This is an optimization exercise on Yosys and OpenROAD, whose aim is small area, a short achievable clock period and few clock cycles per item, not a production implementation. Where RTL was checked, it was by simulation tests only, not by an equivalence proof against the original. Not every run is shown, and edits may drop behaviour that the tests do not exercise. No functional check of the RTL was part of runs 2 to 6, 8 and 9.

<file path="design/flow/constraint.sdc">
create_clock -name core_clock -period 40.0 [get_ports {clk}]
set_input_delay 8.0000 -clock core_clock [delete_from_list [all_inputs] [get_ports {clk}]]
set_output_delay 8.0000 -clock core_clock [all_outputs]
set_load 0.01 [all_outputs]
</file>
<file path="design/flow/design.v">
module divider_400bit (
    input wire clk,
    input wire rst,
    input wire start,
    input wire [399:0] dividend,
    input wire [7:0] divisor,
    output reg [399:0] quotient,
    output reg done
);
    reg [7:0] residue;     
    reg [5:0] index;        
    reg working;            
    reg [15:0] current;     
    always @(posedge clk or posedge rst) begin
        if (rst) begin
            quotient <= 400'd0;
            residue <= 8'd0;
            index <= 0;
            working <= 0;
            done <= 0;
        end else begin
            if (start && !working) begin
                quotient <= 400'd0;
                residue <= 8'd0;
                index <= 0;
                working <= 1;
                done <= 0;
            end else if (working) begin
                current = {residue, dividend[399 - 8*index -: 8]};
                quotient[399 - 8*index -: 8] <= current / divisor;
                residue <= current % divisor;   
                if (index == 49) begin
                    working <= 0;
                    done <= 1;
                end else begin
                    index <= index + 1;
                end
            end else begin
                done <= 0;
            end
        end
    end
endmodule
</file>
<file path="design/flow/config.mk">
export PLATFORM = sky130hd
export DESIGN_NAME = divider_400bit
export DESIGN_NICKNAME = divider_400bit
export VERILOG_FILES = /design/flow/design.v
export SDC_FILE = /design/flow/constraint.sdc
export NUM_CORES = 4
export LEC_CHECK = 0
export CAP_MARGIN = 20
export CORE_MARGIN = 2
export CORE_UTILIZATION = 40
export SLEW_MARGIN = 20
</file>
<file path="design/flow/run.sh">
#!/bin/bash
# synth_recipe.tcl (not shown) runs the flow's synth.tcl, then flattens the netlist and writes it again
# the make line also repeats each setting of config.mk as NAME=value (left out here)
make -C /OpenROAD-flow-scripts/flow DESIGN_CONFIG=/design/flow/config.mk WORK_HOME=/design/flow/orfs CLKGATE_MAP_FILE= SYNTH_SCRIPT=/design/flow/synth_recipe.tcl finish
</file>
### Routing view, run 1

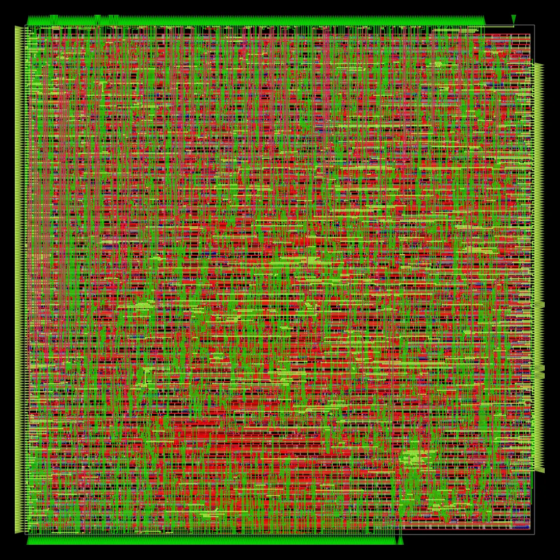
Routed wire per std cell: 26.4 um
wire length on met3: 7590 um
Vias: 27.7k

### Floorplan with the power grid, run 1

Drawn at 2 px/um. Pins as bars on the die edge.
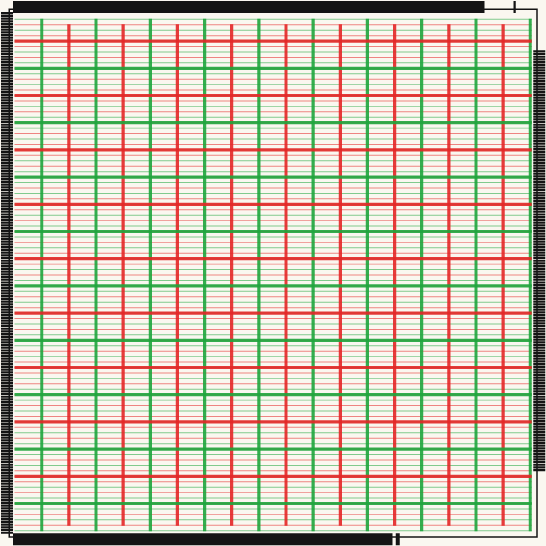
net	color
VDD	red
VSS	green
met4 straps	19
met1 rails	95
signal pins	812
met5 straps	18

==> out/qor.yml, run 1 <==
outcome:
  status: "complete, no violations"
sta:
  finClkSkew_ns: 0.0534
  hold_violations: 0
  fmax_mhz: 26.2
  slew_violations: 0
  finalSetupViolCount: 0
  post-route-period-util_pct: 95.5
  period_needed_ns: 38.21
  hold-worst-slack_ns: 0.478
  slew_headroom_pct: 26.0
  worstMarginPinSlew_ns: 1.10
detailed_routing:
  vias_per_cell: 5.90
  ant_nets: 0
  wl_um: 124000
  drt_iter0_drc: 2666
worst_hold_path:
  min_from: "quotient[344]"
  whs_path_depth: 2
  whs_endpoint: "quotient[344]"
  hold_class: "reg -> reg"
logic_synthesis:
  async_flop_share_pct: 100
  synth_compound_area_share_pct: 20.6
  synth.mux.area_fraction_pct: 11.7
  synth_top_area_cell: "dfrtp_1"
  synthesis.nets: 3575
  synth_top_family_by_area: "compound AO/OA/AOI/OAI gates"
  synthAdderAreaFrac_pct: 5.39
  ys_top_cells_by_area: "dfrtp_1 (39%), mux4_2 (8.6%), nand2_1 (8.4%)"
  synth.yosys.warnings: 1
  synth_edf_count: 0
  synth_xor_area_share_pct: 1.76
  ys_ff_latch: 416
  synth.avg_cell_area_um2: 8.80
  ys_seq_area_share_pct: 38.8
  synth_ff_type: "dfrtp_1"
  synthCells: 3049
  netlist_area_um2: 26800
  synth.top_cell.area_share_pct: 38.8
setup_path:
  reg2reg_slack_ns: 9.48
  timing.rr.start: "residue[7]"
  cp-end-kind: "register"
  critPathSlowestCell: "or4_4"
  cp_max_fo: 11
  start_kind: "primary input"
  cp.arrival_ns: 38.68
  worstReg2RegEnd: "residue[4]"
  cp_common_cell: "o21a_1"
  crit_path_end: "residue[4]"
  cp-startpoint: "divisor[7]"
  ff2ff_path_depth: 136
  max_stage_delay_ns: 0.60
  critPathRequiredTime_ns: 40.48
  worstSetupPathType: "in -> reg"
clock_tree:
  cts_buffers: 47
  cts_tree: "yes"
  cts_root_buffer: "clkbuf_16"
  clock_latency_ns: 0.63
  clk_transition_reported_paths_ns: 0.06
  htree_num_levels: 2
  clockBufferDepth: 3
  cts_sinks: 416
global_route:
  antenna_found_initial: 12
  grt_max_degree: 145
  grt_pass1_vias: 27100
  gr-total-overflow: 0
  grt_pass1_wl_um: 181000
  groute.usage.overall_pct: 34.9
floorplan:
  fp.dieW_um: 263
  ios: 812
  dieArea_um2: 69200
  die_y_um: 263
  start_util_pct: 40.6
  fp-row-count: 94
  fp.coreArea_um2: 66100
flow_run:
  drv_cap: 0
finish:
  final_cell_mix: "clkdlybuf4s50_1 (810), nand2_1 (602), dfrtp_1 (413), o21ai_0 (406), nor2_1 (249)"
  drive_gt1_share_pct: 9.90
  final_common_cell: "clkdlybuf4s50_1"
  final_nets: 4318
  syn2layout_area_growth_pct: 41.1
  final_cells: 4705
  final_area_um2: 37900
place:
  port_buffers: 811
  gp_congestion: 0.982
  dpl_cell_area_um2: 35900
Testbench counts for the RTL of run 1, summed over its fixed seeds: cycles 16,320, items 320.
### Gate families picked out, run 1

Drawn at 2 px/um.
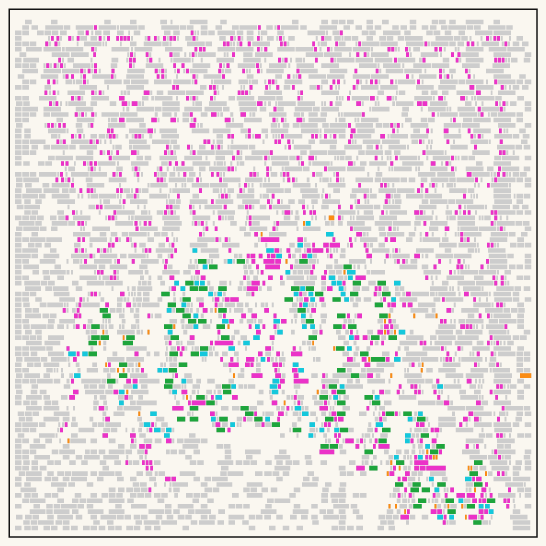
family	color	cells	most used
inv cells	orange	53	inv_1
fa/ha/maj cells	green	115	ha_1
non-inverting ao/oa cells	cyan	104	o21a_1
aoi and oai cells	magenta	820	o21ai_0

-- run 1: worst max-delay path, delay by kind of cell --
kind                       cells  cell delay (ns)
AOI/OAI and AO/OA             75            15.32
and+or+nand+nor               31             6.28
adders and majority gates     15             4.83
muxes                          9             2.93
buffers and inverters          7             1.23
-- run 1: per-layer routing --
metal | vias up | global-route usage (%) | part of all wire [%]
li1 | 12500 | - | -
met1 | 13700 | 41.7 | 38
met2 | 1247 | 59.0 | 48
met3 | 292 | 5.10 | 6.1
met4 | 0 | 22.2 | 7.7
met5 | - | 0 | 0
-- run 1: synth_stat cells (all sizes together), types with 6 or more instances --
library cell  instances
a21o                 18
xnor2                31
a21oi               232
o21a                 47
dfrtp               416
nand2b               19
o21ai               415
nand4                17
buf                  47
nand3                56
o211ai               23
nor2                259
and3                 11
nand2               605
nor3                 58
mux2                 36
ha                  114
or4                   6
nand3b                6
o311ai               30
and2                 13
clkbuf              133
o31ai                47
inv                  52
nor2b                16
or2                  11
or3                  16
a211oi               16
a221oi                6
mux4                102
a31oi                 9
nor4                 12
a211o                 6
mux2i                44
nor3b                 9
a311o                 6
o22ai                11
xor2                 22
-- run 1: per-stage QoR --
step	setup TNS [ns]	worst slack [ns]
floorplan	0	1.98
global placement	0	0.779
detailed placement	-22.02	-0.490
CTS	0	0.00848
global route	-5.37	-0.168
finish	0	1.79
-- run 1: registers in the layout, summed over array words and instances, names as in the netlist --
name,cells
residue,8
index,6
working,1
done,1
quotient,400
-- run 1: cell type report --
cell class / instances / area, um^2
well taps: 864 / 1080
fillers: 5811 / 28200
clock buffers: 67 / 1370
repair buffers: 874 / 8620
inverters: 53 / 216
flip-flops and latches: 416 / 10400
clock inverters: 20 / 270
multi-input cells: 2400 / 15900
diodes: 11 / 27.5
-- run 1: timing repair --
action                                  4_1_cts  5_1_grt
resized for setup                             0       56
setup buffers                                 0        8
endpoints found under the setup margin        0      105
hold buffers                                  0        0
--- run 2 (changed files replaced; the others as in run 1) ---
==> design/flow/design.v <==
module divider_400bit (
    input wire clk,
    input wire rst,
    input wire start,
    input wire [399:0] dividend,
    input wire [7:0] divisor,
    output reg [399:0] quotient,
    output reg done
);
    reg busy;
    reg [5:0] idx;           
    reg [8:0] chunk;          
    reg [7:0] rem;                
    reg [10:0] m1;           
    reg [10:0] m2;           
    reg [10:0] m3;           
    reg [10:0] m4;           
    reg [10:0] m5;           
    reg [10:0] m6;           
    reg [10:0] m7;           
    wire [404:0] dpad = {{5{1'b0}}, dividend};
    reg [8:0] nchunk;
    integer j;
    always @* begin
        nchunk = 9'd0;
        for (j = 0; j < 45; j = j + 1)
            if (idx == j) nchunk = nchunk | dpad[404 - 9*j -: 9];
    end
    wire [7:0] dv = divisor;
    wire [7:0] r0 = rem;
    wire [10:0] t0 = {r0, chunk[8:6]};
    wire [11:0] df0_1 = {1'b0, t0} - {1'b0, m1};
    wire [11:0] df0_2 = {1'b0, t0} - {1'b0, m2};
    wire [11:0] df0_3 = {1'b0, t0} - {1'b0, m3};
    wire [11:0] df0_4 = {1'b0, t0} - {1'b0, m4};
    wire [11:0] df0_5 = {1'b0, t0} - {1'b0, m5};
    wire [11:0] df0_6 = {1'b0, t0} - {1'b0, m6};
    wire [11:0] df0_7 = {1'b0, t0} - {1'b0, m7};
    reg [7:0] r1; reg [2:0] q0;
    always @* begin
        r1 = t0[7:0]; q0 = 3'd0;
        if (!df0_1[11]) begin r1 = df0_1[7:0]; q0 = 3'd1; end
        if (!df0_2[11]) begin r1 = df0_2[7:0]; q0 = 3'd2; end
        if (!df0_3[11]) begin r1 = df0_3[7:0]; q0 = 3'd3; end
        if (!df0_4[11]) begin r1 = df0_4[7:0]; q0 = 3'd4; end
        if (!df0_5[11]) begin r1 = df0_5[7:0]; q0 = 3'd5; end
        if (!df0_6[11]) begin r1 = df0_6[7:0]; q0 = 3'd6; end
        if (!df0_7[11]) begin r1 = df0_7[7:0]; q0 = 3'd7; end
    end
    wire [10:0] t1 = {r1, chunk[5:3]};
    wire [11:0] df1_1 = {1'b0, t1} - {1'b0, m1};
    wire [11:0] df1_2 = {1'b0, t1} - {1'b0, m2};
    wire [11:0] df1_3 = {1'b0, t1} - {1'b0, m3};
    wire [11:0] df1_4 = {1'b0, t1} - {1'b0, m4};
    wire [11:0] df1_5 = {1'b0, t1} - {1'b0, m5};
    wire [11:0] df1_6 = {1'b0, t1} - {1'b0, m6};
    wire [11:0] df1_7 = {1'b0, t1} - {1'b0, m7};
    reg [7:0] r2; reg [2:0] q1;
    always @* begin
        r2 = t1[7:0]; q1 = 3'd0;
        if (!df1_1[11]) begin r2 = df1_1[7:0]; q1 = 3'd1; end
        if (!df1_2[11]) begin r2 = df1_2[7:0]; q1 = 3'd2; end
        if (!df1_3[11]) begin r2 = df1_3[7:0]; q1 = 3'd3; end
        if (!df1_4[11]) begin r2 = df1_4[7:0]; q1 = 3'd4; end
        if (!df1_5[11]) begin r2 = df1_5[7:0]; q1 = 3'd5; end
        if (!df1_6[11]) begin r2 = df1_6[7:0]; q1 = 3'd6; end
        if (!df1_7[11]) begin r2 = df1_7[7:0]; q1 = 3'd7; end
    end
    wire [10:0] t2 = {r2, chunk[2:0]};
    wire [11:0] df2_1 = {1'b0, t2} - {1'b0, m1};
    wire [11:0] df2_2 = {1'b0, t2} - {1'b0, m2};
    wire [11:0] df2_3 = {1'b0, t2} - {1'b0, m3};
    wire [11:0] df2_4 = {1'b0, t2} - {1'b0, m4};
    wire [11:0] df2_5 = {1'b0, t2} - {1'b0, m5};
    wire [11:0] df2_6 = {1'b0, t2} - {1'b0, m6};
    wire [11:0] df2_7 = {1'b0, t2} - {1'b0, m7};
    reg [7:0] r3; reg [2:0] q2;
    always @* begin
        r3 = t2[7:0]; q2 = 3'd0;
        if (!df2_1[11]) begin r3 = df2_1[7:0]; q2 = 3'd1; end
        if (!df2_2[11]) begin r3 = df2_2[7:0]; q2 = 3'd2; end
        if (!df2_3[11]) begin r3 = df2_3[7:0]; q2 = 3'd3; end
        if (!df2_4[11]) begin r3 = df2_4[7:0]; q2 = 3'd4; end
        if (!df2_5[11]) begin r3 = df2_5[7:0]; q2 = 3'd5; end
        if (!df2_6[11]) begin r3 = df2_6[7:0]; q2 = 3'd6; end
        if (!df2_7[11]) begin r3 = df2_7[7:0]; q2 = 3'd7; end
    end
    wire [8:0] qk = {q0, q1, q2};
    always @(posedge clk) begin
        if (busy) begin
            quotient <= {quotient[390:0], qk};
            rem <= r3;
            chunk <= nchunk;
        end else if (start) begin
            rem <= 8'd0;
            chunk <= nchunk;
            m1 <= (11'd1 * {{3{1'b0}}, dv});
            m2 <= (11'd2 * {{3{1'b0}}, dv});
            m3 <= (11'd3 * {{3{1'b0}}, dv});
            m4 <= (11'd4 * {{3{1'b0}}, dv});
            m5 <= (11'd5 * {{3{1'b0}}, dv});
            m6 <= (11'd6 * {{3{1'b0}}, dv});
            m7 <= (11'd7 * {{3{1'b0}}, dv});
        end
    end
    always @(posedge clk or posedge rst) begin
        if (rst) begin
            busy <= 1'b0; done <= 1'b0; idx <= 0;
        end else begin
            done <= 1'b0;
            if (busy) begin
                if (idx == 6'd45) begin busy <= 1'b0; done <= 1'b1; idx <= 0; end
                else idx <= idx + 1'b1;
            end else if (start) begin
                busy <= 1'b1; idx <= 1;
            end
        end
    end
endmodule
==> out/qor.yml, run 2 <==
outcome:
  status: "complete, no violations"  # unchanged
place:
  port_buffers: 811  # unchanged
  gp_congestion: 1.06  # was 0.982
  hpwl_um: 101000  # was 95000 um
  dpl_cell_area_um2: 35000  # was 35900 um^2
clock_tree:
  holdBufCountCts: 0  # unchanged
  clock_latency_ns: 0.61  # was 0.63 ns
  clk_transition_reported_paths_ns: 0.06  # about the same
  post_cts_resized: 0  # unchanged
  post_cts_buffers: 0  # unchanged
  clockBufferDepth: 3  # unchanged
  cts_buffers: 48  # was 47
  cts_root_buffer: "clkbuf_16"  # unchanged
  cts_sinks: 460  # was 416
  htree_num_levels: 2  # unchanged
  cts_tree: "yes"  # unchanged
setup_path:
  worstSetupPathType: "in -> reg"  # unchanged
  cp.arrival_ns: 10.89  # was 38.68 ns
  start_kind: "primary input"  # unchanged
  reg2reg_slack_ns: 30.04  # was 9.48 ns
  cp_max_fo: 9  # was 11
  cp-end-kind: "register"  # unchanged
  worstReg2RegEnd: "rem[6]"  # was residue[4]
  timing.rr.start: "m5[1]"  # was residue[7]
  ff2ff_path_depth: 32  # was 136
  critPathRequiredTime_ns: 40.46  # was 40.48 ns
finish:
  syn2layout_area_growth_pct: 43.6  # was 41.1%
  drive_gt1_share_pct: 5.16  # was 9.90%
  top_regs: "quotient x400, m7 x11, m5 x10"  # was quotient x400, residue x8, index x6
  largest_reg_flops: 400  # unchanged
  regMostFlops: "quotient"  # unchanged
  final_nets: 3595  # was 4318
  final_cell_mix: "clkdlybuf4s50_1 (811), edfxtp_1 (452), ha_1 (213), nor2_1 (119), inv_1 (105)"  # was clkdlybuf4s50_1 (810), nand2_1 (602), dfrtp_1 (413), o21ai_0 (406), nor2_1 (249)
  final_area_um2: 36700  # was 37900 um^2
logic_synthesis:
  async_flop_share_pct: 1.74  # was 100%
  synth.top_cell.area_share_pct: 53.1  # was 38.8%
  yosysMostFrequentCell: "edfxtp_1"  # was nand2_1
  synth_edf_count: 452  # was 0
  ys_seq_area_share_pct: 53.9  # was 38.8%
  ys_top_cells_by_area: "edfxtp_1 (53%), ha_1 (10%), a22oi_1 (2.9%)"  # was dfrtp_1 (39%), mux4_2 (8.6%), nand2_1 (8.4%)
  synth_common_cells: "edfxtp_1 (452), ha_1 (213), nor2_1 (123)"  # was nand2_1 (604), dfrtp_1 (416), o21ai_0 (409)
  netlist_area_um2: 25600  # was 26800 um^2
  synth_top_area_cell: "edfxtp_1"  # was dfrtp_1
  synth.avg_cell_area_um2: 12.4  # was 8.80 um^2
  ys_ff_latch: 460  # was 416
  synth_ff_type: "edfxtp_1"  # was dfrtp_1
  synth.yosys.warnings: 1  # unchanged
  yosysUniqueCellTypes: 83  # was 99
  synthesis.nets: 2711  # was 3575
  synthCells: 2062  # was 3049
sta:
  setup_tns_ns: 0  # unchanged
  post-route-period-util_pct: 26.1  # was 95.5%
  slew_violations: 0  # unchanged
  fmax_mhz: 95.9  # was 26.2 MHz
  hold-worst-slack_ns: 0.426  # was 0.478 ns
  finalSetupViolCount: 0  # unchanged
  finClkSkew_ns: 0.0313  # was 0.0534 ns
  rsz0062_at_grt: "false"
  slew_headroom_pct: 24.7  # was 26.0%
  hold_violations: 0  # unchanged
  period_needed_ns: 10.43  # was 38.21 ns
  worstMarginPinSlew_ns: 1.13  # was 1.10 ns
floorplan:
  ios: 812  # unchanged
  start_util_pct: 40.5  # was 40.6%
  dieArea_um2: 65900  # was 69200 um^2
  fp-row-count: 92  # was 94
detailed_routing:
  vias_per_cell: 6.04  # was 5.90
  drt_iter0_drc: 2729  # was 2666
  via_count: 23300  # was 27.7k
  drt_pass1_iterations: 6  # unchanged
  drc: 0  # unchanged
  ant_nets: 0  # unchanged
  wl_um: 125000  # was 124000 um
global_route:
  antenna_found_initial: 28  # was 12
  grt_pass1_wl_um: 172000  # was 181000 um
  gr-total-overflow: 0  # unchanged
  grt_pass1_vias: 22400  # was 27.1k
  groute.usage.overall_pct: 36.7  # was 34.9%
  grt_max_degree: 214  # was 145
worst_hold_path:
  min_from: "quotient[255]"  # was quotient[344]
  hold_class: "reg -> reg"  # unchanged
  whs_path_depth: 0  # was 2
  whs_endpoint: "quotient[264]"  # was quotient[344]
flow_run:
  drv_cap: 0  # unchanged
-- run 2: final cells by class --
class,count,area (um^2)
multi-input cells,1468,11300
clock inverters,35,353
clock buffers,54,1240
well taps,846,1060
repair buffers,862,8540
diodes,23,57.6
fillers,5283,26400
flip-flops and latches,460,13800
inverters,106,398
-- run 2: how the worst max path moves through the flow --
| stage | slack (ns) | end | start |
|---|---|---|---|
| after floorplan | 28.57 | idx[4] | busy |
| after global placement | 28.94 | m7[10] | divisor[2] |
| after detailed placement | 28.99 | m7[10] | divisor[2] |
| after CTS | 29.58 | m7[10] | divisor[2] |
| after global routing | 29.36 | m7[10] | divisor[2] |
| final | 29.57 | m7[10] | divisor[2] |
-- run 2: layer usage --
metal	part of all wire, %	GRT usage (%)	up-vias
li1	-	-	9985
met1	38	45.3	11600
met2	47	60.3	1431
met3	9.5	8.89	282
met4	5.4	17.6	4
met5	0.022	0	-
-- run 2: logic make-up after synthesis --
logic type	after synthesis	share of synthesized area, %
xor gates and xnor gates	97	3.32
muxes	19	0.788
AOI/OAI and AO/OA	673	19.0
buffers and inverters	134	2.06
adders and majority gates	238	12.4
and+or+nand+nor	441	8.58
DFF	460	53.9
-- run 2: metrics by stage --
stage	instances	setup WS (ns)	utilization [%]
after floorplan	2062	28.57	-
after global placement	3741	28.94	55.5
after detailed placement	3741	28.99	55.5
after CTS	3830	29.58	58.0
after global routing	3850	29.36	58.2
final	3854	29.57	58.2
-- run 2: worst max-delay path: stages --
cell and delay [ns]:
clkdlybuf4s50_1 0.63, fa_1 0.59, ha_1 0.17, inv_1 0.07, fa_1 0.46, inv_1 0.08
a21oi_1 0.06, o21ai_0 0.26, a21oi_1 0.12, o21bai_1 0.20, a21o_1 0.15, a21o_1 0.10
### Metal layers overlaid, run 2

Drawn at 2 px/um.
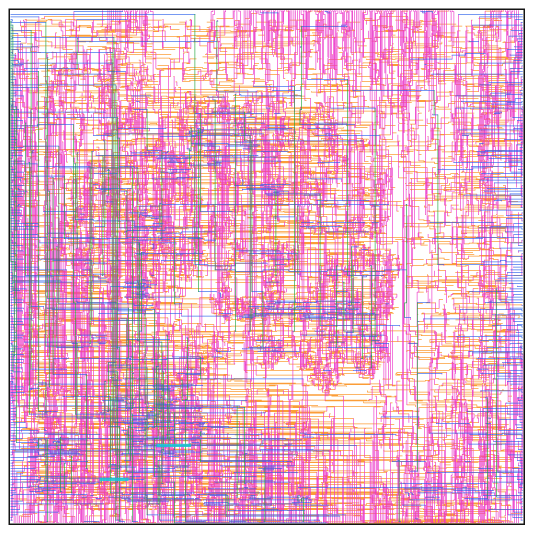
layer	color	wire length
metal 3	blue	11800 um
metal 4	green	6790 um
metal 2	magenta	58.9 mm
metal 1	orange	47.5 mm
metal 5	cyan	28.5 um

### Floorplan with the power grid, run 2

Drawn at 2 px/um. Pins as bars on the die edge.
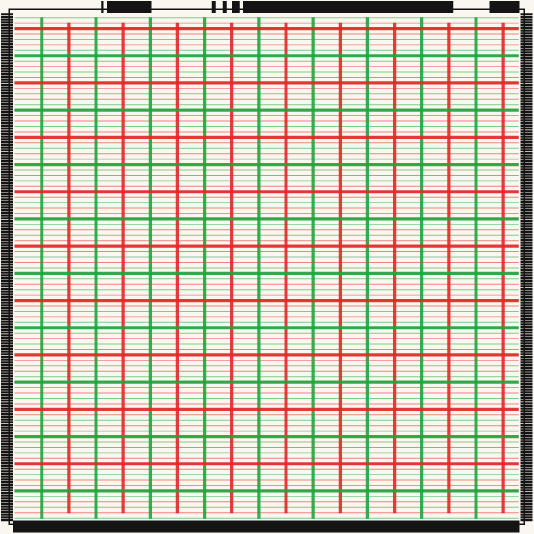
chip width: 257 um
die height: 257 um
Core Region: 63100 um^2

### Gate families picked out, run 2

Drawn at 2 px/um.
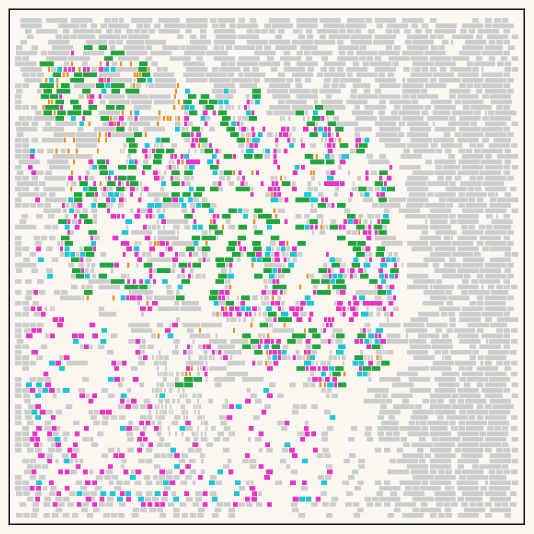
post-route insts no fill: 3854
fraction of area in multi-input gates: 30.7%
commonest non-fill, non-tap cell in the layout: clkdlybuf4s50_1

### Routing view, run 2

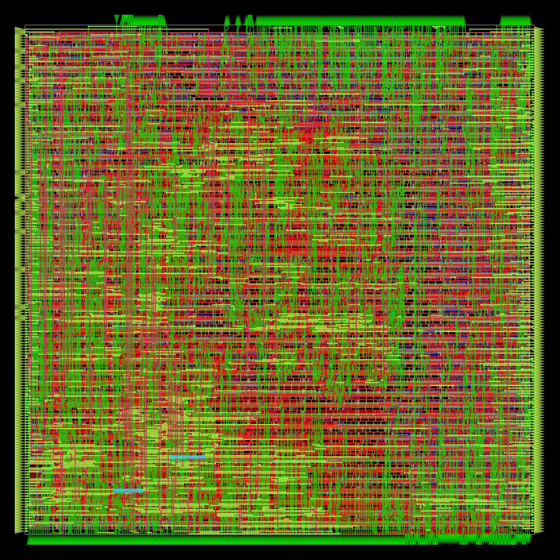
Max Used Layer: met5
met1 WL: 47500 um
Routed wire per std cell: 32.4 um
met2 routed WL: 58900 um

### The metal 3 layer, run 2

Drawn at 2 px/um. Cells faint in the background.
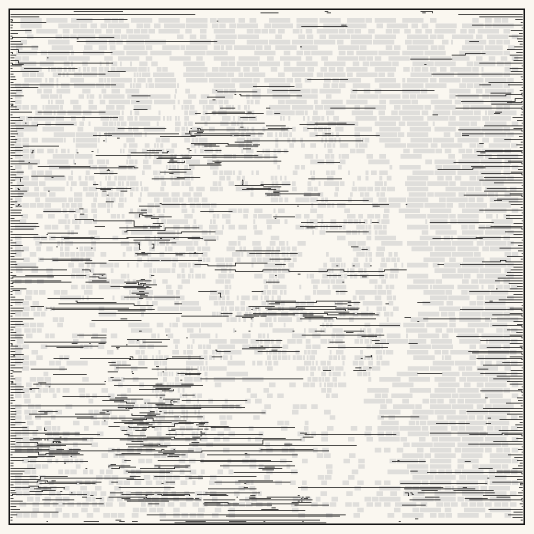

==> run 3, diff against run 2 <==
==> design/flow/flow/run.sh (new file) <==
#!/bin/bash
# Own layout flow: the standard flow (standard.sh) with smaller port buffers,
# a lighter clock tree and a timing-repair margin. Every tool's output goes to a log
# file in this folder (make_*.log) and ORFS's own logs under orfs/logs/.
set -euo pipefail
cd "$(dirname "$0")/.."
# Port buffers: one small buffer on every input and output port.
export BUFFER_PORTS_ARGS="-buffer_cell sky130_fd_sc_hd__buf_2"
# Clock tree: smaller clock buffers, bigger sink clusters, no dummy loads.
export CTS_ARGS="-sink_clustering_enable -repair_clock_nets -buf_list {sky130_fd_sc_hd__clkbuf_4 sky130_fd_sc_hd__clkbuf_8} -sink_clustering_size 20 -sink_clustering_max_diameter 100 -dont_use_dummy_load"
# Timing repair aims for this much setup slack (ns) at the design's clock period.
export SETUP_SLACK_MARGIN=0
export TNS_END_PERCENT=100
bash standard.sh finish > make_finish.log 2>&1
==> design/flow/standard.sh (new file) <==
#!/bin/bash
# synth_recipe.tcl (not shown) runs the flow's synth.tcl, then flattens the netlist and writes it again
# the make line also repeats each setting of config.mk as NAME=value (left out here)
make -C /OpenROAD-flow-scripts/flow DESIGN_CONFIG=/design/flow/config.mk WORK_HOME=/design/flow/orfs CLKGATE_MAP_FILE= SYNTH_SCRIPT=/design/flow/synth_recipe.tcl "${@:-finish}"
removed: design/flow/run.sh
### The metal 3 layer, run 3

Drawn at 2 px/um. Cells faint in the background.
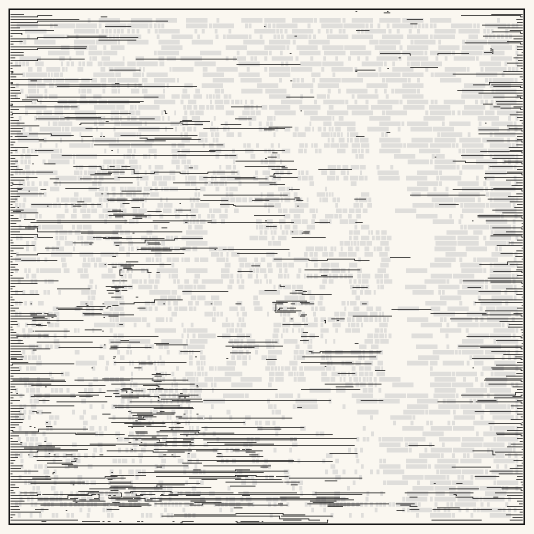
longest straight run	116 um
main direction	horizontal
share of all routed wire	10%
wire length on this layer	12300 um
nets with wire on the layer	712

### Gate families picked out, run 3

Drawn at 2 px/um.
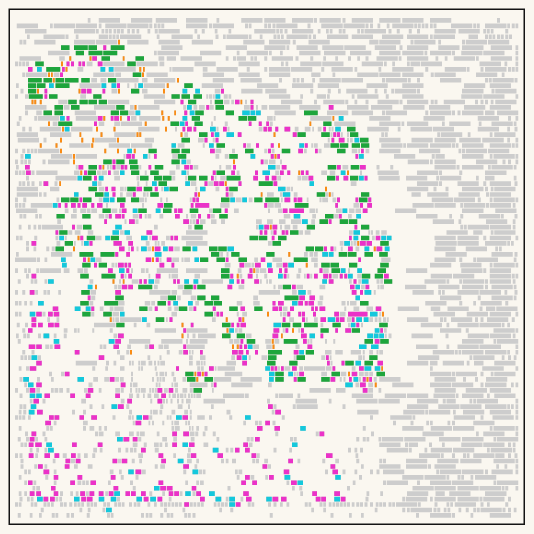
family	color	cells	most used
aoi and oai cells	magenta	485	a21oi_1
fa/ha/maj cells	green	238	ha_1
inv cells	orange	106	inv_1
non-inverting ao/oa cells	cyan	188	a21o_1

==> out/qor.yml, run 3 <==
outcome:
  status: "complete, no violations"  # unchanged
setup_path:
  timing.rr.start: "m7[0]"  # was m5[1]
  worstSetupPathType: "reg -> reg"  # was in -> reg
  critPathRequiredTime_ns: 40.37  # was 40.46 ns
  cp.arrival_ns: 10.30  # was 10.89 ns
  cp-end-kind: "register"  # unchanged
  worstReg2RegEnd: "rem[4]"  # was rem[6]
  cp_max_fo: 13  # was 9
finish:
  multi_input_area_um2: 11300  # about the same
  regArea_um2: 13800  # unchanged
  drive_gt1_share_pct: 31.6  # was 5.16%
  final_cells: 3805  # was 3854
worst_hold_path:
  whs_path_depth: 0  # unchanged
  hold_class: "reg -> reg"  # unchanged
  min_from: "quotient[85]"  # was quotient[255]
logic_synthesis:
  yosys.area_share.simple_pct: 8.58  # unchanged
  synth_top_area_cell: "edfxtp_1"  # unchanged
  ys_top_cells_by_area: "edfxtp_1 (53%), ha_1 (10%), a22oi_1 (2.9%)"  # unchanged
  synth_top_family_by_area: "compound AO/OA/AOI/OAI gates"  # unchanged
  synthesis.nets: 2711  # unchanged
  yosysMostFrequentCell: "edfxtp_1"  # unchanged
  synth.yosys.warnings: 1  # unchanged
  synth.top_cell.area_share_pct: 53.1  # unchanged
  synth_edf_count: 452  # unchanged
floorplan:
  fp.dieW_um: 257  # unchanged
  fp.coreArea_um2: 63100  # unchanged
  ios: 812  # unchanged
sta:
  finalSetupViolCount: 0  # unchanged
  slew_violations: 0  # unchanged
global_route:
  use_met3_pct: 9.57  # was 8.89%
detailed_routing:
  vias_per_cell: 5.97  # was 6.04
  wl_per_cell_um: 31.9  # was 32.4 um
  wl_um: 121000  # was 125000 um
clock_tree:
  holdBufCountCts: 0  # unchanged
  cts_buffers: 30  # was 48
  clockBufferDepth: 3  # unchanged
place:
  dpl_cell_area_um2: 31000  # was 35000 um^2
### Metal layers overlaid, run 3

Drawn at 2 px/um.
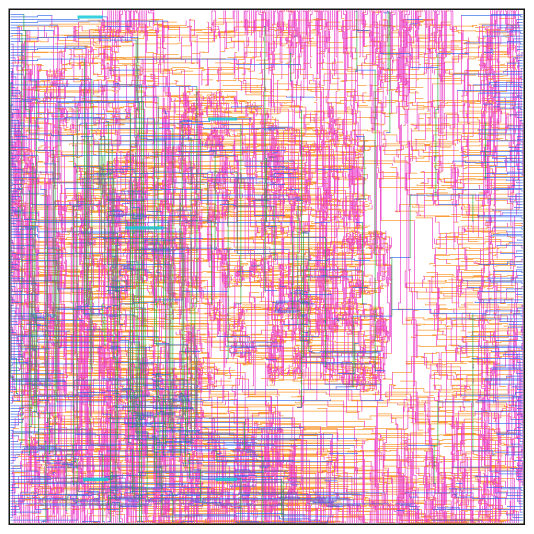
layer	color	wire length
metal 2	magenta	55.0 mm
metal 4	green	8050 um
metal 5	cyan	61.6 um
metal 3	blue	12300 um
metal 1	orange	46.0 mm

### Routing view, run 3

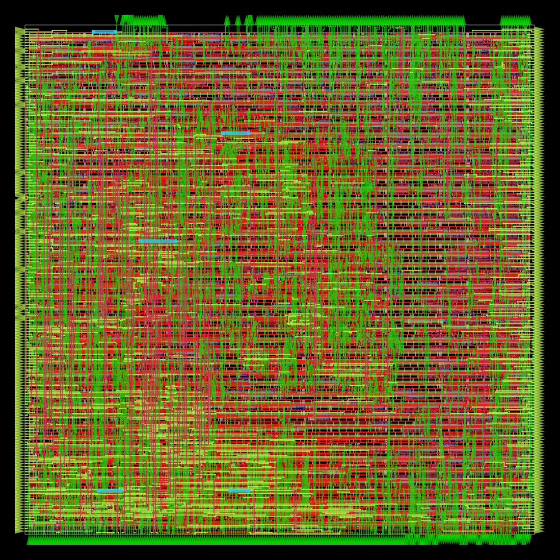
met1 WL: 46000 um
Vias: 22.7k
met2 routed WL: 55000 um
Total Routing Usage GR: 35.5%

## run 3: cell families (layout without fill, tap and decap cells)
kind of cell | after synthesis | after routing
adders and majority gates | 238 | 238
buffers and inverters | 134 | 1000
and+or+nand+nor | 441 | 441
AOI/OAI and AO/OA | 673 | 673
DFF | 460 | 460
muxes | 19 | 19
other | 0 | 31
xor gates and xnor gates | 97 | 97
## run 3: routing by layer
| metal | share of wire (%) | vias up |
|---|---|---|
| met5 | 0.050 | - |
| met4 | 6.6 | 10 |
| met3 | 10 | 297 |
| met2 | 45 | 1326 |
| met1 | 38 | 11100 |
| li1 | - | 9933 |
## run 3: cell type report
class	instances	share of cell area, %
Sequential cell	460	43.8
Multi-Input combinational cell	1468	35.8
Timing Repair Buffer	864	14.2
Tap cell	846	3.36
Clock buffer	30	1.31
Inverter	106	1.26
Antenna cell	31	0.246
## run 3: how the worst max path moves through the flow
| stage | from | end | slack (ns) | depth (start not counted) |
|---|---|---|---|---|
| 6_report | m7[0] | rem[4] | 30.07 | 32 |
| 5_1_grt | m7[1] | rem[6] | 29.37 | 29 |
| 4_1_cts | divisor[1] | m7[10] | 30.24 | 12 |
| 3_5_place_dp | divisor[1] | m7[10] | 29.57 | 12 |
| 3_3_place_gp | divisor[1] | m7[10] | 29.51 | 12 |
| 2_1_floorplan | busy | idx[4] | 28.57 | 2 |
## run 3: through the flow
| step | hold slack [ns] | util (%) | setup slack (ns) |
|---|---|---|---|
| finish | 0.410 | 49.9 | 30.07 |
| floorplan | 0.484 | - | 28.57 |
| CTS | 0.399 | 49.7 | 30.24 |
| global route | 0.413 | 49.9 | 29.37 |
| detailed placement | 0.426 | 49.1 | 29.57 |
| global placement | 0.425 | 49.1 | 29.51 |
==> run 4, diff against run 3 <==
==> design/flow/flow/run.sh (replaced) <==
#!/bin/bash
# Own layout flow: the standard flow (standard.sh) with smaller port buffers,
# a lighter clock tree and a timing-repair margin. Every tool's output goes to a log
# file in this folder (make_*.log) and ORFS's own logs under orfs/logs/.
set -euo pipefail
cd "$(dirname "$0")/.."
# Port buffers: one small buffer on every input and output port.
export BUFFER_PORTS_ARGS="-buffer_cell sky130_fd_sc_hd__buf_2"
# Clock tree: smaller clock buffers, bigger sink clusters, no dummy loads.
export CTS_ARGS="-sink_clustering_enable -repair_clock_nets -buf_list {sky130_fd_sc_hd__clkbuf_8} -sink_clustering_size 12 -sink_clustering_max_diameter 60 -dont_use_dummy_load"
# Timing repair aims for this much setup slack (ns) at the design's clock period.
export SETUP_SLACK_MARGIN=32
export TNS_END_PERCENT=100
bash standard.sh finish > make_finish.log 2>&1
### The metal 3 layer, run 4

Drawn at 2 px/um. Cells faint in the background.
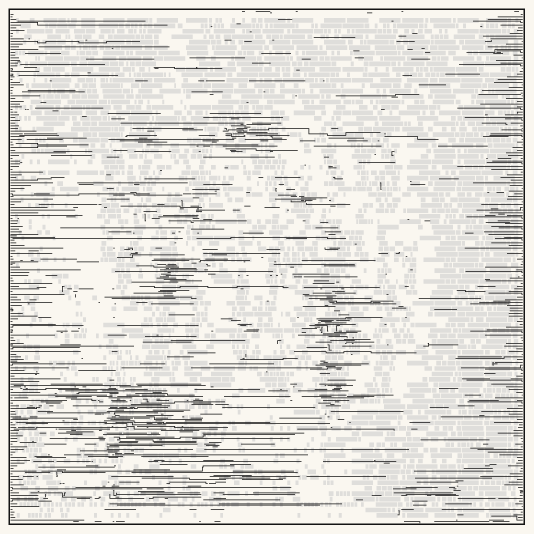
met3 Use GR: 10.9%
final WL: 134000 um
Vias: 25.4k

### Routing view, run 4

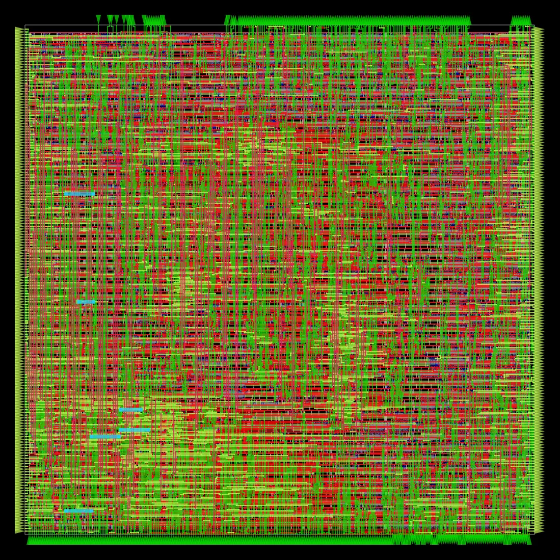
Routed wire per std cell: 31.3 um
wire length on met3: 13100 um

==> out/qor.yml, run 4 <==
outcome:
  status: "complete, no violations"  # unchanged
sta:
  hold-worst-slack_ns: 0.423  # was 0.410 ns
  setup_tns_ns: 0  # unchanged
  period_needed_ns: 9.50  # was 9.93 ns
  worstMarginPinSlew_ns: 1.25  # was 1.16 ns
  finalSetupViolCount: 0  # unchanged
  slew_violations: 0  # unchanged
  hold_violations: 0  # unchanged
  setup_ws_ns: 30.50  # was 30.07 ns
  slew_headroom_pct: 16.5  # was 22.2%
detailed_routing:
  ant_nets: 0  # unchanged
  drt_pass1_iterations: 7  # was 8
  vias_per_cell: 5.93  # was 5.97
  drc: 0  # unchanged
clock_tree:
  cts_buffers: 49  # was 30
  htree_num_levels: 2  # was 1
  clk_transition_reported_paths_ns: 0.09  # was 0.12 ns
  clockBufferDepth: 3  # unchanged
  clock_latency_ns: 0.65  # was 0.66 ns
  cts_root_buffer: "clkbuf_8"  # unchanged
global_route:
  groute.usage.overall_pct: 38.1  # was 35.5%
  busiest_layer: "met2"  # unchanged
  antenna_found_initial: 28  # was 38
  globalRouteMet1Util_pct: 43.6  # about the same
  grt_max_degree: 172  # was 176
  grt_pass1_vias: 24400  # was 22.2k
logic_synthesis:
  yosysMostFrequentCell: "edfxtp_1"  # unchanged
  synthAdderAreaFrac_pct: 12.4  # unchanged
  ys_seq_area_share_pct: 53.9  # unchanged
  synth_edf_count: 452  # unchanged
  yosysUniqueCellTypes: 83  # unchanged
  ys_top_cells_by_area: "edfxtp_1 (53%), ha_1 (10%), a22oi_1 (2.9%)"  # unchanged
  synth.yosys.warnings: 1  # unchanged
  synth_top_area_cell: "edfxtp_1"  # unchanged
  yosys.area_share.simple_pct: 8.58  # unchanged
  ys_ff_latch: 460  # unchanged
  synthesis.nets: 2711  # unchanged
  netlist_area_um2: 25600  # unchanged
  synth.avg_cell_area_um2: 12.4  # unchanged
  synth_ff_type: "edfxtp_1"  # unchanged
  synthCells: 2062  # unchanged
finish:
  top_regs: "quotient x400, m7 x11, m5 x10"  # unchanged
  final_cells: 4277  # was 3805
  final_nets: 4060  # was 3579
  largest_reg_flops: 400  # unchanged
  final_cell_mix: "buf_2 (694), buf_4 (458), edfxtp_1 (452), ha_1 (189), buf_6 (144)"  # was buf_2 (811), edfxtp_1 (452), ha_1 (213), nor2_1 (118), inv_1 (105)
  final_common_cell: "buf_2"  # unchanged
  fin_util_pct: 59.9  # was 49.9%
setup_path:
  worstSetupPathType: "in -> reg"  # was reg -> reg
  cp_max_fo: 3  # was 13
  ff2ff_path_depth: 33  # was 32
  cp.arrival_ns: 9.92  # was 10.30 ns
  cp-end-kind: "register"  # unchanged
  worstReg2RegEnd: "rem[5]"  # was rem[4]
  critPathRequiredTime_ns: 40.42  # was 40.37 ns
floorplan:
  die_y_um: 257  # unchanged
  fp.coreArea_um2: 63100  # unchanged
  start_util_pct: 40.5  # unchanged
  ios: 812  # unchanged
  fp-row-count: 92  # unchanged
  dieArea_um2: 65900  # unchanged
place:
  dpl_cell_area_um2: 31300  # was 31000 um^2
  gp_congestion: 1.10  # was 1.09
  dp.cells: 3742  # was 3743
worst_hold_path:
  whs_path_depth: 0  # unchanged
  hold_class: "reg -> reg"  # unchanged
### Gate families picked out, run 4

Drawn at 2 px/um.
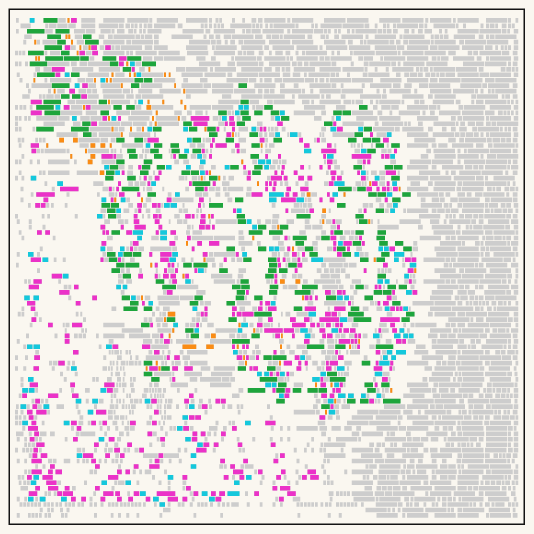
family	color	cells	most used
fa/ha/maj cells	green	238	ha_1
aoi and oai cells	magenta	485	a22oi_1
non-inverting ao/oa cells	cyan	188	a21o_1
inv cells	orange	108	inv_1

### Floorplan with the power grid, run 4

Drawn at 2 px/um. Pins as bars on the die edge.
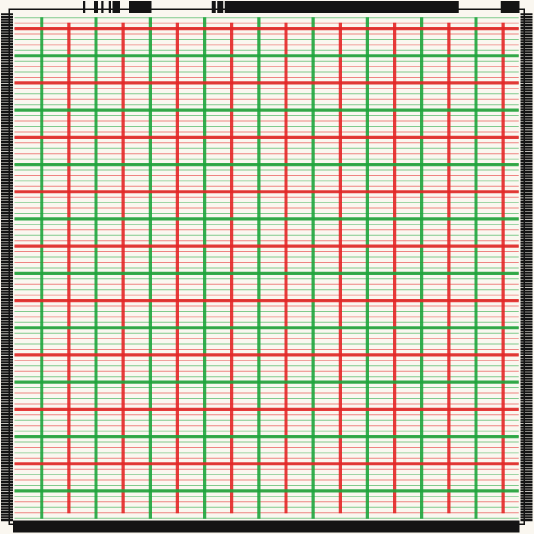
net	color
VSS	green
VDD	red
met1 rails	93
rows	92
met5 straps	18

## run 4: cell counts after synthesis
Identical to the previous run, type by type.
## run 4: cell families (layout without fill, tap and decap cells)
group / Yosys count / after routing
buffers and inverters: 134 / 1480
adders and majority gates: 238 / 238
xor gates and xnor gates: 97 / 97
muxes: 19 / 19
other: 0 / 22
DFF: 460 / 460
AOI/OAI and AO/OA: 673 / 673
and+or+nand+nor: 441 / 442
## run 4: final cells by class
cell class,instances,area [um^2],share of cell area [%]
diodes,22,55.1,0.146
clock buffers,49,674,1.79
inverters,106,460,1.22
multi-input cells,1469,12600,33.5
flip-flops and latches,460,13800,36.5
well taps,846,1060,2.80
repair buffers,1323,9070,24.0
repair inverters,2,22.5,0.0596
## run 4: worst max-delay path: stages
cell and delay, ns:
buf_12 0.11, fa_1 0.52, ha_4 0.19, inv_2 0.06, fa_2 0.20, inv_2 0.04
a21oi_2 0.14, o21ai_2 0.09, a21oi_2 0.14, o21bai_2 0.10, a21o_1 0.17, a21o_1 0.15
## run 4: worst max path at each step
stage / slack, ns / to / start
final: 30.50 / m7[10] / divisor[2]
after detailed placement: 29.50 / m7[9] / divisor[1]
after CTS: 30.52 / m7[10] / divisor[0]
after global routing: 30.42 / m7[10] / divisor[2]
after floorplan: 30.04 / m7[10] / divisor[2]
after global placement: 29.56 / m7[9] / divisor[1]
## run 4: repair_timing
action	CTS	global route
gates cloned	6	1
setup buffers	295	161
pin swaps	75	83
hold endpoints to repair	0	0
endpoints found under the setup margin	506	507
gates resized for setup	259	233
## run 4: metal layers
layer,wire length [um],share of wire [%]
met3,13100,9.8
met5,71,0.053
met1,47100,35
met2,62100,46
met4,11300,8.5
### Metal layers overlaid, run 4

Drawn at 2 px/um.
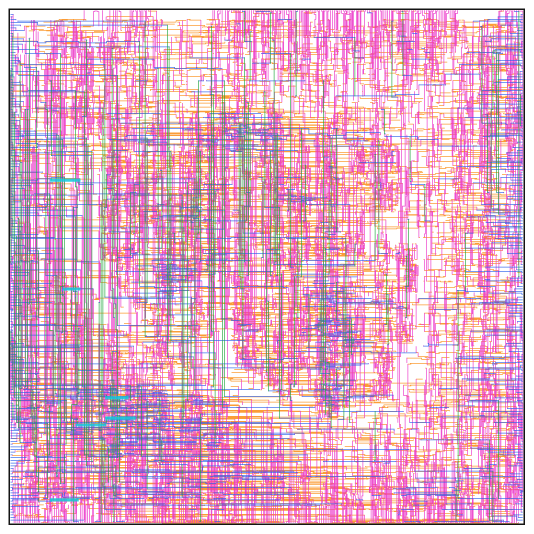

==> run 5, diff against run 4 <==
==> design/flow/flow/run.sh (replaced) <==
#!/bin/bash
# Own layout flow: the standard flow (standard.sh) with smaller port buffers,
# a lighter clock tree and a timing-repair margin. Every tool's output goes to a log
# file in this folder (make_*.log) and ORFS's own logs under orfs/logs/.
set -euo pipefail
cd "$(dirname "$0")/.."
# Port buffers: one small buffer on every input and output port.
export BUFFER_PORTS_ARGS="-buffer_cell sky130_fd_sc_hd__buf_1"
# Clock tree: smaller clock buffers, bigger sink clusters, no dummy loads.
export CTS_ARGS="-sink_clustering_enable -repair_clock_nets -buf_list {sky130_fd_sc_hd__clkbuf_8} -sink_clustering_size 15 -sink_clustering_max_diameter 80 -dont_use_dummy_load"
# Timing repair aims for this much setup slack (ns) at the design's clock period.
export SETUP_SLACK_MARGIN=31
export TNS_END_PERCENT=100
bash standard.sh finish > make_finish.log 2>&1
### Metal layers overlaid, run 5

Drawn at 2 px/um.
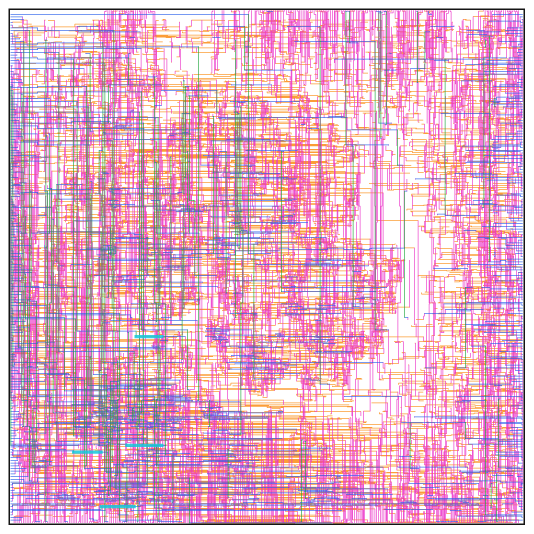
layer	color	wire length
metal 5	cyan	60.7 um
metal 4	green	8560 um
metal 1	orange	49.4 mm
metal 2	magenta	58.5 mm
metal 3	blue	13100 um

### Floorplan with the power grid, run 5

Drawn at 2 px/um. Pins as bars on the die edge.
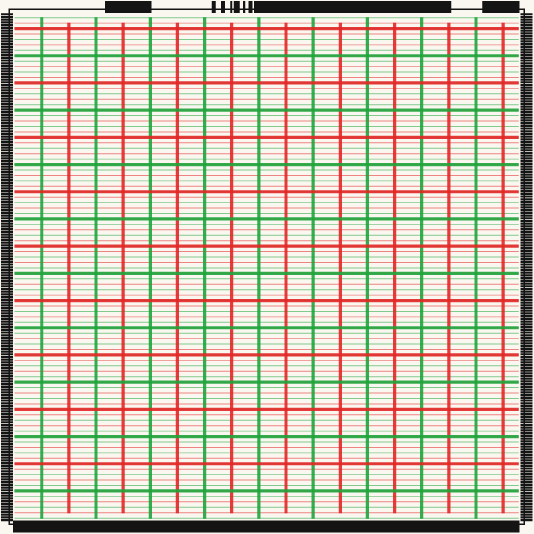

==> out/qor.yml, run 5 <==
outcome:
  status: "complete, no violations"  # unchanged
setup_path:
  cp.arrival_ns: 10.00  # was 9.92 ns
  critPathRequiredTime_ns: 40.53  # was 40.42 ns
  cp_max_fo: 4  # was 3
  cp-end-kind: "register"  # unchanged
  start_kind: "primary input"  # unchanged
floorplan:
  die_y_um: 257  # unchanged
  fp.dieW_um: 257  # unchanged
  ios: 812  # unchanged
  start_util_pct: 40.5  # unchanged
  fp-row-count: 92  # unchanged
  dieArea_um2: 65900  # unchanged
  fp.coreArea_um2: 63100  # unchanged
logic_synthesis:
  yosysUniqueCellTypes: 83  # unchanged
  netlist_area_um2: 25600  # unchanged
  synth.avg_cell_area_um2: 12.4  # unchanged
  ys_seq_area_share_pct: 53.9  # unchanged
  synth.top_cell.area_share_pct: 53.1  # unchanged
  synth.yosys.warnings: 1  # unchanged
  ys_ff_latch: 460  # unchanged
  yosysMostFrequentCell: "edfxtp_1"  # unchanged
  async_flop_share_pct: 1.74  # unchanged
  synthesis.nets: 2711  # unchanged
  synthCells: 2062  # unchanged
  synth_common_cells: "edfxtp_1 (452), ha_1 (213), nor2_1 (123)"  # unchanged
  ys_top_cells_by_area: "edfxtp_1 (53%), ha_1 (10%), a22oi_1 (2.9%)"  # unchanged
  synth_ff_type: "edfxtp_1"  # unchanged
detailed_routing:
  drt_pass1_iterations: 9  # was 7
  ant_nets: 0  # unchanged
  wl_um: 129000  # was 134000 um
  wl_per_cell_um: 30.9  # was 31.3 um
  drt_iter0_drc: 2992  # was 2713
  drc: 0  # unchanged
  vias_per_cell: 5.94  # was 5.93
finish:
  largest_reg_flops: 400  # unchanged
  top_regs: "quotient x400, m7 x11, m5 x10"  # unchanged
  drive_gt1_share_pct: 29.3  # was 47.5%
  regMostFlops: "quotient"  # unchanged
  syn2layout_area_growth_pct: 36.9  # was 47.7%
  fin_util_pct: 55.5  # was 59.9%
  final_area_um2: 35000  # was 37800 um^2
  final_cell_mix: "edfxtp_1 (452), buf_1 (432), buf_4 (411), clkbuf_2 (223), ha_1 (200)"  # was buf_2 (694), buf_4 (458), edfxtp_1 (452), ha_1 (189), buf_6 (144)
sta:
  finClkSkew_ns: 0.0963  # was 0.0741 ns
  slew_violations: 0  # unchanged
  worstMarginPinSlew_ns: 1.22  # was 1.25 ns
  fmax_mhz: 106  # was 105 MHz
  finalSetupViolCount: 0  # unchanged
  setup_tns_ns: 0  # unchanged
  post-route-period-util_pct: 23.7  # was 23.8%
  slew_headroom_pct: 18.7  # was 16.5%
  setup_ws_ns: 30.53  # was 30.50 ns
  period_needed_ns: 9.47  # was 9.50 ns
  hold_violations: 0  # unchanged
  rsz0062_at_grt: "true"  # unchanged
clock_tree:
  clockBufferDepth: 3  # unchanged
  cts_tree: "yes"  # unchanged
  cts_sinks: 460  # unchanged
  clk_transition_reported_paths_ns: 0.10  # was 0.09 ns
  htree_num_levels: 2  # unchanged
  cts_root_buffer: "clkbuf_8"  # unchanged
  cts_buffers: 41  # was 49
  clock_latency_ns: 0.65  # about the same
global_route:
  grt_pass1_vias: 23600  # was 24.4k
  grt_pass1_wl_um: 173000  # was 179000 um
  antenna_found_initial: 35  # was 28
  groute.usage.overall_pct: 36.8  # was 38.1%
  gr-total-overflow: 0  # unchanged
  grt_max_degree: 91  # was 172
place:
  gp_congestion: 1.06  # was 1.10
  hpwl_um: 101000  # was 102000 um
  port_buffers: 811  # unchanged
  dpl_cell_area_um2: 30100  # was 31300 um^2
  dp_slack_ns: 29.29  # was 29.50 ns
worst_hold_path:
  hold_class: "reg -> reg"  # unchanged
flow_run:
  drv_cap: 0  # unchanged
### Routing view, run 5

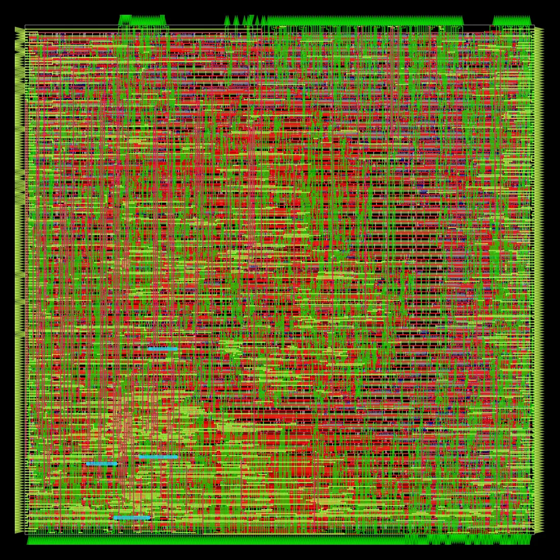
Vias: 24.9k
met1 WL: 49400 um

### Gate families picked out, run 5

Drawn at 2 px/um.
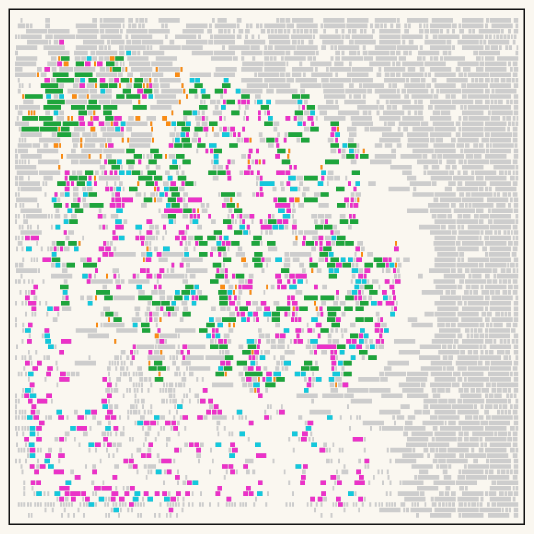
post-route insts no fill: 4189
commonest non-fill, non-tap cell in the layout: edfxtp_1

-- run 5: cells by family after synthesis --
kind of cell	after synthesis	synth area share, %
compound gates	673	19.0
simple gates	441	8.58
buf+inv	134	2.06
mux	19	0.788
flops	460	53.9
fa+ha+maj	238	12.4
xor+xnor	97	3.32
-- run 5: area by class of cell --
type	count	area [um^2]
Inverter	106	445
Fill cell	5368	28100
Clock buffer	41	564
Tap cell	846	1060
Timing Repair Buffer	1238	7310
Sequential cell	460	13800
Multi-Input combinational cell	1469	11800
Antenna cell	29	72.6
-- run 5: through the flow --
stage | hold WS (ns) | instances
final | 0.438 | 4189
after global routing | 0.454 | 4184
after CTS | 0.439 | 4034
after detailed placement | 0.432 | 3741
after global placement | 0.428 | 3741
after floorplan | 0.484 | 2062
-- run 5: worst paths after layout --
kind / start / slack, ns / cells after the start / endpoint
min reg2reg: quotient[220] / 0.44 / 0 / quotient[229]
max in group asynchronous: rst / 32.22 / 2 / done
max reg2reg: m3[5] / 31.17 / 33 / rem[2]
min in group asynchronous: rst / 7.48 / 2 / busy
max: divisor[1] / 30.53 / 12 / m7[10]
min: quotient[220] / 0.44 / 0 / quotient[229]
-- run 5: worst max-delay path: stages --
cell	delay [ns]
buf_12	0.11
fa_1	0.57
ha_4	0.14
inv_2	0.03
fa_2	0.35
inv_2	0.07
a21oi_2	0.05
o21ai_2	0.18
a21oi_2	0.09
o21bai_2	0.18
a21o_1	0.13
a21o_1	0.11
-- run 5: repair_timing --
action,in CTS,in global routing
pin swaps,40,25
gates cloned,0,1
setup buffers,252,125
gates resized for setup,283,324
endpoints found under the setup margin,436,436
hold buffers,0,0
-- run 5: per-layer routing --
metal | vias to the layer above | share of wire [%] | track usage [%]
met5 | - | 0.046 | 0
met4 | 8 | 6.6 | 20.8
met3 | 312 | 10 | 9.89
met2 | 1550 | 45 | 57.7
met1 | 12300 | 38 | 46.0
li1 | 10700 | - | -
### The metal 3 layer, run 5

Drawn at 2 px/um. Cells faint in the background.
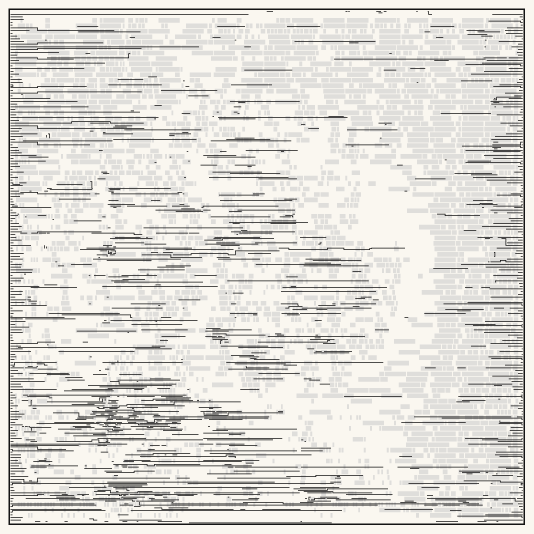

## Run 6: files that changed since run 5, shown whole
==> design/flow/design.v <==
module divider_400bit (
    input wire clk,
    input wire rst,
    input wire start,
    input wire [399:0] dividend,
    input wire [7:0] divisor,
    output reg [399:0] quotient,
    output reg done
);
    reg busy;                     
    reg setup;                    
    reg [5:0] idx;             
    reg [8:0] chunk;            
    reg [7:0] rem;                
    reg [7:0] dvs;                
    reg [10:0] mul3;            
    reg [10:0] mul5;            
    reg [10:0] mul7;            
    wire [404:0] dpad = {5'd0, dividend};
    reg [8:0] nchunk;
    integer j;
    always @* begin
        nchunk = 9'd0;
        for (j = 0; j < 45; j = j + 1)
            nchunk = nchunk | (dpad[404 - 9*j -: 9] & {9{idx == j}});
    end
    wire [7:0] r0 = rem;
    wire [10:0] t0 = {r0, chunk[8:6]};
    wire [11:0] df0_1 = {1'b0, t0} - {1'b0, {3'd0, dvs}};
    wire [11:0] df0_2 = {1'b0, t0} - {1'b0, ({3'd0, dvs} << 1)};
    wire [11:0] df0_3 = {1'b0, t0} - {1'b0, mul3};
    wire [11:0] df0_4 = {1'b0, t0} - {1'b0, ({3'd0, dvs} << 2)};
    wire [11:0] df0_5 = {1'b0, t0} - {1'b0, mul5};
    wire [11:0] df0_6 = {1'b0, t0} - {1'b0, (mul3 << 1)};
    wire [11:0] df0_7 = {1'b0, t0} - {1'b0, mul7};
    reg [7:0] r1;
    reg [2:0] q0;
    always @* begin
        r1 = t0[7:0];
        q0 = 3'd0;
        if (!df0_1[11]) begin r1 = df0_1[7:0]; q0 = 3'd1; end
        if (!df0_2[11]) begin r1 = df0_2[7:0]; q0 = 3'd2; end
        if (!df0_3[11]) begin r1 = df0_3[7:0]; q0 = 3'd3; end
        if (!df0_4[11]) begin r1 = df0_4[7:0]; q0 = 3'd4; end
        if (!df0_5[11]) begin r1 = df0_5[7:0]; q0 = 3'd5; end
        if (!df0_6[11]) begin r1 = df0_6[7:0]; q0 = 3'd6; end
        if (!df0_7[11]) begin r1 = df0_7[7:0]; q0 = 3'd7; end
    end
    wire [10:0] t1 = {r1, chunk[5:3]};
    wire [11:0] df1_1 = {1'b0, t1} - {1'b0, {3'd0, dvs}};
    wire [11:0] df1_2 = {1'b0, t1} - {1'b0, ({3'd0, dvs} << 1)};
    wire [11:0] df1_3 = {1'b0, t1} - {1'b0, mul3};
    wire [11:0] df1_4 = {1'b0, t1} - {1'b0, ({3'd0, dvs} << 2)};
    wire [11:0] df1_5 = {1'b0, t1} - {1'b0, mul5};
    wire [11:0] df1_6 = {1'b0, t1} - {1'b0, (mul3 << 1)};
    wire [11:0] df1_7 = {1'b0, t1} - {1'b0, mul7};
    reg [7:0] r2;
    reg [2:0] q1;
    always @* begin
        r2 = t1[7:0];
        q1 = 3'd0;
        if (!df1_1[11]) begin r2 = df1_1[7:0]; q1 = 3'd1; end
        if (!df1_2[11]) begin r2 = df1_2[7:0]; q1 = 3'd2; end
        if (!df1_3[11]) begin r2 = df1_3[7:0]; q1 = 3'd3; end
        if (!df1_4[11]) begin r2 = df1_4[7:0]; q1 = 3'd4; end
        if (!df1_5[11]) begin r2 = df1_5[7:0]; q1 = 3'd5; end
        if (!df1_6[11]) begin r2 = df1_6[7:0]; q1 = 3'd6; end
        if (!df1_7[11]) begin r2 = df1_7[7:0]; q1 = 3'd7; end
    end
    wire [10:0] t2 = {r2, chunk[2:0]};
    wire [11:0] df2_1 = {1'b0, t2} - {1'b0, {3'd0, dvs}};
    wire [11:0] df2_2 = {1'b0, t2} - {1'b0, ({3'd0, dvs} << 1)};
    wire [11:0] df2_3 = {1'b0, t2} - {1'b0, mul3};
    wire [11:0] df2_4 = {1'b0, t2} - {1'b0, ({3'd0, dvs} << 2)};
    wire [11:0] df2_5 = {1'b0, t2} - {1'b0, mul5};
    wire [11:0] df2_6 = {1'b0, t2} - {1'b0, (mul3 << 1)};
    wire [11:0] df2_7 = {1'b0, t2} - {1'b0, mul7};
    reg [7:0] r3;
    reg [2:0] q2;
    always @* begin
        r3 = t2[7:0];
        q2 = 3'd0;
        if (!df2_1[11]) begin r3 = df2_1[7:0]; q2 = 3'd1; end
        if (!df2_2[11]) begin r3 = df2_2[7:0]; q2 = 3'd2; end
        if (!df2_3[11]) begin r3 = df2_3[7:0]; q2 = 3'd3; end
        if (!df2_4[11]) begin r3 = df2_4[7:0]; q2 = 3'd4; end
        if (!df2_5[11]) begin r3 = df2_5[7:0]; q2 = 3'd5; end
        if (!df2_6[11]) begin r3 = df2_6[7:0]; q2 = 3'd6; end
        if (!df2_7[11]) begin r3 = df2_7[7:0]; q2 = 3'd7; end
    end
    wire [8:0] qk = {q0, q1, q2};
    always @(posedge clk) begin
        if (start && !busy) begin
            dvs <= divisor;
            rem <= 8'd0;
        end
        if (setup) begin
            mul3 <= 11'd3 * {3'd0, dvs};
            mul5 <= 11'd5 * {3'd0, dvs};
            mul7 <= 11'd7 * {3'd0, dvs};
        end
        if (setup || busy) chunk <= nchunk;
        if (busy && !setup) begin
            quotient <= {quotient[390:0], qk};
            rem <= r3;
        end
    end
    always @(posedge clk or posedge rst) begin
        if (rst) begin
            busy <= 1'b0;
            setup <= 1'b0;
            done <= 1'b0;
            idx <= 6'd0;
        end else begin
            done <= 1'b0;
            setup <= 1'b0;
            if (busy) begin
                if (idx == 6'd45) begin
                    busy <= 1'b0;
                    done <= 1'b1;
                    idx <= 6'd0;
                end else begin
                    idx <= idx + 1'b1;
                end
            end else if (start) begin
                busy <= 1'b1;
                setup <= 1'b1;
            end
        end
    end
endmodule
==> design/flow/flow/run.sh <==
#!/bin/bash
# Own layout flow: the standard flow (standard.sh) with smaller port buffers,
# a lighter clock tree and a timing-repair margin. Every tool's output goes to a log
# file in this folder (make_*.log) and ORFS's own logs under orfs/logs/.
set -euo pipefail
cd "$(dirname "$0")/.."
# Port buffers: one small buffer on every input and output port.
export BUFFER_PORTS_ARGS="-buffer_cell sky130_fd_sc_hd__buf_1"
# Clock tree: smaller clock buffers, bigger sink clusters, no dummy loads.
export CTS_ARGS="-sink_clustering_enable -repair_clock_nets -buf_list {sky130_fd_sc_hd__clkbuf_8} -sink_clustering_size 15 -sink_clustering_max_diameter 80 -dont_use_dummy_load"
# Timing repair aims for this much setup slack (ns) at the design's clock period.
export SETUP_SLACK_MARGIN=30
export TNS_END_PERCENT=20
bash standard.sh finish > make_finish.log 2>&1
### The metal 3 layer, run 6

Drawn at 2 px/um. Cells faint in the background.
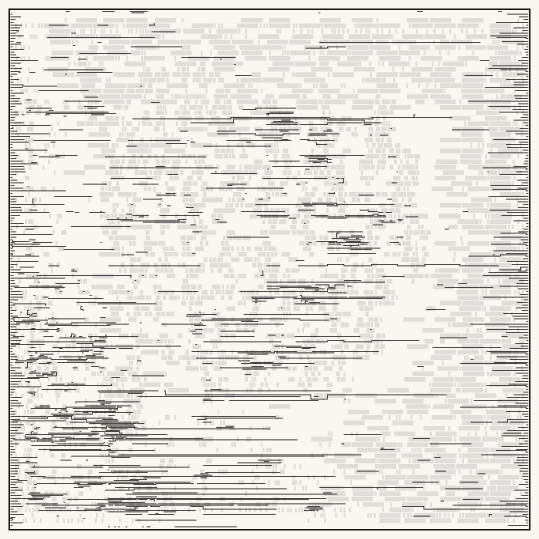
final WL: 120000 um
met3 Use GR: 8.70%
Vias: 23.4k

### Metal layers overlaid, run 6

Drawn at 2 px/um.
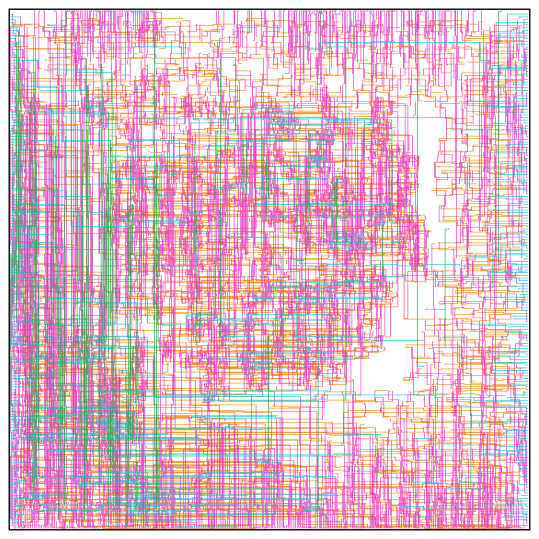
layer	color	wire length
metal 2	magenta	54.1 mm
metal 4	green	9540 um
metal 1	orange	44.4 mm
metal 3	cyan	11500 um

==> out/qor.yml, run 6 <==
outcome:
  status: "complete, no violations"  # unchanged
global_route:
  grt_pass1_vias: 22700  # was 23.6k
  antenna_found_initial: 18  # was 35
  gr-total-overflow: 0  # unchanged
  grt_pass1_wl_um: 164000  # was 173000 um
  grt_max_degree: 194  # was 91
place:
  port_buffers: 811  # unchanged
  gp_congestion: 1.10  # was 1.06
  hpwl_um: 96600  # was 101000 um
finish:
  syn2layout_area_growth_pct: 19.8  # was 36.9%
  regArea_um2: 13900  # was 13800 um^2
  top_regs: "quotient x400, mul7 x11, mul5 x10"  # was quotient x400, m7 x11, m5 x10
  drive_gt1_share_pct: 5.04  # was 29.3%
  final_nets: 3677  # was 3965
  final_common_cell: "buf_1"  # was edfxtp_1
  nFillCells: 6046  # was 5368
  largest_reg_flops: 400  # unchanged
  fin_util_pct: 48.5  # was 55.5%
  multi_input_area_um2: 11800  # about the same
  final_cell_mix: "buf_1 (811), edfxtp_1 (454), ha_1 (221), nor2_1 (120)"  # was edfxtp_1 (452), buf_1 (432), buf_4 (411), clkbuf_2 (223), ha_1 (200)
  regMostFlops: "quotient"  # unchanged
floorplan:
  fp.dieW_um: 259  # was 257 um
  fp.coreArea_um2: 64500  # was 63100 um^2
  fp-row-count: 93  # was 92
  ios: 812  # unchanged
  start_util_pct: 40.5  # about the same
  die_y_um: 259  # was 257 um
  dieArea_um2: 67300  # was 65900 um^2
sta:
  post-route-period-util_pct: 24.8  # was 23.7%
  slew_headroom_pct: 12.0  # was 18.7%
  finClkSkew_ns: 0.0576  # was 0.0963 ns
  slew_violations: 0  # unchanged
  rsz0062_at_grt: "false"  # was true
  finalSetupViolCount: 0  # unchanged
  period_needed_ns: 9.92  # was 9.47 ns
  fmax_mhz: 101  # was 106 MHz
  worstMarginPinSlew_ns: 1.32  # was 1.22 ns
  hold_violations: 0  # unchanged
  hold-worst-slack_ns: 0.424  # was 0.438 ns
  setup_tns_ns: 0  # unchanged
logic_synthesis:
  synth_ff_type: "edfxtp_1"  # unchanged
  async_flop_share_pct: 1.94  # was 1.74%
  netlist_area_um2: 26100  # was 25600 um^2
  yosysUniqueCellTypes: 91  # was 83
  ys_seq_area_share_pct: 53.1  # was 53.9%
  yosysMostFrequentCell: "edfxtp_1"  # unchanged
  synth.top_cell.area_share_pct: 52.2  # was 53.1%
  synth.avg_cell_area_um2: 12.3  # was 12.4 um^2
  synthesis.nets: 2781  # was 2711
  synth_common_cells: "edfxtp_1 (454), ha_1 (221), nor2_1 (123)"  # was edfxtp_1 (452), ha_1 (213), nor2_1 (123)
  synthCells: 2121  # was 2062
  synth.yosys.warnings: 1  # unchanged
  ys_ff_latch: 463  # was 460
  synth_edf_count: 454  # was 452
  ys_top_cells_by_area: "edfxtp_1 (52%), ha_1 (11%), a22oi_1 (3.3%)"  # was edfxtp_1 (53%), ha_1 (10%), a22oi_1 (2.9%)
  synth_top_area_cell: "edfxtp_1"  # unchanged
clock_tree:
  cts_sinks: 463  # was 460
  clk_transition_reported_paths_ns: 0.09  # was 0.10 ns
  clock_latency_ns: 0.61  # was 0.65 ns
  clockBufferDepth: 3  # unchanged
  cts_buffers: 41  # unchanged
  cts_root_buffer: "clkbuf_8"  # unchanged
  htree_num_levels: 2  # unchanged
  cts_tree: "yes"  # unchanged
setup_path:
  critPathRequiredTime_ns: 40.22  # was 40.53 ns
  crit_path_end: "chunk[7]"  # was m7[10]
  worstReg2RegEnd: "quotient[0]"  # was rem[2]
  cp-startpoint: "dividend[277]"  # was divisor[1]
  cp.arrival_ns: 10.14  # was 10.00 ns
  timing.rr.start: "mul7[1]"  # was m3[5]
  reg2reg_slack_ns: 30.51  # was 31.17 ns
  worstSetupPathType: "in -> reg"  # unchanged
  cp_max_fo: 1  # was 4
  start_kind: "primary input"  # unchanged
  ff2ff_path_depth: 35  # was 33
  cp-end-kind: "register"  # unchanged
flow_run:
  drv_cap: 0  # unchanged
detailed_routing:
  drt_iter0_drc: 2699  # was 2992
  vias_per_cell: 6.02  # was 5.94
  drt_pass1_iterations: 8  # was 9
  ant_nets: 0  # unchanged
  drc: 0  # unchanged
worst_hold_path:
  hold_class: "reg -> reg"  # unchanged
### Floorplan with the power grid, run 6

Drawn at 2 px/um. Pins as bars on the die edge.
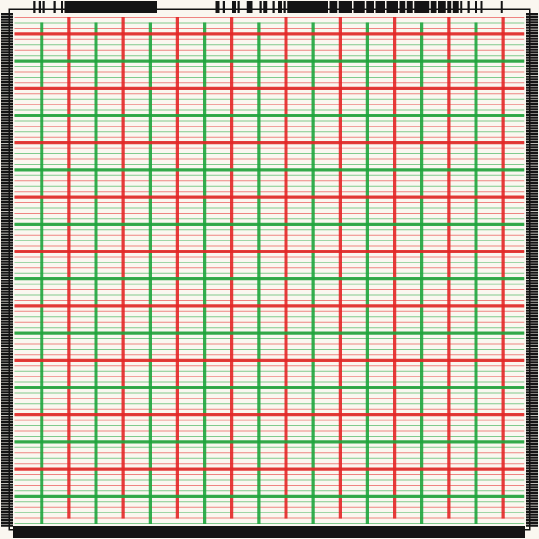
net	color
VDD	red
VSS	green
met1 rails	94
met4 straps	18
met5 straps	18
signal pins	812
rows	93

### Routing view, run 6

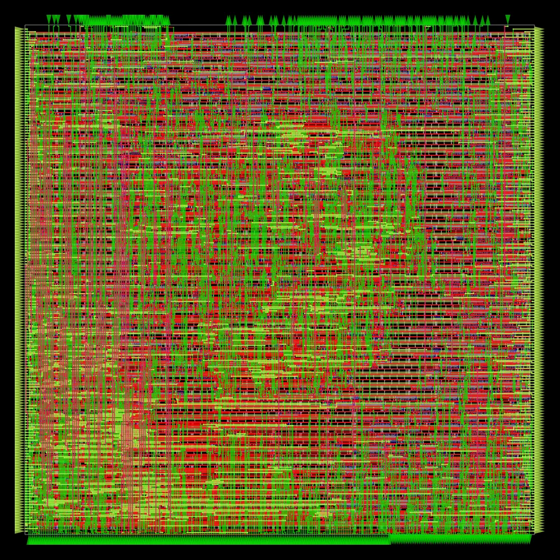
Routed wire per std cell: 30.8 um
met2 routed WL: 54100 um
Total Routing Usage GR: 34.3%

run 6: changes by cell type in the layout (fill, tap and decap cells not counted), sizes merged, moves of 15 or more:
cell	previous run	this run
buf	1015	876
o21a	43	28
a22oi	100	115
a21oi	102	118
clkbuf	264	41
run 6: timing repair:
action,in CTS,in global routing
setup endpoints to repair,0,8
gates resized for setup,0,4
hold buffers,0,0
setup buffers,0,2
run 6: worst min-delay path by stage:
| stage | from | end | slack [ns] | cells after the start |
|---|---|---|---|---|
| 6_report | quotient[24] | quotient[33] | 0.42 | 0 |
| 4_1_cts | quotient[19] | quotient[28] | 0.42 | 0 |
| 3_3_place_gp | quotient[110] | quotient[119] | 0.43 | 0 |
| 2_1_floorplan | idx[5] | idx[5] | 0.48 | 1 |
| 5_1_grt | quotient[59] | quotient[68] | 0.44 | 0 |
| 3_5_place_dp | quotient[62] | quotient[71] | 0.43 | 0 |
run 6: cell type report:
class                      instances  area share (%)
sequential                       463            44.3
multi-input combinational       1533            37.7
timing repair buffer             876            11.3
tap                              855            3.42
clock buffer                      41            1.80
inverter                         102            1.30
antenna                           17           0.136
run 6: worst max-delay path, stage by stage:
cell and delay (ns):
buf_1 0.09, a22o_1 0.22, a221oi_1 0.23, nand3_1 0.20
nor4_1 0.97, nand4_1 0.42
run 6: per-stage QoR:
step                      setup WS [ns]  cell area, um^2  cells
after CTS                         30.35            31200   3866
after detailed placement          29.70            30600   3825
after floorplan                   30.75            26100   2121
final                             30.08            31300   3887
after global routing              30.02            31300   3883
after global placement            29.65            30600   3825
run 6: cells by family after synthesis:
logic type	Yosys count	share of synthesized area (%)
multiplexers	9	0.359
adder cells (fa/ha/maj)	249	12.7
XOR/XNOR	95	3.19
flip-flops	463	53.1
buffers and inverters	125	1.85
AO/OA/AOI/OAI	692	19.1
AND/OR/NAND/NOR	488	9.68
run 6: layer usage:
metal | wire (um) | vias to the layer above | GRT usage (%)
met5 | 0 | - | 0
met4 | 9540 | 0 | 23.8
met3 | 11500 | 353 | 8.70
met2 | 54100 | 1461 | 54.3
met1 | 44400 | 11400 | 41.0
li1 | - | 10200 | -
### Gate families picked out, run 6

Drawn at 2 px/um.
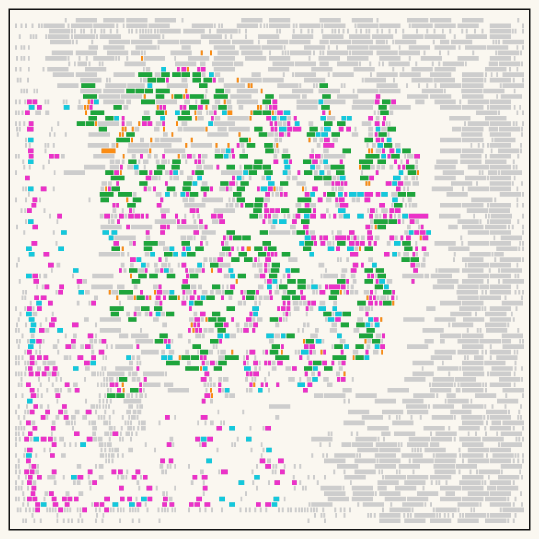

==> run 7, diff against run 6 <==
--- a/design/flow/design.v
+++ b/design/flow/design.v
@@ -90,20 +90,14 @@
     end
     wire [8:0] qk = {q0, q1, q2};
     always @(posedge clk) begin
-        if (start && !busy) begin
-            dvs <= divisor;
-            rem <= 8'd0;
-        end
-        if (setup) begin
-            mul3 <= 11'd3 * {3'd0, dvs};
-            mul5 <= 11'd5 * {3'd0, dvs};
-            mul7 <= 11'd7 * {3'd0, dvs};
-        end
-        if (setup || busy) chunk <= nchunk;
-        if (busy && !setup) begin
+        dvs <= divisor;
+        mul3 <= 11'd3 * {3'd0, dvs};
+        mul5 <= 11'd5 * {3'd0, dvs};
+        mul7 <= 11'd7 * {3'd0, dvs};
+        chunk <= nchunk;
+        rem <= (busy && !setup) ? r3 : 8'd0;
+        if (busy)
             quotient <= {quotient[390:0], qk};
-            rem <= r3;
-        end
     end
     always @(posedge clk or posedge rst) begin
         if (rst) begin
### Gate families picked out, run 7

Drawn at 2 px/um.
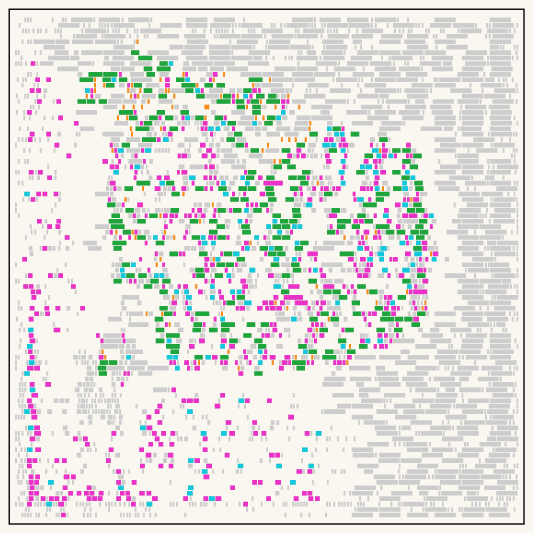
fraction of area in multi-input gates: 38.5%
post-route insts no fill: 3884

### Metal layers overlaid, run 7

Drawn at 2 px/um.
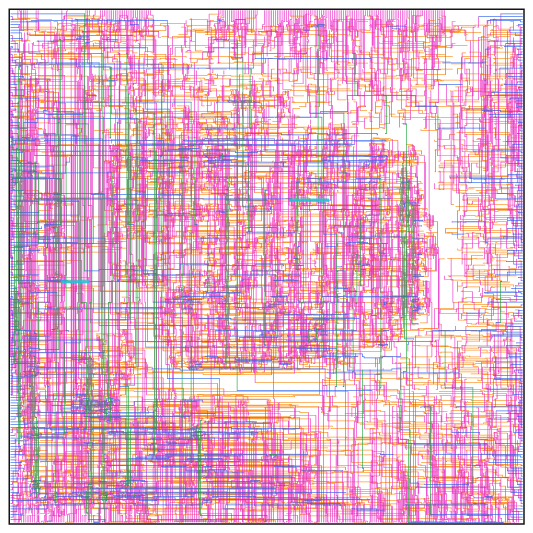
layer	color	wire length
metal 5	cyan	31.3 um
metal 3	blue	12200 um
metal 4	green	9510 um
metal 2	magenta	56.7 mm
metal 1	orange	44.5 mm

==> out/qor.yml, run 7 <==
logic_synthesis:
  synth.top_cell.area_share_pct: 47.1  # was 52.2%
  synth_top_family_by_area: "compound AO/OA/AOI/OAI gates"  # unchanged
  yosysUniqueCellTypes: 88  # was 91
  synth.avg_cell_area_um2: 11.9  # was 12.3 um^2
  synth_edf_count: 400  # was 454
  yosysMostFrequentCell: "edfxtp_1"  # unchanged
  synth.mux.area_fraction_pct: 0.598  # was 0.359%
  synthAdderAreaFrac_pct: 13.0  # was 12.7%
  synth_xor_area_share_pct: 2.75  # was 3.19%
  async_flop_share_pct: 1.94  # unchanged
  synth_top_area_cell: "edfxtp_1"  # unchanged
  ys_top_cells_by_area: "edfxtp_1 (47%), ha_1 (11%), dfxtp_1 (4.2%)"  # was edfxtp_1 (52%), ha_1 (11%), a22oi_1 (3.3%)
  synth_ff_type: "edfxtp_1"  # unchanged
  synth.yosys.warnings: 1  # unchanged
place:
  hpwl_um: 100000  # was 96600 um
  gp_congestion: 1.11  # was 1.10
  port_buffers: 811  # unchanged
detailed_routing:
  via_count: 23300  # was 23.4k
  ant_nets: 0  # unchanged
  drt_pass1_iterations: 6  # was 8
  wl_um: 123000  # was 120000 um
  drc: 0  # unchanged
  drt_iter0_drc: 2598  # was 2699
  wl_per_cell_um: 31.7  # was 30.8 um
outcome:
  status: "complete, no violations"  # unchanged
floorplan:
  die_y_um: 257  # was 259 um
  ios: 812  # unchanged
  dieArea_um2: 65800  # was 67300 um^2
  fp.dieW_um: 257  # was 259 um
  fp-row-count: 92  # was 93
clock_tree:
  holdBufCountCts: 0  # unchanged
  clk_transition_reported_paths_ns: 0.10  # was 0.09 ns
  htree_num_levels: 2  # unchanged
  cts_sinks: 463  # unchanged
  clockBufferDepth: 3  # unchanged
  clock_latency_ns: 0.61  # about the same
  cts_tree: "yes"  # unchanged
  cts_root_buffer: "clkbuf_8"  # unchanged
sta:
  hold-worst-slack_ns: 0.403  # was 0.424 ns
  post-route-period-util_pct: 24.0  # was 24.8%
  finClkSkew_ns: 0.0668  # was 0.0576 ns
  rsz0062_at_grt: "false"  # unchanged
  period_needed_ns: 9.60  # was 9.92 ns
  setup_tns_ns: 0  # unchanged
  slew_headroom_pct: 18.3  # was 12.0%
  hold_violations: 0  # unchanged
  fmax_mhz: 104  # was 101 MHz
  finalSetupViolCount: 0  # unchanged
  worstMarginPinSlew_ns: 1.22  # was 1.32 ns
setup_path:
  critPathRequiredTime_ns: 40.43  # was 40.22 ns
  worstSetupPathType: "in -> reg"  # unchanged
  cp-end-kind: "register"  # unchanged
  cp_max_fo: 1  # unchanged
  start_kind: "primary input"  # unchanged
  cp.arrival_ns: 10.04  # was 10.14 ns
worst_hold_path:
  hold_class: "reg -> reg"  # unchanged
finish:
  drive_gt1_share_pct: 4.88  # was 5.04%
  final_nets: 3692  # was 3677
  final_cell_mix: "buf_1 (811), edfxtp_1 (400), ha_1 (221), a22oi_1 (137), nor2_1 (134)"  # was buf_1 (811), edfxtp_1 (454), ha_1 (221), nor2_1 (120)
  final_common_cell: "buf_1"  # unchanged
flow_run:
  drv_cap: 0  # unchanged
global_route:
  grt_max_degree: 92  # was 194
  grt_pass1_vias: 23100  # was 22.7k
  gr-total-overflow: 0  # unchanged
Testbench counts for the RTL of run 7, summed over its fixed seeds: cycles 15,040, items 320.
### The metal 3 layer, run 7

Drawn at 2 px/um. Cells faint in the background.
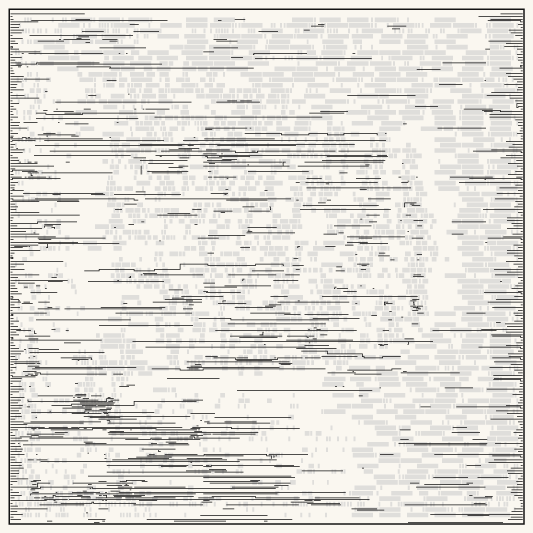
nets with wire on the layer	727
wire length on this layer	12200 um

### Floorplan with the power grid, run 7

Drawn at 2 px/um. Pins as bars on the die edge.
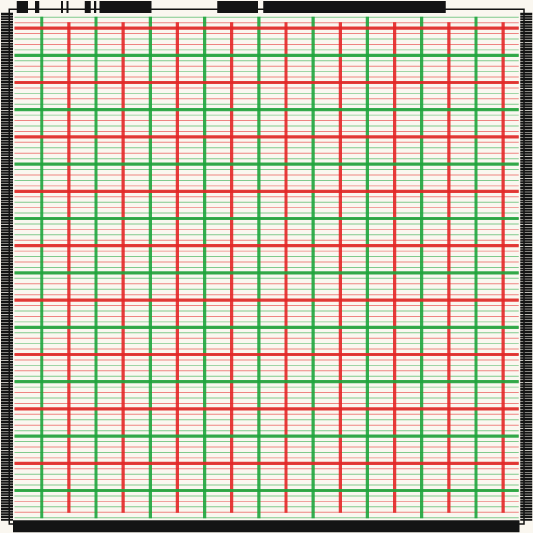
net	color
VSS	green
VDD	red
rows	92
signal pins	812
met1 rails	93
met4 straps	18

[run 7: cell count changes in the layout (fill, tap and decap cells not counted), moves of 8 or more]
cell	delta
nand2_1	+17
a22o_1	-13
a21o_1	-10
a221oi_1	-16
diode_2	-9
a22oi_1	+22
xnor2_1	-10
nor2_1	+14
o21ai_0	+18
nor2_2	+9
a21oi_1	-8
edfxtp_1	-54
dfxtp_1	+54
[run 7: what timing repair did]
action / 4_1_cts / 5_1_grt
gates resized for setup: 0 / 8
setup endpoints to repair: 0 / 11
setup buffers: 0 / 4
[run 7: worst max-delay path, stage by stage]
cell	delay (ns)
buf_1	0.32
a22o_1	0.31
a221oi_1	0.22
nand4_1	0.16
nor3_1	0.93
nand2_1	0.11
[run 7: final cells by class]
cell class | count | area (um^2) | share of cell area [%]
flip-flops and latches | 463 | 13300 | 43.6
multi-input cells | 1556 | 11800 | 38.5
repair buffers | 872 | 3510 | 11.5
well taps | 846 | 1060 | 3.46
clock buffers | 37 | 509 | 1.67
inverters | 102 | 387 | 1.26
diodes | 8 | 20.0 | 0.0655
[run 7: path summary, 6_finish.rpt]
kind	from	end	slack, ns	cells past startpoint
max	dividend[216]	chunk[0]	30.40	6
min reg2reg	quotient[147]	quotient[156]	0.40	0
max in group asynchronous	rst	busy	32.27	2
min	quotient[147]	quotient[156]	0.40	0
max reg2reg	dvs[7]	rem[5]	30.64	34
min in group asynchronous	rst	setup	7.37	2
[run 7: per-layer routing]
layer | GRT usage [%] | vias to the layer above | part of all wire [%]
li1 | - | 10200 | -
met3 | 10.2 | 331 | 9.9
met2 | 59.0 | 1432 | 46
met4 | 23.7 | 4 | 7.7
met1 | 41.5 | 11400 | 36
met5 | 0 | - | 0.025
[run 7: stage by stage]
stage                     worst slack (ns)  instances  cell area, um^2  util (%)
after global placement               30.00       3834            30000      47.5
after detailed placement             30.08       3835            30000      47.5
after global routing                 30.05       3881            30600      48.5
after floorplan                      30.03       2150            25500         -
after CTS                            30.42       3872            30500      48.3
final                                30.40       3884            30600      48.5
==> run 8: a larger rewrite; changed files in full <==
==> design/flow/design.v <==
module divider_400bit (
    input wire clk,
    input wire rst,
    input wire start,
    input wire [399:0] dividend,
    input wire [7:0] divisor,
    output reg [399:0] quotient,
    output reg done
);
    reg busy;                     
    reg setup;                    
    reg [4:0] idx;             
    reg [14:0] chunk;            
    reg [7:0] rem;                
    reg [7:0] dvs;                
    reg [10:0] mul3;            
    reg [10:0] mul5;            
    reg [10:0] mul7;            
    wire [404:0] dpad = {5'd0, dividend};
    reg [14:0] nchunk;
    integer j;
    always @* begin
        nchunk = 15'd0;
        for (j = 0; j < 27; j = j + 1)
            nchunk = nchunk | (dpad[404 - 15*j -: 15] & {15{idx == j}});
    end
    wire [7:0] r0 = rem;
    wire [10:0] t0 = {r0, chunk[14:12]};
    wire [11:0] df0_1 = {1'b0, t0} - {1'b0, {3'd0, dvs}};
    wire [11:0] df0_2 = {1'b0, t0} - {1'b0, ({3'd0, dvs} << 1)};
    wire [11:0] df0_3 = {1'b0, t0} - {1'b0, mul3};
    wire [11:0] df0_4 = {1'b0, t0} - {1'b0, ({3'd0, dvs} << 2)};
    wire [11:0] df0_5 = {1'b0, t0} - {1'b0, mul5};
    wire [11:0] df0_6 = {1'b0, t0} - {1'b0, (mul3 << 1)};
    wire [11:0] df0_7 = {1'b0, t0} - {1'b0, mul7};
    reg [7:0] r1;
    reg [2:0] q0;
    always @* begin
        r1 = t0[7:0];
        q0 = 3'd0;
        if (!df0_1[11]) begin r1 = df0_1[7:0]; q0 = 3'd1; end
        if (!df0_2[11]) begin r1 = df0_2[7:0]; q0 = 3'd2; end
        if (!df0_3[11]) begin r1 = df0_3[7:0]; q0 = 3'd3; end
        if (!df0_4[11]) begin r1 = df0_4[7:0]; q0 = 3'd4; end
        if (!df0_5[11]) begin r1 = df0_5[7:0]; q0 = 3'd5; end
        if (!df0_6[11]) begin r1 = df0_6[7:0]; q0 = 3'd6; end
        if (!df0_7[11]) begin r1 = df0_7[7:0]; q0 = 3'd7; end
    end
    wire [10:0] t1 = {r1, chunk[11:9]};
    wire [11:0] df1_1 = {1'b0, t1} - {1'b0, {3'd0, dvs}};
    wire [11:0] df1_2 = {1'b0, t1} - {1'b0, ({3'd0, dvs} << 1)};
    wire [11:0] df1_3 = {1'b0, t1} - {1'b0, mul3};
    wire [11:0] df1_4 = {1'b0, t1} - {1'b0, ({3'd0, dvs} << 2)};
    wire [11:0] df1_5 = {1'b0, t1} - {1'b0, mul5};
    wire [11:0] df1_6 = {1'b0, t1} - {1'b0, (mul3 << 1)};
    wire [11:0] df1_7 = {1'b0, t1} - {1'b0, mul7};
    reg [7:0] r2;
    reg [2:0] q1;
    always @* begin
        r2 = t1[7:0];
        q1 = 3'd0;
        if (!df1_1[11]) begin r2 = df1_1[7:0]; q1 = 3'd1; end
        if (!df1_2[11]) begin r2 = df1_2[7:0]; q1 = 3'd2; end
        if (!df1_3[11]) begin r2 = df1_3[7:0]; q1 = 3'd3; end
        if (!df1_4[11]) begin r2 = df1_4[7:0]; q1 = 3'd4; end
        if (!df1_5[11]) begin r2 = df1_5[7:0]; q1 = 3'd5; end
        if (!df1_6[11]) begin r2 = df1_6[7:0]; q1 = 3'd6; end
        if (!df1_7[11]) begin r2 = df1_7[7:0]; q1 = 3'd7; end
    end
    wire [10:0] t2 = {r2, chunk[8:6]};
    wire [11:0] df2_1 = {1'b0, t2} - {1'b0, {3'd0, dvs}};
    wire [11:0] df2_2 = {1'b0, t2} - {1'b0, ({3'd0, dvs} << 1)};
    wire [11:0] df2_3 = {1'b0, t2} - {1'b0, mul3};
    wire [11:0] df2_4 = {1'b0, t2} - {1'b0, ({3'd0, dvs} << 2)};
    wire [11:0] df2_5 = {1'b0, t2} - {1'b0, mul5};
    wire [11:0] df2_6 = {1'b0, t2} - {1'b0, (mul3 << 1)};
    wire [11:0] df2_7 = {1'b0, t2} - {1'b0, mul7};
    reg [7:0] r3;
    reg [2:0] q2;
    always @* begin
        r3 = t2[7:0];
        q2 = 3'd0;
        if (!df2_1[11]) begin r3 = df2_1[7:0]; q2 = 3'd1; end
        if (!df2_2[11]) begin r3 = df2_2[7:0]; q2 = 3'd2; end
        if (!df2_3[11]) begin r3 = df2_3[7:0]; q2 = 3'd3; end
        if (!df2_4[11]) begin r3 = df2_4[7:0]; q2 = 3'd4; end
        if (!df2_5[11]) begin r3 = df2_5[7:0]; q2 = 3'd5; end
        if (!df2_6[11]) begin r3 = df2_6[7:0]; q2 = 3'd6; end
        if (!df2_7[11]) begin r3 = df2_7[7:0]; q2 = 3'd7; end
    end
    wire [10:0] t3 = {r3, chunk[5:3]};
    wire [11:0] df3_1 = {1'b0, t3} - {1'b0, {3'd0, dvs}};
    wire [11:0] df3_2 = {1'b0, t3} - {1'b0, ({3'd0, dvs} << 1)};
    wire [11:0] df3_3 = {1'b0, t3} - {1'b0, mul3};
    wire [11:0] df3_4 = {1'b0, t3} - {1'b0, ({3'd0, dvs} << 2)};
    wire [11:0] df3_5 = {1'b0, t3} - {1'b0, mul5};
    wire [11:0] df3_6 = {1'b0, t3} - {1'b0, (mul3 << 1)};
    wire [11:0] df3_7 = {1'b0, t3} - {1'b0, mul7};
    reg [7:0] r4;
    reg [2:0] q3;
    always @* begin
        r4 = t3[7:0];
        q3 = 3'd0;
        if (!df3_1[11]) begin r4 = df3_1[7:0]; q3 = 3'd1; end
        if (!df3_2[11]) begin r4 = df3_2[7:0]; q3 = 3'd2; end
        if (!df3_3[11]) begin r4 = df3_3[7:0]; q3 = 3'd3; end
        if (!df3_4[11]) begin r4 = df3_4[7:0]; q3 = 3'd4; end
        if (!df3_5[11]) begin r4 = df3_5[7:0]; q3 = 3'd5; end
        if (!df3_6[11]) begin r4 = df3_6[7:0]; q3 = 3'd6; end
        if (!df3_7[11]) begin r4 = df3_7[7:0]; q3 = 3'd7; end
    end
    wire [10:0] t4 = {r4, chunk[2:0]};
    wire [11:0] df4_1 = {1'b0, t4} - {1'b0, {3'd0, dvs}};
    wire [11:0] df4_2 = {1'b0, t4} - {1'b0, ({3'd0, dvs} << 1)};
    wire [11:0] df4_3 = {1'b0, t4} - {1'b0, mul3};
    wire [11:0] df4_4 = {1'b0, t4} - {1'b0, ({3'd0, dvs} << 2)};
    wire [11:0] df4_5 = {1'b0, t4} - {1'b0, mul5};
    wire [11:0] df4_6 = {1'b0, t4} - {1'b0, (mul3 << 1)};
    wire [11:0] df4_7 = {1'b0, t4} - {1'b0, mul7};
    reg [7:0] r5;
    reg [2:0] q4;
    always @* begin
        r5 = t4[7:0];
        q4 = 3'd0;
        if (!df4_1[11]) begin r5 = df4_1[7:0]; q4 = 3'd1; end
        if (!df4_2[11]) begin r5 = df4_2[7:0]; q4 = 3'd2; end
        if (!df4_3[11]) begin r5 = df4_3[7:0]; q4 = 3'd3; end
        if (!df4_4[11]) begin r5 = df4_4[7:0]; q4 = 3'd4; end
        if (!df4_5[11]) begin r5 = df4_5[7:0]; q4 = 3'd5; end
        if (!df4_6[11]) begin r5 = df4_6[7:0]; q4 = 3'd6; end
        if (!df4_7[11]) begin r5 = df4_7[7:0]; q4 = 3'd7; end
    end
    wire [14:0] qk = {q0, q1, q2, q3, q4};
    always @(posedge clk) begin
        dvs <= divisor;
        mul3 <= 11'd3 * {3'd0, dvs};
        mul5 <= 11'd5 * {3'd0, dvs};
        mul7 <= 11'd7 * {3'd0, dvs};
        chunk <= nchunk;
        rem <= (busy && !setup) ? r5 : 8'd0;
        if (busy)
            quotient <= {quotient[384:0], qk};
    end
    always @(posedge clk or posedge rst) begin
        if (rst) begin
            busy <= 1'b0;
            setup <= 1'b0;
            done <= 1'b0;
            idx <= 5'd0;
        end else begin
            done <= 1'b0;
            setup <= 1'b0;
            if (busy) begin
                if (idx == 5'd27) begin
                    busy <= 1'b0;
                    done <= 1'b1;
                    idx <= 5'd0;
                end else begin
                    idx <= idx + 1'b1;
                end
            end else if (start) begin
                busy <= 1'b1;
                setup <= 1'b1;
            end
        end
    end
endmodule
==> design/flow/flow/run.sh <==
#!/bin/bash
# Own layout flow: the standard flow (standard.sh) with smaller port buffers,
# a lighter clock tree and a timing-repair margin. Every tool's output goes to a log
# file in this folder (make_*.log) and ORFS's own logs under orfs/logs/.
set -euo pipefail
cd "$(dirname "$0")/.."
# Port buffers: one small buffer on every input and output port.
export BUFFER_PORTS_ARGS="-buffer_cell sky130_fd_sc_hd__buf_1"
# Clock tree: smaller clock buffers, bigger sink clusters, no dummy loads.
export CTS_ARGS="-sink_clustering_enable -repair_clock_nets -buf_list {sky130_fd_sc_hd__clkbuf_8} -sink_clustering_size 15 -sink_clustering_max_diameter 80 -dont_use_dummy_load"
# Timing repair aims for this much setup slack (ns) at the design's clock period.
export SETUP_SLACK_MARGIN=30.5
export TNS_END_PERCENT=20
# Synthesis: leave adders as plain gates for ABC (no full/half-adder cells); the
# registers are the standard synthesis's.
export ADDER_MAP_FILE=
bash standard.sh finish > make_finish.log 2>&1
==> design/flow/config.mk <==
export PLATFORM = sky130hd
export DESIGN_NAME = divider_400bit
export DESIGN_NICKNAME = divider_400bit
export VERILOG_FILES = /design/flow/design.v
export SDC_FILE = /design/flow/constraint.sdc
export NUM_CORES = 4
export LEC_CHECK = 0
export ABC_AREA = 1
export CAP_MARGIN = 20
export CORE_MARGIN = 2
export CORE_UTILIZATION = 40
export SLEW_MARGIN = 20
==> out/qor.yml, run 8 <==
finish:
  nFillCells: 8324  # was 5995
  final_nets: 5586  # was 3692
  final_cell_mix: "nand2_1 (1455), buf_1 (807), edfxtp_1 (400), nor2_1 (399), nand3_1 (395)"  # was buf_1 (811), edfxtp_1 (400), ha_1 (221), a22oi_1 (137), nor2_1 (134)
  final_cells: 6247  # was 3884
  largest_reg_flops: 400  # unchanged
  top_regs: "quotient x400, chunk x15, mul7 x11"  # was quotient x400, mul7 x11, mul5 x10
  syn2layout_area_growth_pct: 18.2  # was 19.8%
  regMostFlops: "quotient"  # unchanged
outcome:
  status: "complete, no violations"  # unchanged
worst_hold_path:
  whs_path_depth: 0  # unchanged
  hold_class: "reg -> reg"  # unchanged
  whs_endpoint: "quotient[306]"  # was quotient[156]
  min_from: "quotient[291]"  # was quotient[147]
detailed_routing:
  ant_nets: 0  # unchanged
  drt_iter0_drc: 3378  # was 2598
  wl_um: 148000  # was 123000 um
  vias_per_cell: 5.54  # was 6.01
  drt_pass1_iterations: 8  # was 6
floorplan:
  fp-row-count: 104  # was 92
  start_util_pct: 40.4  # was 40.5%
  fp.dieW_um: 289  # was 257 um
  fp.coreArea_um2: 80400  # was 63100 um^2
  ios: 812  # unchanged
  die_y_um: 289  # was 257 um
logic_synthesis:
  synth_edf_count: 400  # unchanged
  yosysMostFrequentCell: "nand2_1"  # was edfxtp_1
  synth_top_area_cell: "edfxtp_1"  # unchanged
  ys_ff_latch: 468  # was 463
  ys_top_cells_by_area: "edfxtp_1 (37%), nand2_1 (17%), nand3_1 (6.2%)"  # was edfxtp_1 (47%), ha_1 (11%), dfxtp_1 (4.2%)
  ys_seq_area_share_pct: 41.3  # was 52.2%
  synth.top_cell.area_share_pct: 37.0  # was 47.1%
  synthesis.nets: 4769  # was 2810
  synth.avg_cell_area_um2: 7.45  # was 11.9 um^2
clock_tree:
  cts_buffers: 38  # was 37
  cts_sinks: 468  # was 463
  cts_tree: "yes"  # unchanged
  clockBufferDepth: 3  # unchanged
  holdBufCountCts: 0  # unchanged
  htree_num_levels: 2  # unchanged
  clk_transition_reported_paths_ns: 0.10  # about the same
setup_path:
  cp_max_fo: 1  # unchanged
  worstSetupPathType: "in -> reg"  # unchanged
  timing.rr.start: "mul3[3]"  # was dvs[7]
  ff2ff_path_depth: 60  # was 34
  critPathTopFamily: "compound AO/OA/AOI/OAI gates"  # was simple AND/OR/NAND/NOR gates
  cp-end-kind: "register"  # unchanged
  reg2reg_slack_ns: 31.03  # was 30.64 ns
  critPathSlowestCell: "a221o_1"  # was nor3_1
place:
  port_buffers: 811  # unchanged
  gp_congestion: 1.01  # was 1.11
  dp.cells: 6146  # was 3835
sta:
  fmax_mhz: 97.4  # was 104 MHz
  hold_violations: 0  # unchanged
  slew_headroom_pct: 26.0  # was 18.3%
  period_needed_ns: 10.27  # was 9.60 ns
  finalSetupViolCount: 0  # unchanged
  setup_tns_ns: 0  # unchanged
global_route:
  grt_pass1_vias: 31600  # was 23.1k
  antenna_found_initial: 20  # was 13
  gr-total-overflow: 0  # unchanged
  grt_pass1_wl_um: 206000  # was 169000 um
[run 8: changes by cell type in the layout (fill, tap and decap cells not counted), sizes merged, moves of 135 or more]
cell	delta
ha	-221
nand3	+411
nand2	+1482
a21oi	+135
inv	+267
nor2	+312
a22oi	-137
[run 8: final cells by class]
type | instances | share of cell area, %
diodes | 14 | 0.0913
clock buffers | 38 | 1.36
multi-input cells | 3381 | 45.8
well taps | 1060 | 3.45
inverters | 378 | 3.97
flip-flops and latches | 468 | 35.0
repair buffers | 908 | 10.3
[run 8: worst max path at each step]
stage	cells past startpoint	from	endpoint	slack, ns
2_1_floorplan	14	dividend[373]	chunk[13]	29.88
3_3_place_gp	14	dividend[390]	chunk[0]	28.96
3_5_place_dp	12	dividend[375]	chunk[0]	28.90
4_1_cts	14	dividend[390]	chunk[0]	29.91
5_1_grt	14	dividend[360]	chunk[0]	29.58
6_report	12	dividend[375]	chunk[0]	29.73
[run 8: logic make-up (layout without fill, tap and decap cells)]
group / count (synthesis) / count (layout) / synth area share (%)
simple gates: 2647 / 2652 / 36.3
compound gates: 545 / 545 / 10.4
buf+inv: 514 / 1324 / 7.04
flops: 468 / 468 / 41.3
xor+xnor: 183 / 183 / 4.94
fa+ha+maj: 1 / 1 / 0.0347
other cells: 0 / 14 / 0
[run 8: routing by layer]
metal	track usage (%)	vias to the layer above	routed length, um
li1	-	16200	-
met1	41.5	16100	56100
met2	53.7	1860	66400
met3	6.95	367	15200
met4	20.9	2	10300
met5	0	-	11
[run 8: worst register-to-register path, delay by kind of cell, from the launching register on]
kind                   cells  cell delay, ns
and+or+nand+nor           45            5.45
AOI/OAI and AO/OA          7            1.88
buffers and inverters      8            1.20
DFF                        1            0.42
[run 8: repair_timing]
action,CTS,global route
endpoints found under the setup margin,26,26
cloned,0,7
pin swaps,29,22
gates resized for setup,49,177
hold endpoints to repair,0,0
setup buffers,0,42
[run 8: through the flow]
step	worst slack [ns]	util [%]	hold WS [ns]	cell area, um^2
after floorplan	29.88	-	0.351	32500
after global placement	28.96	45.3	0.425	36500
after detailed placement	28.90	45.3	0.430	36500
after CTS	29.91	46.3	0.424	37200
after global routing	29.58	47.7	0.434	38400
final	29.73	47.7	0.422	38400
### Metal layers overlaid, run 8

Drawn at 1.5 px/um.
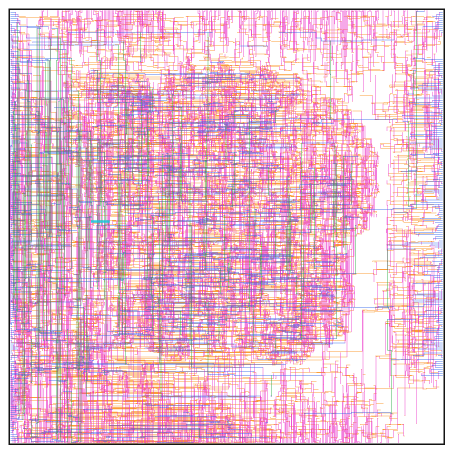
layer	color	wire length
metal 5	cyan	11.0 um
metal 1	orange	56.1 mm
metal 3	blue	15200 um
metal 4	green	10300 um
metal 2	magenta	66.4 mm

### The metal 3 layer, run 8

Drawn at 1.5 px/um. Cells faint in the background.
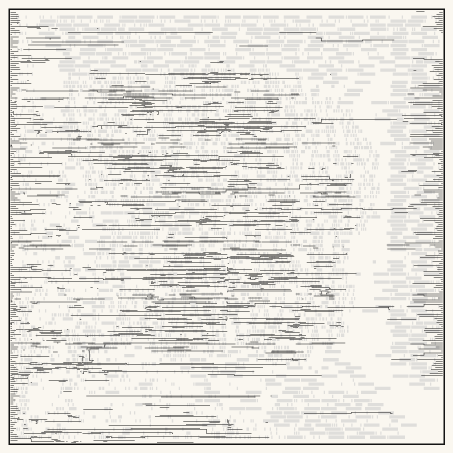
wire length on this layer	15200 um
share of all routed wire	10%
longest straight run	116 um

### Routing view, run 8

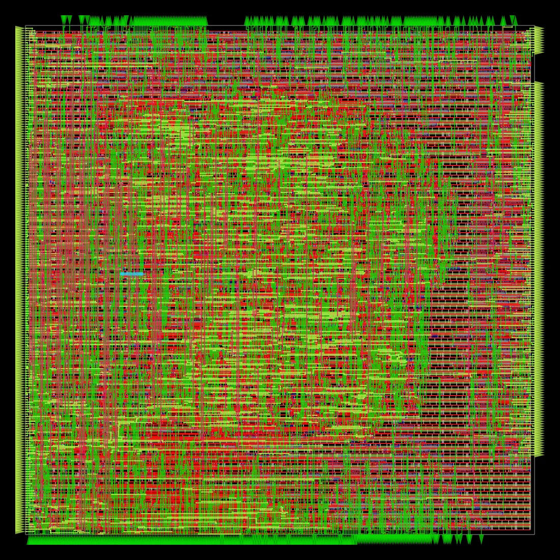
met2 routed WL: 66400 um
Vias: 34.6k

### Gate families picked out, run 8

Drawn at 2 px/um.
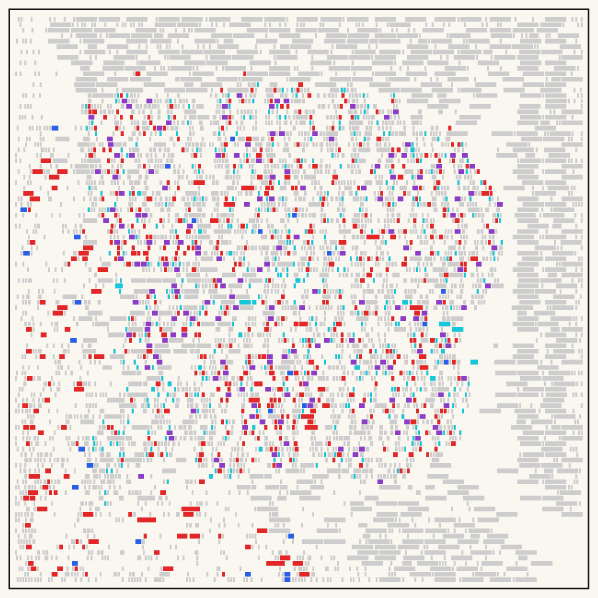
family	color	cells
xor and xnor cells	purple	183
inv cells	cyan	378
non-inverting ao/oa cells	blue	27
aoi and oai cells	red	518

### Floorplan with the power grid, run 8

Drawn at 1.5 px/um. Pins as bars on the die edge.
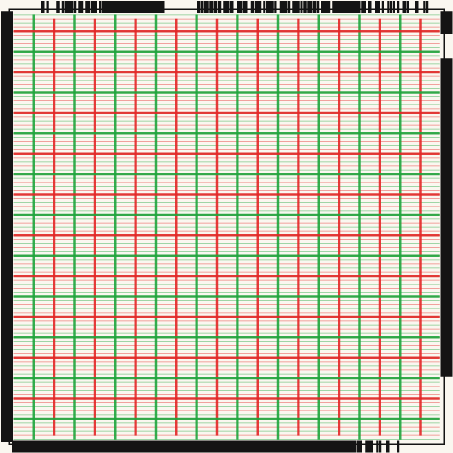

==> run 9, diff against run 8 <==
--- a/design/flow/design.v
+++ b/design/flow/design.v
@@ -8,7 +8,6 @@
     output reg done
 );
     reg busy;                     
-    reg setup;                    
     reg [4:0] idx;             
     reg [14:0] chunk;            
     reg [7:0] rem;                
@@ -16,14 +15,13 @@
     reg [10:0] mul3;            
     reg [10:0] mul5;            
     reg [10:0] mul7;            
-    wire [404:0] dpad = {5'd0, dividend};
-    reg [14:0] nchunk;
-    integer j;
-    always @* begin
-        nchunk = 15'd0;
-        for (j = 0; j < 27; j = j + 1)
-            nchunk = nchunk | (dpad[404 - 15*j -: 15] & {15{idx == j}});
+    wire [14:0] nchunk;
+    wire [26:0] sel;             
+    genvar g;
+    for (g = 0; g < 27; g = g + 1) begin : sel_
+        assign sel[g] = idx == g;
     end
+    div400_chunk_mux chunk_mux (.dividend(dividend), .sel(sel), .chunk(nchunk));
     wire [7:0] r0 = rem;
     wire [10:0] t0 = {r0, chunk[14:12]};
     wire [11:0] df0_1 = {1'b0, t0} - {1'b0, {3'd0, dvs}};
@@ -133,23 +131,21 @@
     wire [14:0] qk = {q0, q1, q2, q3, q4};
     always @(posedge clk) begin
         dvs <= divisor;
-        mul3 <= 11'd3 * {3'd0, dvs};
-        mul5 <= 11'd5 * {3'd0, dvs};
-        mul7 <= 11'd7 * {3'd0, dvs};
+        mul3 <= 11'd3 * {3'd0, divisor};
+        mul5 <= 11'd5 * {3'd0, divisor};
+        mul7 <= 11'd7 * {3'd0, divisor};
         chunk <= nchunk;
-        rem <= (busy && !setup) ? r5 : 8'd0;
+        rem <= busy ? r5 : 8'd0;
         if (busy)
             quotient <= {quotient[384:0], qk};
     end
     always @(posedge clk or posedge rst) begin
         if (rst) begin
             busy <= 1'b0;
-            setup <= 1'b0;
             done <= 1'b0;
             idx <= 5'd0;
         end else begin
             done <= 1'b0;
-            setup <= 1'b0;
             if (busy) begin
                 if (idx == 5'd27) begin
                     busy <= 1'b0;
@@ -160,8 +156,25 @@
                 end
             end else if (start) begin
                 busy <= 1'b1;
-                setup <= 1'b1;
+                idx <= 5'd1;
             end
         end
     end
 endmodule
+module div400_chunk_mux (
+    input wire [399:0] dividend,
+    input wire [26:0] sel,
+    output wire [14:0] chunk
+);
+    wire [404:0] dpad = {5'd0, dividend};
+    genvar b, j;
+    generate
+        for (b = 0; b < 15; b = b + 1) begin : bit_
+            wire [26:0] hit;
+            for (j = 0; j < 27; j = j + 1) begin : chunk_
+                assign hit[j] = dpad[404 - 15*j - (14 - b)] & sel[j];
+            end
+            assign chunk[b] = |hit;
+        end
+    endgenerate
+endmodule
--- a/design/flow/flow/run.sh
+++ b/design/flow/flow/run.sh
@@ -9,8 +9,8 @@
 # Clock tree: smaller clock buffers, bigger sink clusters, no dummy loads.
 export CTS_ARGS="-sink_clustering_enable -repair_clock_nets -buf_list {sky130_fd_sc_hd__clkbuf_8} -sink_clustering_size 15 -sink_clustering_max_diameter 80 -dont_use_dummy_load"
 # Timing repair aims for this much setup slack (ns) at the design's clock period.
-export SETUP_SLACK_MARGIN=30.5
-export TNS_END_PERCENT=20
+export SETUP_SLACK_MARGIN=30.2
+export TNS_END_PERCENT=10
 # Synthesis: leave adders as plain gates for ABC (no full/half-adder cells); the
 # registers are the standard synthesis's.
 export ADDER_MAP_FILE=
### Floorplan with the power grid, run 9

Drawn at 1.5 px/um. Pins as bars on the die edge.
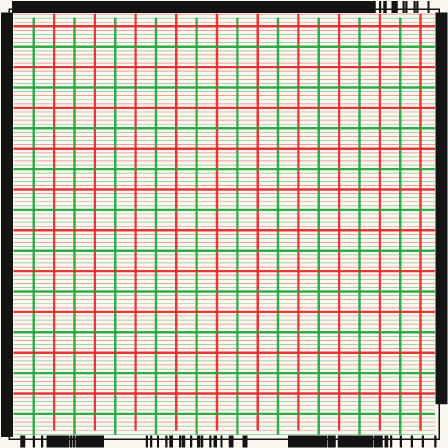
net	color
VDD	red
VSS	green
met5 straps	20
rows	103
met1 rails	104
met4 straps	20

### Metal layers overlaid, run 9

Drawn at 1.5 px/um.
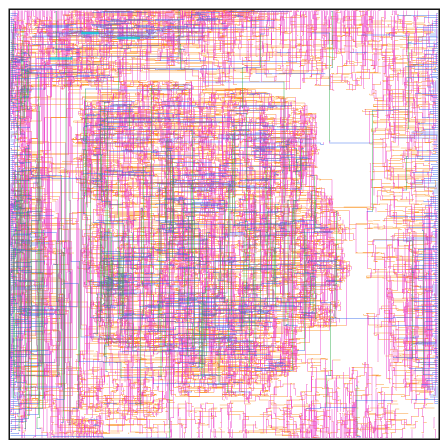
layer	color	wire length
metal 3	blue	12600 um
metal 5	cyan	37.7 um
metal 4	green	10000 um
metal 2	magenta	63.7 mm
metal 1	orange	50.8 mm

==> out/qor.yml, run 9 <==
outcome:
  status: "complete, no violations"  # unchanged
finish:
  drive_gt1_share_pct: 9.94  # was 11.9%
  largest_reg_flops: 400  # unchanged
  regMostFlops: "quotient"  # unchanged
  final_cells: 5985  # was 6247
  syn2layout_area_growth_pct: 15.8  # was 18.2%
  final_nets: 5342  # was 5586
logic_synthesis:
  ys_seq_area_share_pct: 42.1  # was 41.3%
  synthesis.nets: 4558  # was 4769
  synth_top_area_cell: "edfxtp_1"  # unchanged
  synth.avg_cell_area_um2: 7.65  # was 7.45 um^2
  ys_ff_latch: 465  # was 468
  synthCells: 4147  # was 4358
global_route:
  gr-total-overflow: 0  # unchanged
  antenna_found_initial: 8  # was 20
floorplan:
  ios: 812  # unchanged
  fp.dieW_um: 286  # was 289 um
  fp-row-count: 103  # was 104
sta:
  hold-worst-slack_ns: 0.416  # was 0.422 ns
  setup_ws_ns: 30.31  # was 29.73 ns
  period_needed_ns: 9.69  # was 10.27 ns
  slew_headroom_pct: 28.0  # was 26.0%
  setup_tns_ns: 0  # unchanged
  hold_violations: 0  # unchanged
  rsz0062_at_grt: "true"  # unchanged
setup_path:
  critPathRequiredTime_ns: 40.49  # was 40.54 ns
  ff2ff_path_depth: 66  # was 60
  cp_max_fo: 1  # unchanged
  start_kind: "primary input"  # unchanged
  timing.rr.start: "dvs[4]"  # was mul3[3]
  worstSetupPathType: "in -> reg"  # unchanged
clock_tree:
  cts_tree: "yes"  # unchanged
  cts_buffers: 38  # unchanged
  cts_root_buffer: "clkbuf_8"  # unchanged
  clock_latency_ns: 0.64  # was 0.66 ns
  clk_transition_reported_paths_ns: 0.10  # about the same
detailed_routing:
  via_count: 32900  # was 34.6k
worst_hold_path:
  hold_class: "reg -> reg"  # unchanged
place:
  gp_congestion: 1.07  # was 1.01
### Gate families picked out, run 9

Drawn at 2 px/um.
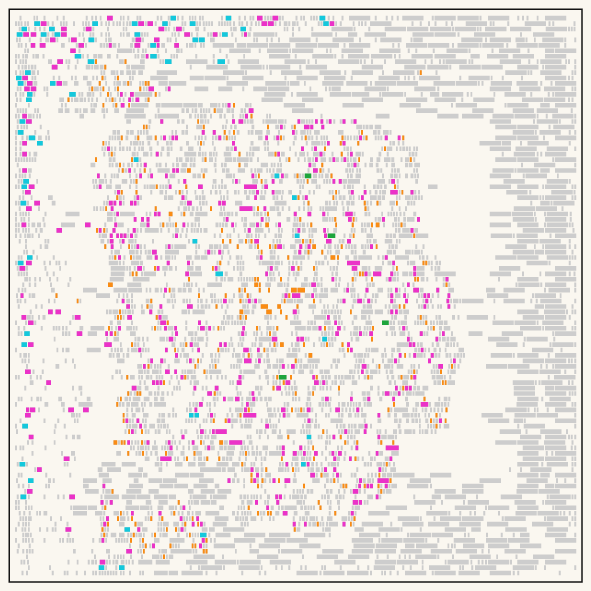
family	color	cells
aoi and oai cells	magenta	479
fa/ha/maj cells	green	4
non-inverting ao/oa cells	cyan	63
inv cells	orange	361

### The metal 3 layer, run 9

Drawn at 1.5 px/um. Cells faint in the background.
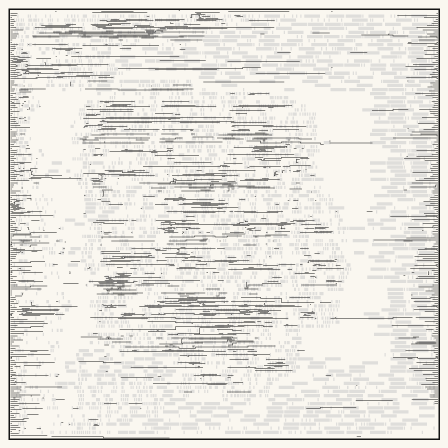
nets with wire on the layer	821
longest straight run	118 um
share of all routed wire	9.2%
main direction	horizontal

==> run 9: changes by cell type after synthesis, sizes merged, moves of 11 or more <==
cell,before,now
inv,370,358
a22o,6,43
a22oi,0,14
xor2,130,141
a21oi,243,208
nor2,458,394
a31oi,41,29
nand3,445,379
nand2,1591,1529
==> run 9: final cells by class <==
class	instances	area [um^2]	area share, %
multi-input combinational	3199	16500	45.0
sequential	465	13400	36.4
timing repair buffer	866	3550	9.67
inverter	361	1420	3.86
tap	1050	1310	3.58
clock buffer	38	523	1.42
antenna	6	15.0	0.0409
==> run 9: timing repair <==
item,in CTS,in global routing
endpoints found under the setup margin,0,12
resized for setup,0,90
hold buffers,0,0
buffers inserted,0,4
==> run 9: critical path: stages <==
cell and delay [ns]:
buf_1 0.07, a22o_1 0.24, a221oi_1 0.29, nand3_1 0.29
a2111oi_0 0.92, buf_4 0.26, nand4_1 0.11
==> run 9: kinds of logic after synthesis <==
| family | after synthesis | share of synthesized area (%) |
|---|---|---|
| DFF | 465 | 42.1 |
| and+or+nand+nor | 2463 | 34.9 |
| buffers and inverters | 483 | 6.59 |
| adders and majority gates | 4 | 0.134 |
| xor gates and xnor gates | 190 | 5.34 |
| AOI/OAI and AO/OA | 542 | 11.0 |
==> run 9: per-layer routing <==
metal | track usage (%) | up-vias | share of wire, % | routed length (um)
met5 | 0 | - | 0.027 | 37
met4 | 20.9 | 6 | 7.3 | 10000
met3 | 5.95 | 409 | 9.2 | 12600
met2 | 53.0 | 1821 | 46 | 63700
met1 | 38.0 | 15200 | 37 | 50800
li1 | - | 15500 | - | -
==> run 9: worst max path at each step <==
stage,startpoint,endpoint,slack [ns],cells after the start
after global routing,mul7[10],rem[5],30.05,69
after global placement,dividend[112],chunk[7],29.79,7
after CTS,mul5[1],quotient[1],30.28,62
after floorplan,divisor[3],mul7[9],30.13,15
after detailed placement,dividend[112],chunk[7],29.70,7
final,dividend[112],chunk[7],30.31,7
## Run 10: large edit since run 9, in outline
design/flow/design.v: 180 -> 149 lines; modules unchanged: 0
  divider_400bit: edited, 163 -> 132 lines
  div400_chunk_mux: edited, 17 -> 17 lines
==> module div400_chunk_mux as of run 10 <==
module div400_chunk_mux (
    input wire [399:0] dividend,
    input wire [33:0] sel,
    output wire [11:0] chunk
);
    wire [407:0] dpad = {8'd0, dividend};
    genvar b, j;
    generate
        for (b = 0; b < 12; b = b + 1) begin : bit_
            wire [33:0] hit;
            for (j = 0; j < 34; j = j + 1) begin : chunk_
                assign hit[j] = dpad[407 - 12*j - (11 - b)] & sel[j];
            end
            assign chunk[b] = |hit;
        end
    endgenerate
endmodule
--- a/design/flow/flow/run.sh
+++ b/design/flow/flow/run.sh
@@ -10,5 +10,5 @@
 export CTS_ARGS="-sink_clustering_enable -repair_clock_nets -buf_list {sky130_fd_sc_hd__clkbuf_8} -sink_clustering_size 15 -sink_clustering_max_diameter 80 -dont_use_dummy_load"
 # Timing repair aims for this much setup slack (ns) at the design's clock period.
-export SETUP_SLACK_MARGIN=30.2
+export SETUP_SLACK_MARGIN=30.4
 export TNS_END_PERCENT=10
 # Synthesis: leave adders as plain gates for ABC (no full/half-adder cells); the
--- a/design/flow/config.mk
+++ b/design/flow/config.mk
@@ -11,2 +11,3 @@
 export CORE_UTILIZATION = 40
 export SLEW_MARGIN = 20
+export SYNTH_HIERARCHICAL = 1
### Metal layers overlaid, run 10

Drawn at 2 px/um.
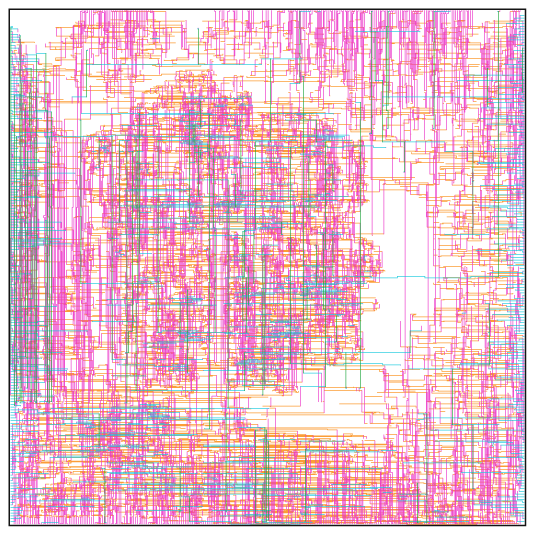
layer	color	wire length
metal 1	orange	42.0 mm
metal 3	cyan	9620 um
metal 2	magenta	49.4 mm
metal 4	green	5680 um

### Routing view, run 10

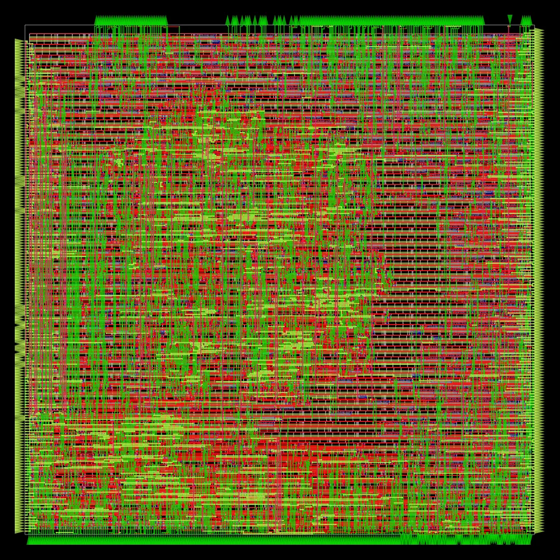
wire length on met3: 9620 um
met1 WL: 42000 um
met2 routed WL: 49400 um
Vias: 25.3k
Total Routing Usage GR: 31.0%

### The metal 3 layer, run 10

Drawn at 2 px/um. Cells faint in the background.
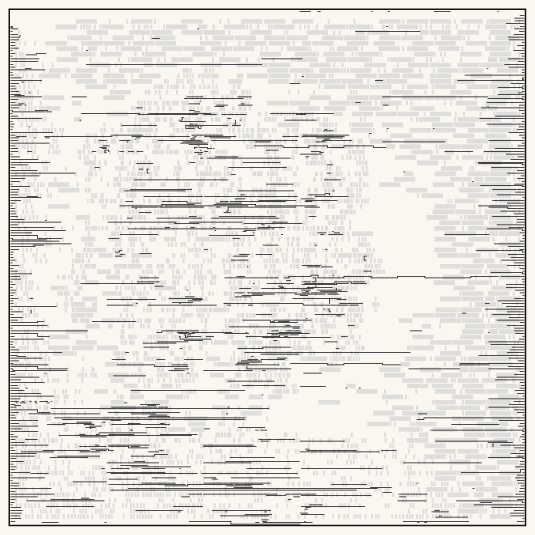
nets with wire on the layer	697
longest straight run	125 um
wire length on this layer	9620 um
main direction	horizontal
share of all routed wire	9.0%

### Gate families picked out, run 10

Drawn at 2 px/um.
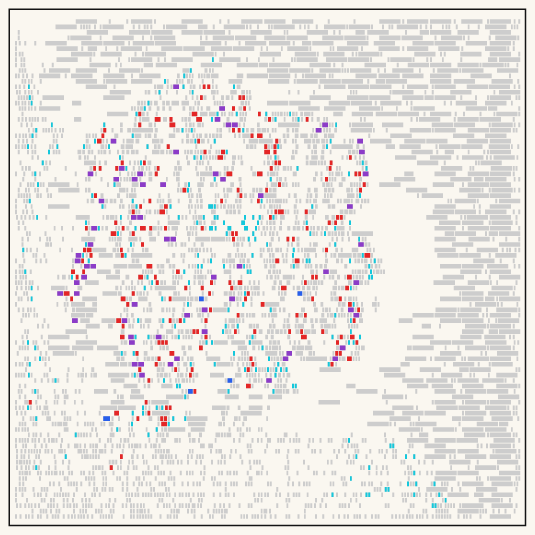
family	color	cells
xor and xnor cells	purple	65
non-inverting ao/oa cells	blue	5
aoi and oai cells	red	193
inv cells	cyan	243

==> out/qor.yml, run 10 <==
clock_tree:
  htree_num_levels: 2  # unchanged
  cts_buffers: 37  # was 38
  clockBufferDepth: 3  # unchanged
  cts_sinks: 445  # was 465
  cts_tree: "yes"  # unchanged
detailed_routing:
  drc: 0  # unchanged
  wl_per_cell_um: 22.0  # was 22.9 um
  wl_um: 107000  # was 137000 um
  drt_pass1_iterations: 6  # was 9
setup_path:
  crit_path_end: "quotient[46]"  # was chunk[7]
  cp-end-kind: "output port"  # was register
  cp.arrival_ns: 1.42  # was 10.18 ns
  timing.rr.start: "mul3[4]"  # was dvs[4]
  worstReg2RegEnd: "rem[0]"  # was quotient[1]
  start_kind: "register"  # was primary input
  critPathTopFamily: "flip-flops"  # was compound AO/OA/AOI/OAI gates
  worstSetupPathType: "reg -> out"  # was in -> reg
  max_stage_delay_ns: 0.59  # was 0.92 ns
  critPathRequiredTime_ns: 32.00  # was 40.49 ns
  reg2reg_slack_ns: 31.03  # was 30.93 ns
  ff2ff_path_depth: 60  # was 66
  critPathSlowestCell: "edfxtp_1"  # was a2111oi_0
  critical_path_buf_inv_count: 1  # was 2
floorplan:
  fp-row-count: 92  # was 103
  ios: 812  # unchanged
  start_util_pct: 40.6  # was 40.3%
  fp.dieW_um: 257  # was 286 um
  dieArea_um2: 66200  # was 81600 um^2
place:
  gp_congestion: 0.990  # was 1.07
  hpwl_um: 86300  # was 105000 um
  dp_slack_ns: 30.17  # was 29.70 ns
outcome:
  status: "complete, no violations"  # unchanged
sta:
  setup_ws_ns: 30.58  # was 30.31 ns
  rsz0062_at_grt: "false"  # was true
  period_needed_ns: 9.42  # was 9.69 ns
  fmax_mhz: 106  # was 103 MHz
  setup_tns_ns: 0  # unchanged
  worstMarginPinSlew_ns: 1.18  # was 1.08 ns
  slew_headroom_pct: 21.3  # was 28.0%
  finClkSkew_ns: 0.0622  # was 0.0785 ns
logic_synthesis:
  synthCells: 3174  # was 4147
  netlist_area_um2: 25700  # was 31700 um^2
  ys_ff_latch: 445  # was 465
  synth_top_area_cell: "edfxtp_1"  # unchanged
  async_flop_share_pct: 1.80  # was 1.51%
  yosysMostFrequentCell: "nand2_1"  # unchanged
  synth.yosys.warnings: 7  # was 1
  synth.avg_cell_area_um2: 8.09  # was 7.65 um^2
  synth_ff_type: "edfxtp_1"  # unchanged
global_route:
  antenna_found_initial: 2  # was 8
  gr-total-overflow: 0  # unchanged
  grt_max_degree: 204  # was 171
  grt_pass1_vias: 23200  # was 30.1k
flow_run:
  drv_cap: 0  # unchanged
worst_hold_path:
  hold_class: "reg -> reg"  # unchanged
finish:
  final_common_cell: "nand2_1"  # unchanged
  regMostFlops: "quotient"  # unchanged
  top_regs: "quotient x400, chunk x12, mul3 x10"  # was quotient x400, chunk x15, mul7 x11
  largest_reg_flops: 400  # unchanged
Testbench counts for the RTL of run 10, summed over its fixed seeds: cycles 11,200, items 320.
-- run 10: metal layers --
layer / track usage (%) / share of wire (%) / vias up
met5: 0 / 0 / -
met4: 14.4 / 5.3 / 0
met3: 6.05 / 9.0 / 213
met1: 39.2 / 39 / 11700
met2: 51.2 / 46 / 1323
li1: - / - / 12000
-- run 10: through the flow --
step / std cells / area [um^2]
after CTS: 4837 / 30000
after detailed placement: 4800 / 29500
after global routing: 4843 / 30100
final: 4844 / 30100
after global placement: 4800 / 29500
after floorplan: 3174 / 25700
-- run 10: per-module statistics from Yosys, one instance, submodules excluded --
module	copies in the design	cells inside	cell area [um^2]	flops+latches
divider_400bit	1	2358	22300	445
div400_chunk_mux	1	816	3390	0
-- run 10: repair_timing --
action	4_1_cts	5_1_grt
gates resized for setup	0	15
endpoints found under the setup margin	0	10
hold buffers	0	0
setup buffers	0	4
-- run 10: logic make-up (layout without fill, tap and decap cells) --
family                 after synthesis  after routing  synth area share [%]
other                                0              3                     0
AND/OR/NAND/NOR                   2162           2162                  37.2
flip-flops                         445            445                  50.5
AO/OA/AOI/OAI                      198            198                  4.38
XOR/XNOR                            65             65                  2.22
buffers and inverters              304           1125                  5.74
-- run 10: worst reg2reg max path: cells and delay by family (launching register included) --
kind	cells	cell delay [ns]
buffers and inverters	5	0.74
flip-flops	1	0.81
AND/OR/NAND/NOR	52	6.59
AO/OA/AOI/OAI	3	0.74
-- run 10: worst min path at each step --
stage,start,endpoint,slack (ns),cells after the start
floorplan,chunk[0],rem[0],0.47,2
global placement,quotient[291],quotient[303],0.43,0
detailed placement,quotient[265],quotient[277],0.43,0
CTS,quotient[368],quotient[380],0.40,0
global route,quotient[368],quotient[380],0.42,0
finish,quotient[368],quotient[380],0.40,0
-- run 10: cell type report --
| class | instances | area [um^2] | share of cell area [%] |
|---|---|---|---|
| tap | 846 | 1060 | 3.52 |
| sequential | 445 | 13000 | 43.1 |
| multi-input combinational | 2425 | 11300 | 37.5 |
| clock buffer | 37 | 509 | 1.69 |
| inverter | 243 | 926 | 3.08 |
| timing repair buffer | 845 | 3320 | 11.0 |
| antenna | 3 | 7.51 | 0.0250 |

-- port drivers added, routing unchanged --
No port has a modelled driver above. Below, the same layouts with a new extraction and two added sets of constraints. Step 1 assumes that a clkbuf_16 drives the clock port and a buf_2 every other input. Step 2 times the ports against the registers' clock, not the clock port: input delays grow and output delays shrink by t, the midpoint of the rising clock arrivals with the driver on. a / b / c = ideal / step 1 / step 2; a / b = the first two.
run	shift t [ns]	setup WS [ns]	hold slack, ns
run 1	0.671	1.794 / 1.840 / 1.169	0.478 / 0.478 / 0.478
run 2	0.663	29.570 / 29.613 / 28.950	0.426 / 0.426 / 0.426
run 3	0.708	30.072 / 30.072 / 29.533	0.410 / 0.410 / 0.410
run 4	0.686	30.500 / 30.518 / 29.832	0.423 / 0.423 / 0.423
run 5	0.657	30.528 / 30.540 / 29.883	0.438 / 0.438 / 0.438
run 6	0.648	30.083 / 30.110 / 29.462	0.424 / 0.424 / 0.424
run 7	0.652	30.397 / 30.441 / 29.789	0.403 / 0.403 / 0.403
run 8	0.685	29.733 / 29.753 / 29.068	0.422 / 0.422 / 0.422
run 9	0.663	30.312 / 30.344 / 29.681	0.416 / 0.416 / 0.416
run 10	0.655	30.579 / 30.519 / 30.189	0.405 / 0.405 / 0.405
After both steps setup and hold are still met in every run listed. The setup slack of run 4, which loses most, moves by +0.018 ns with the drivers and by -0.668 ns with both steps.
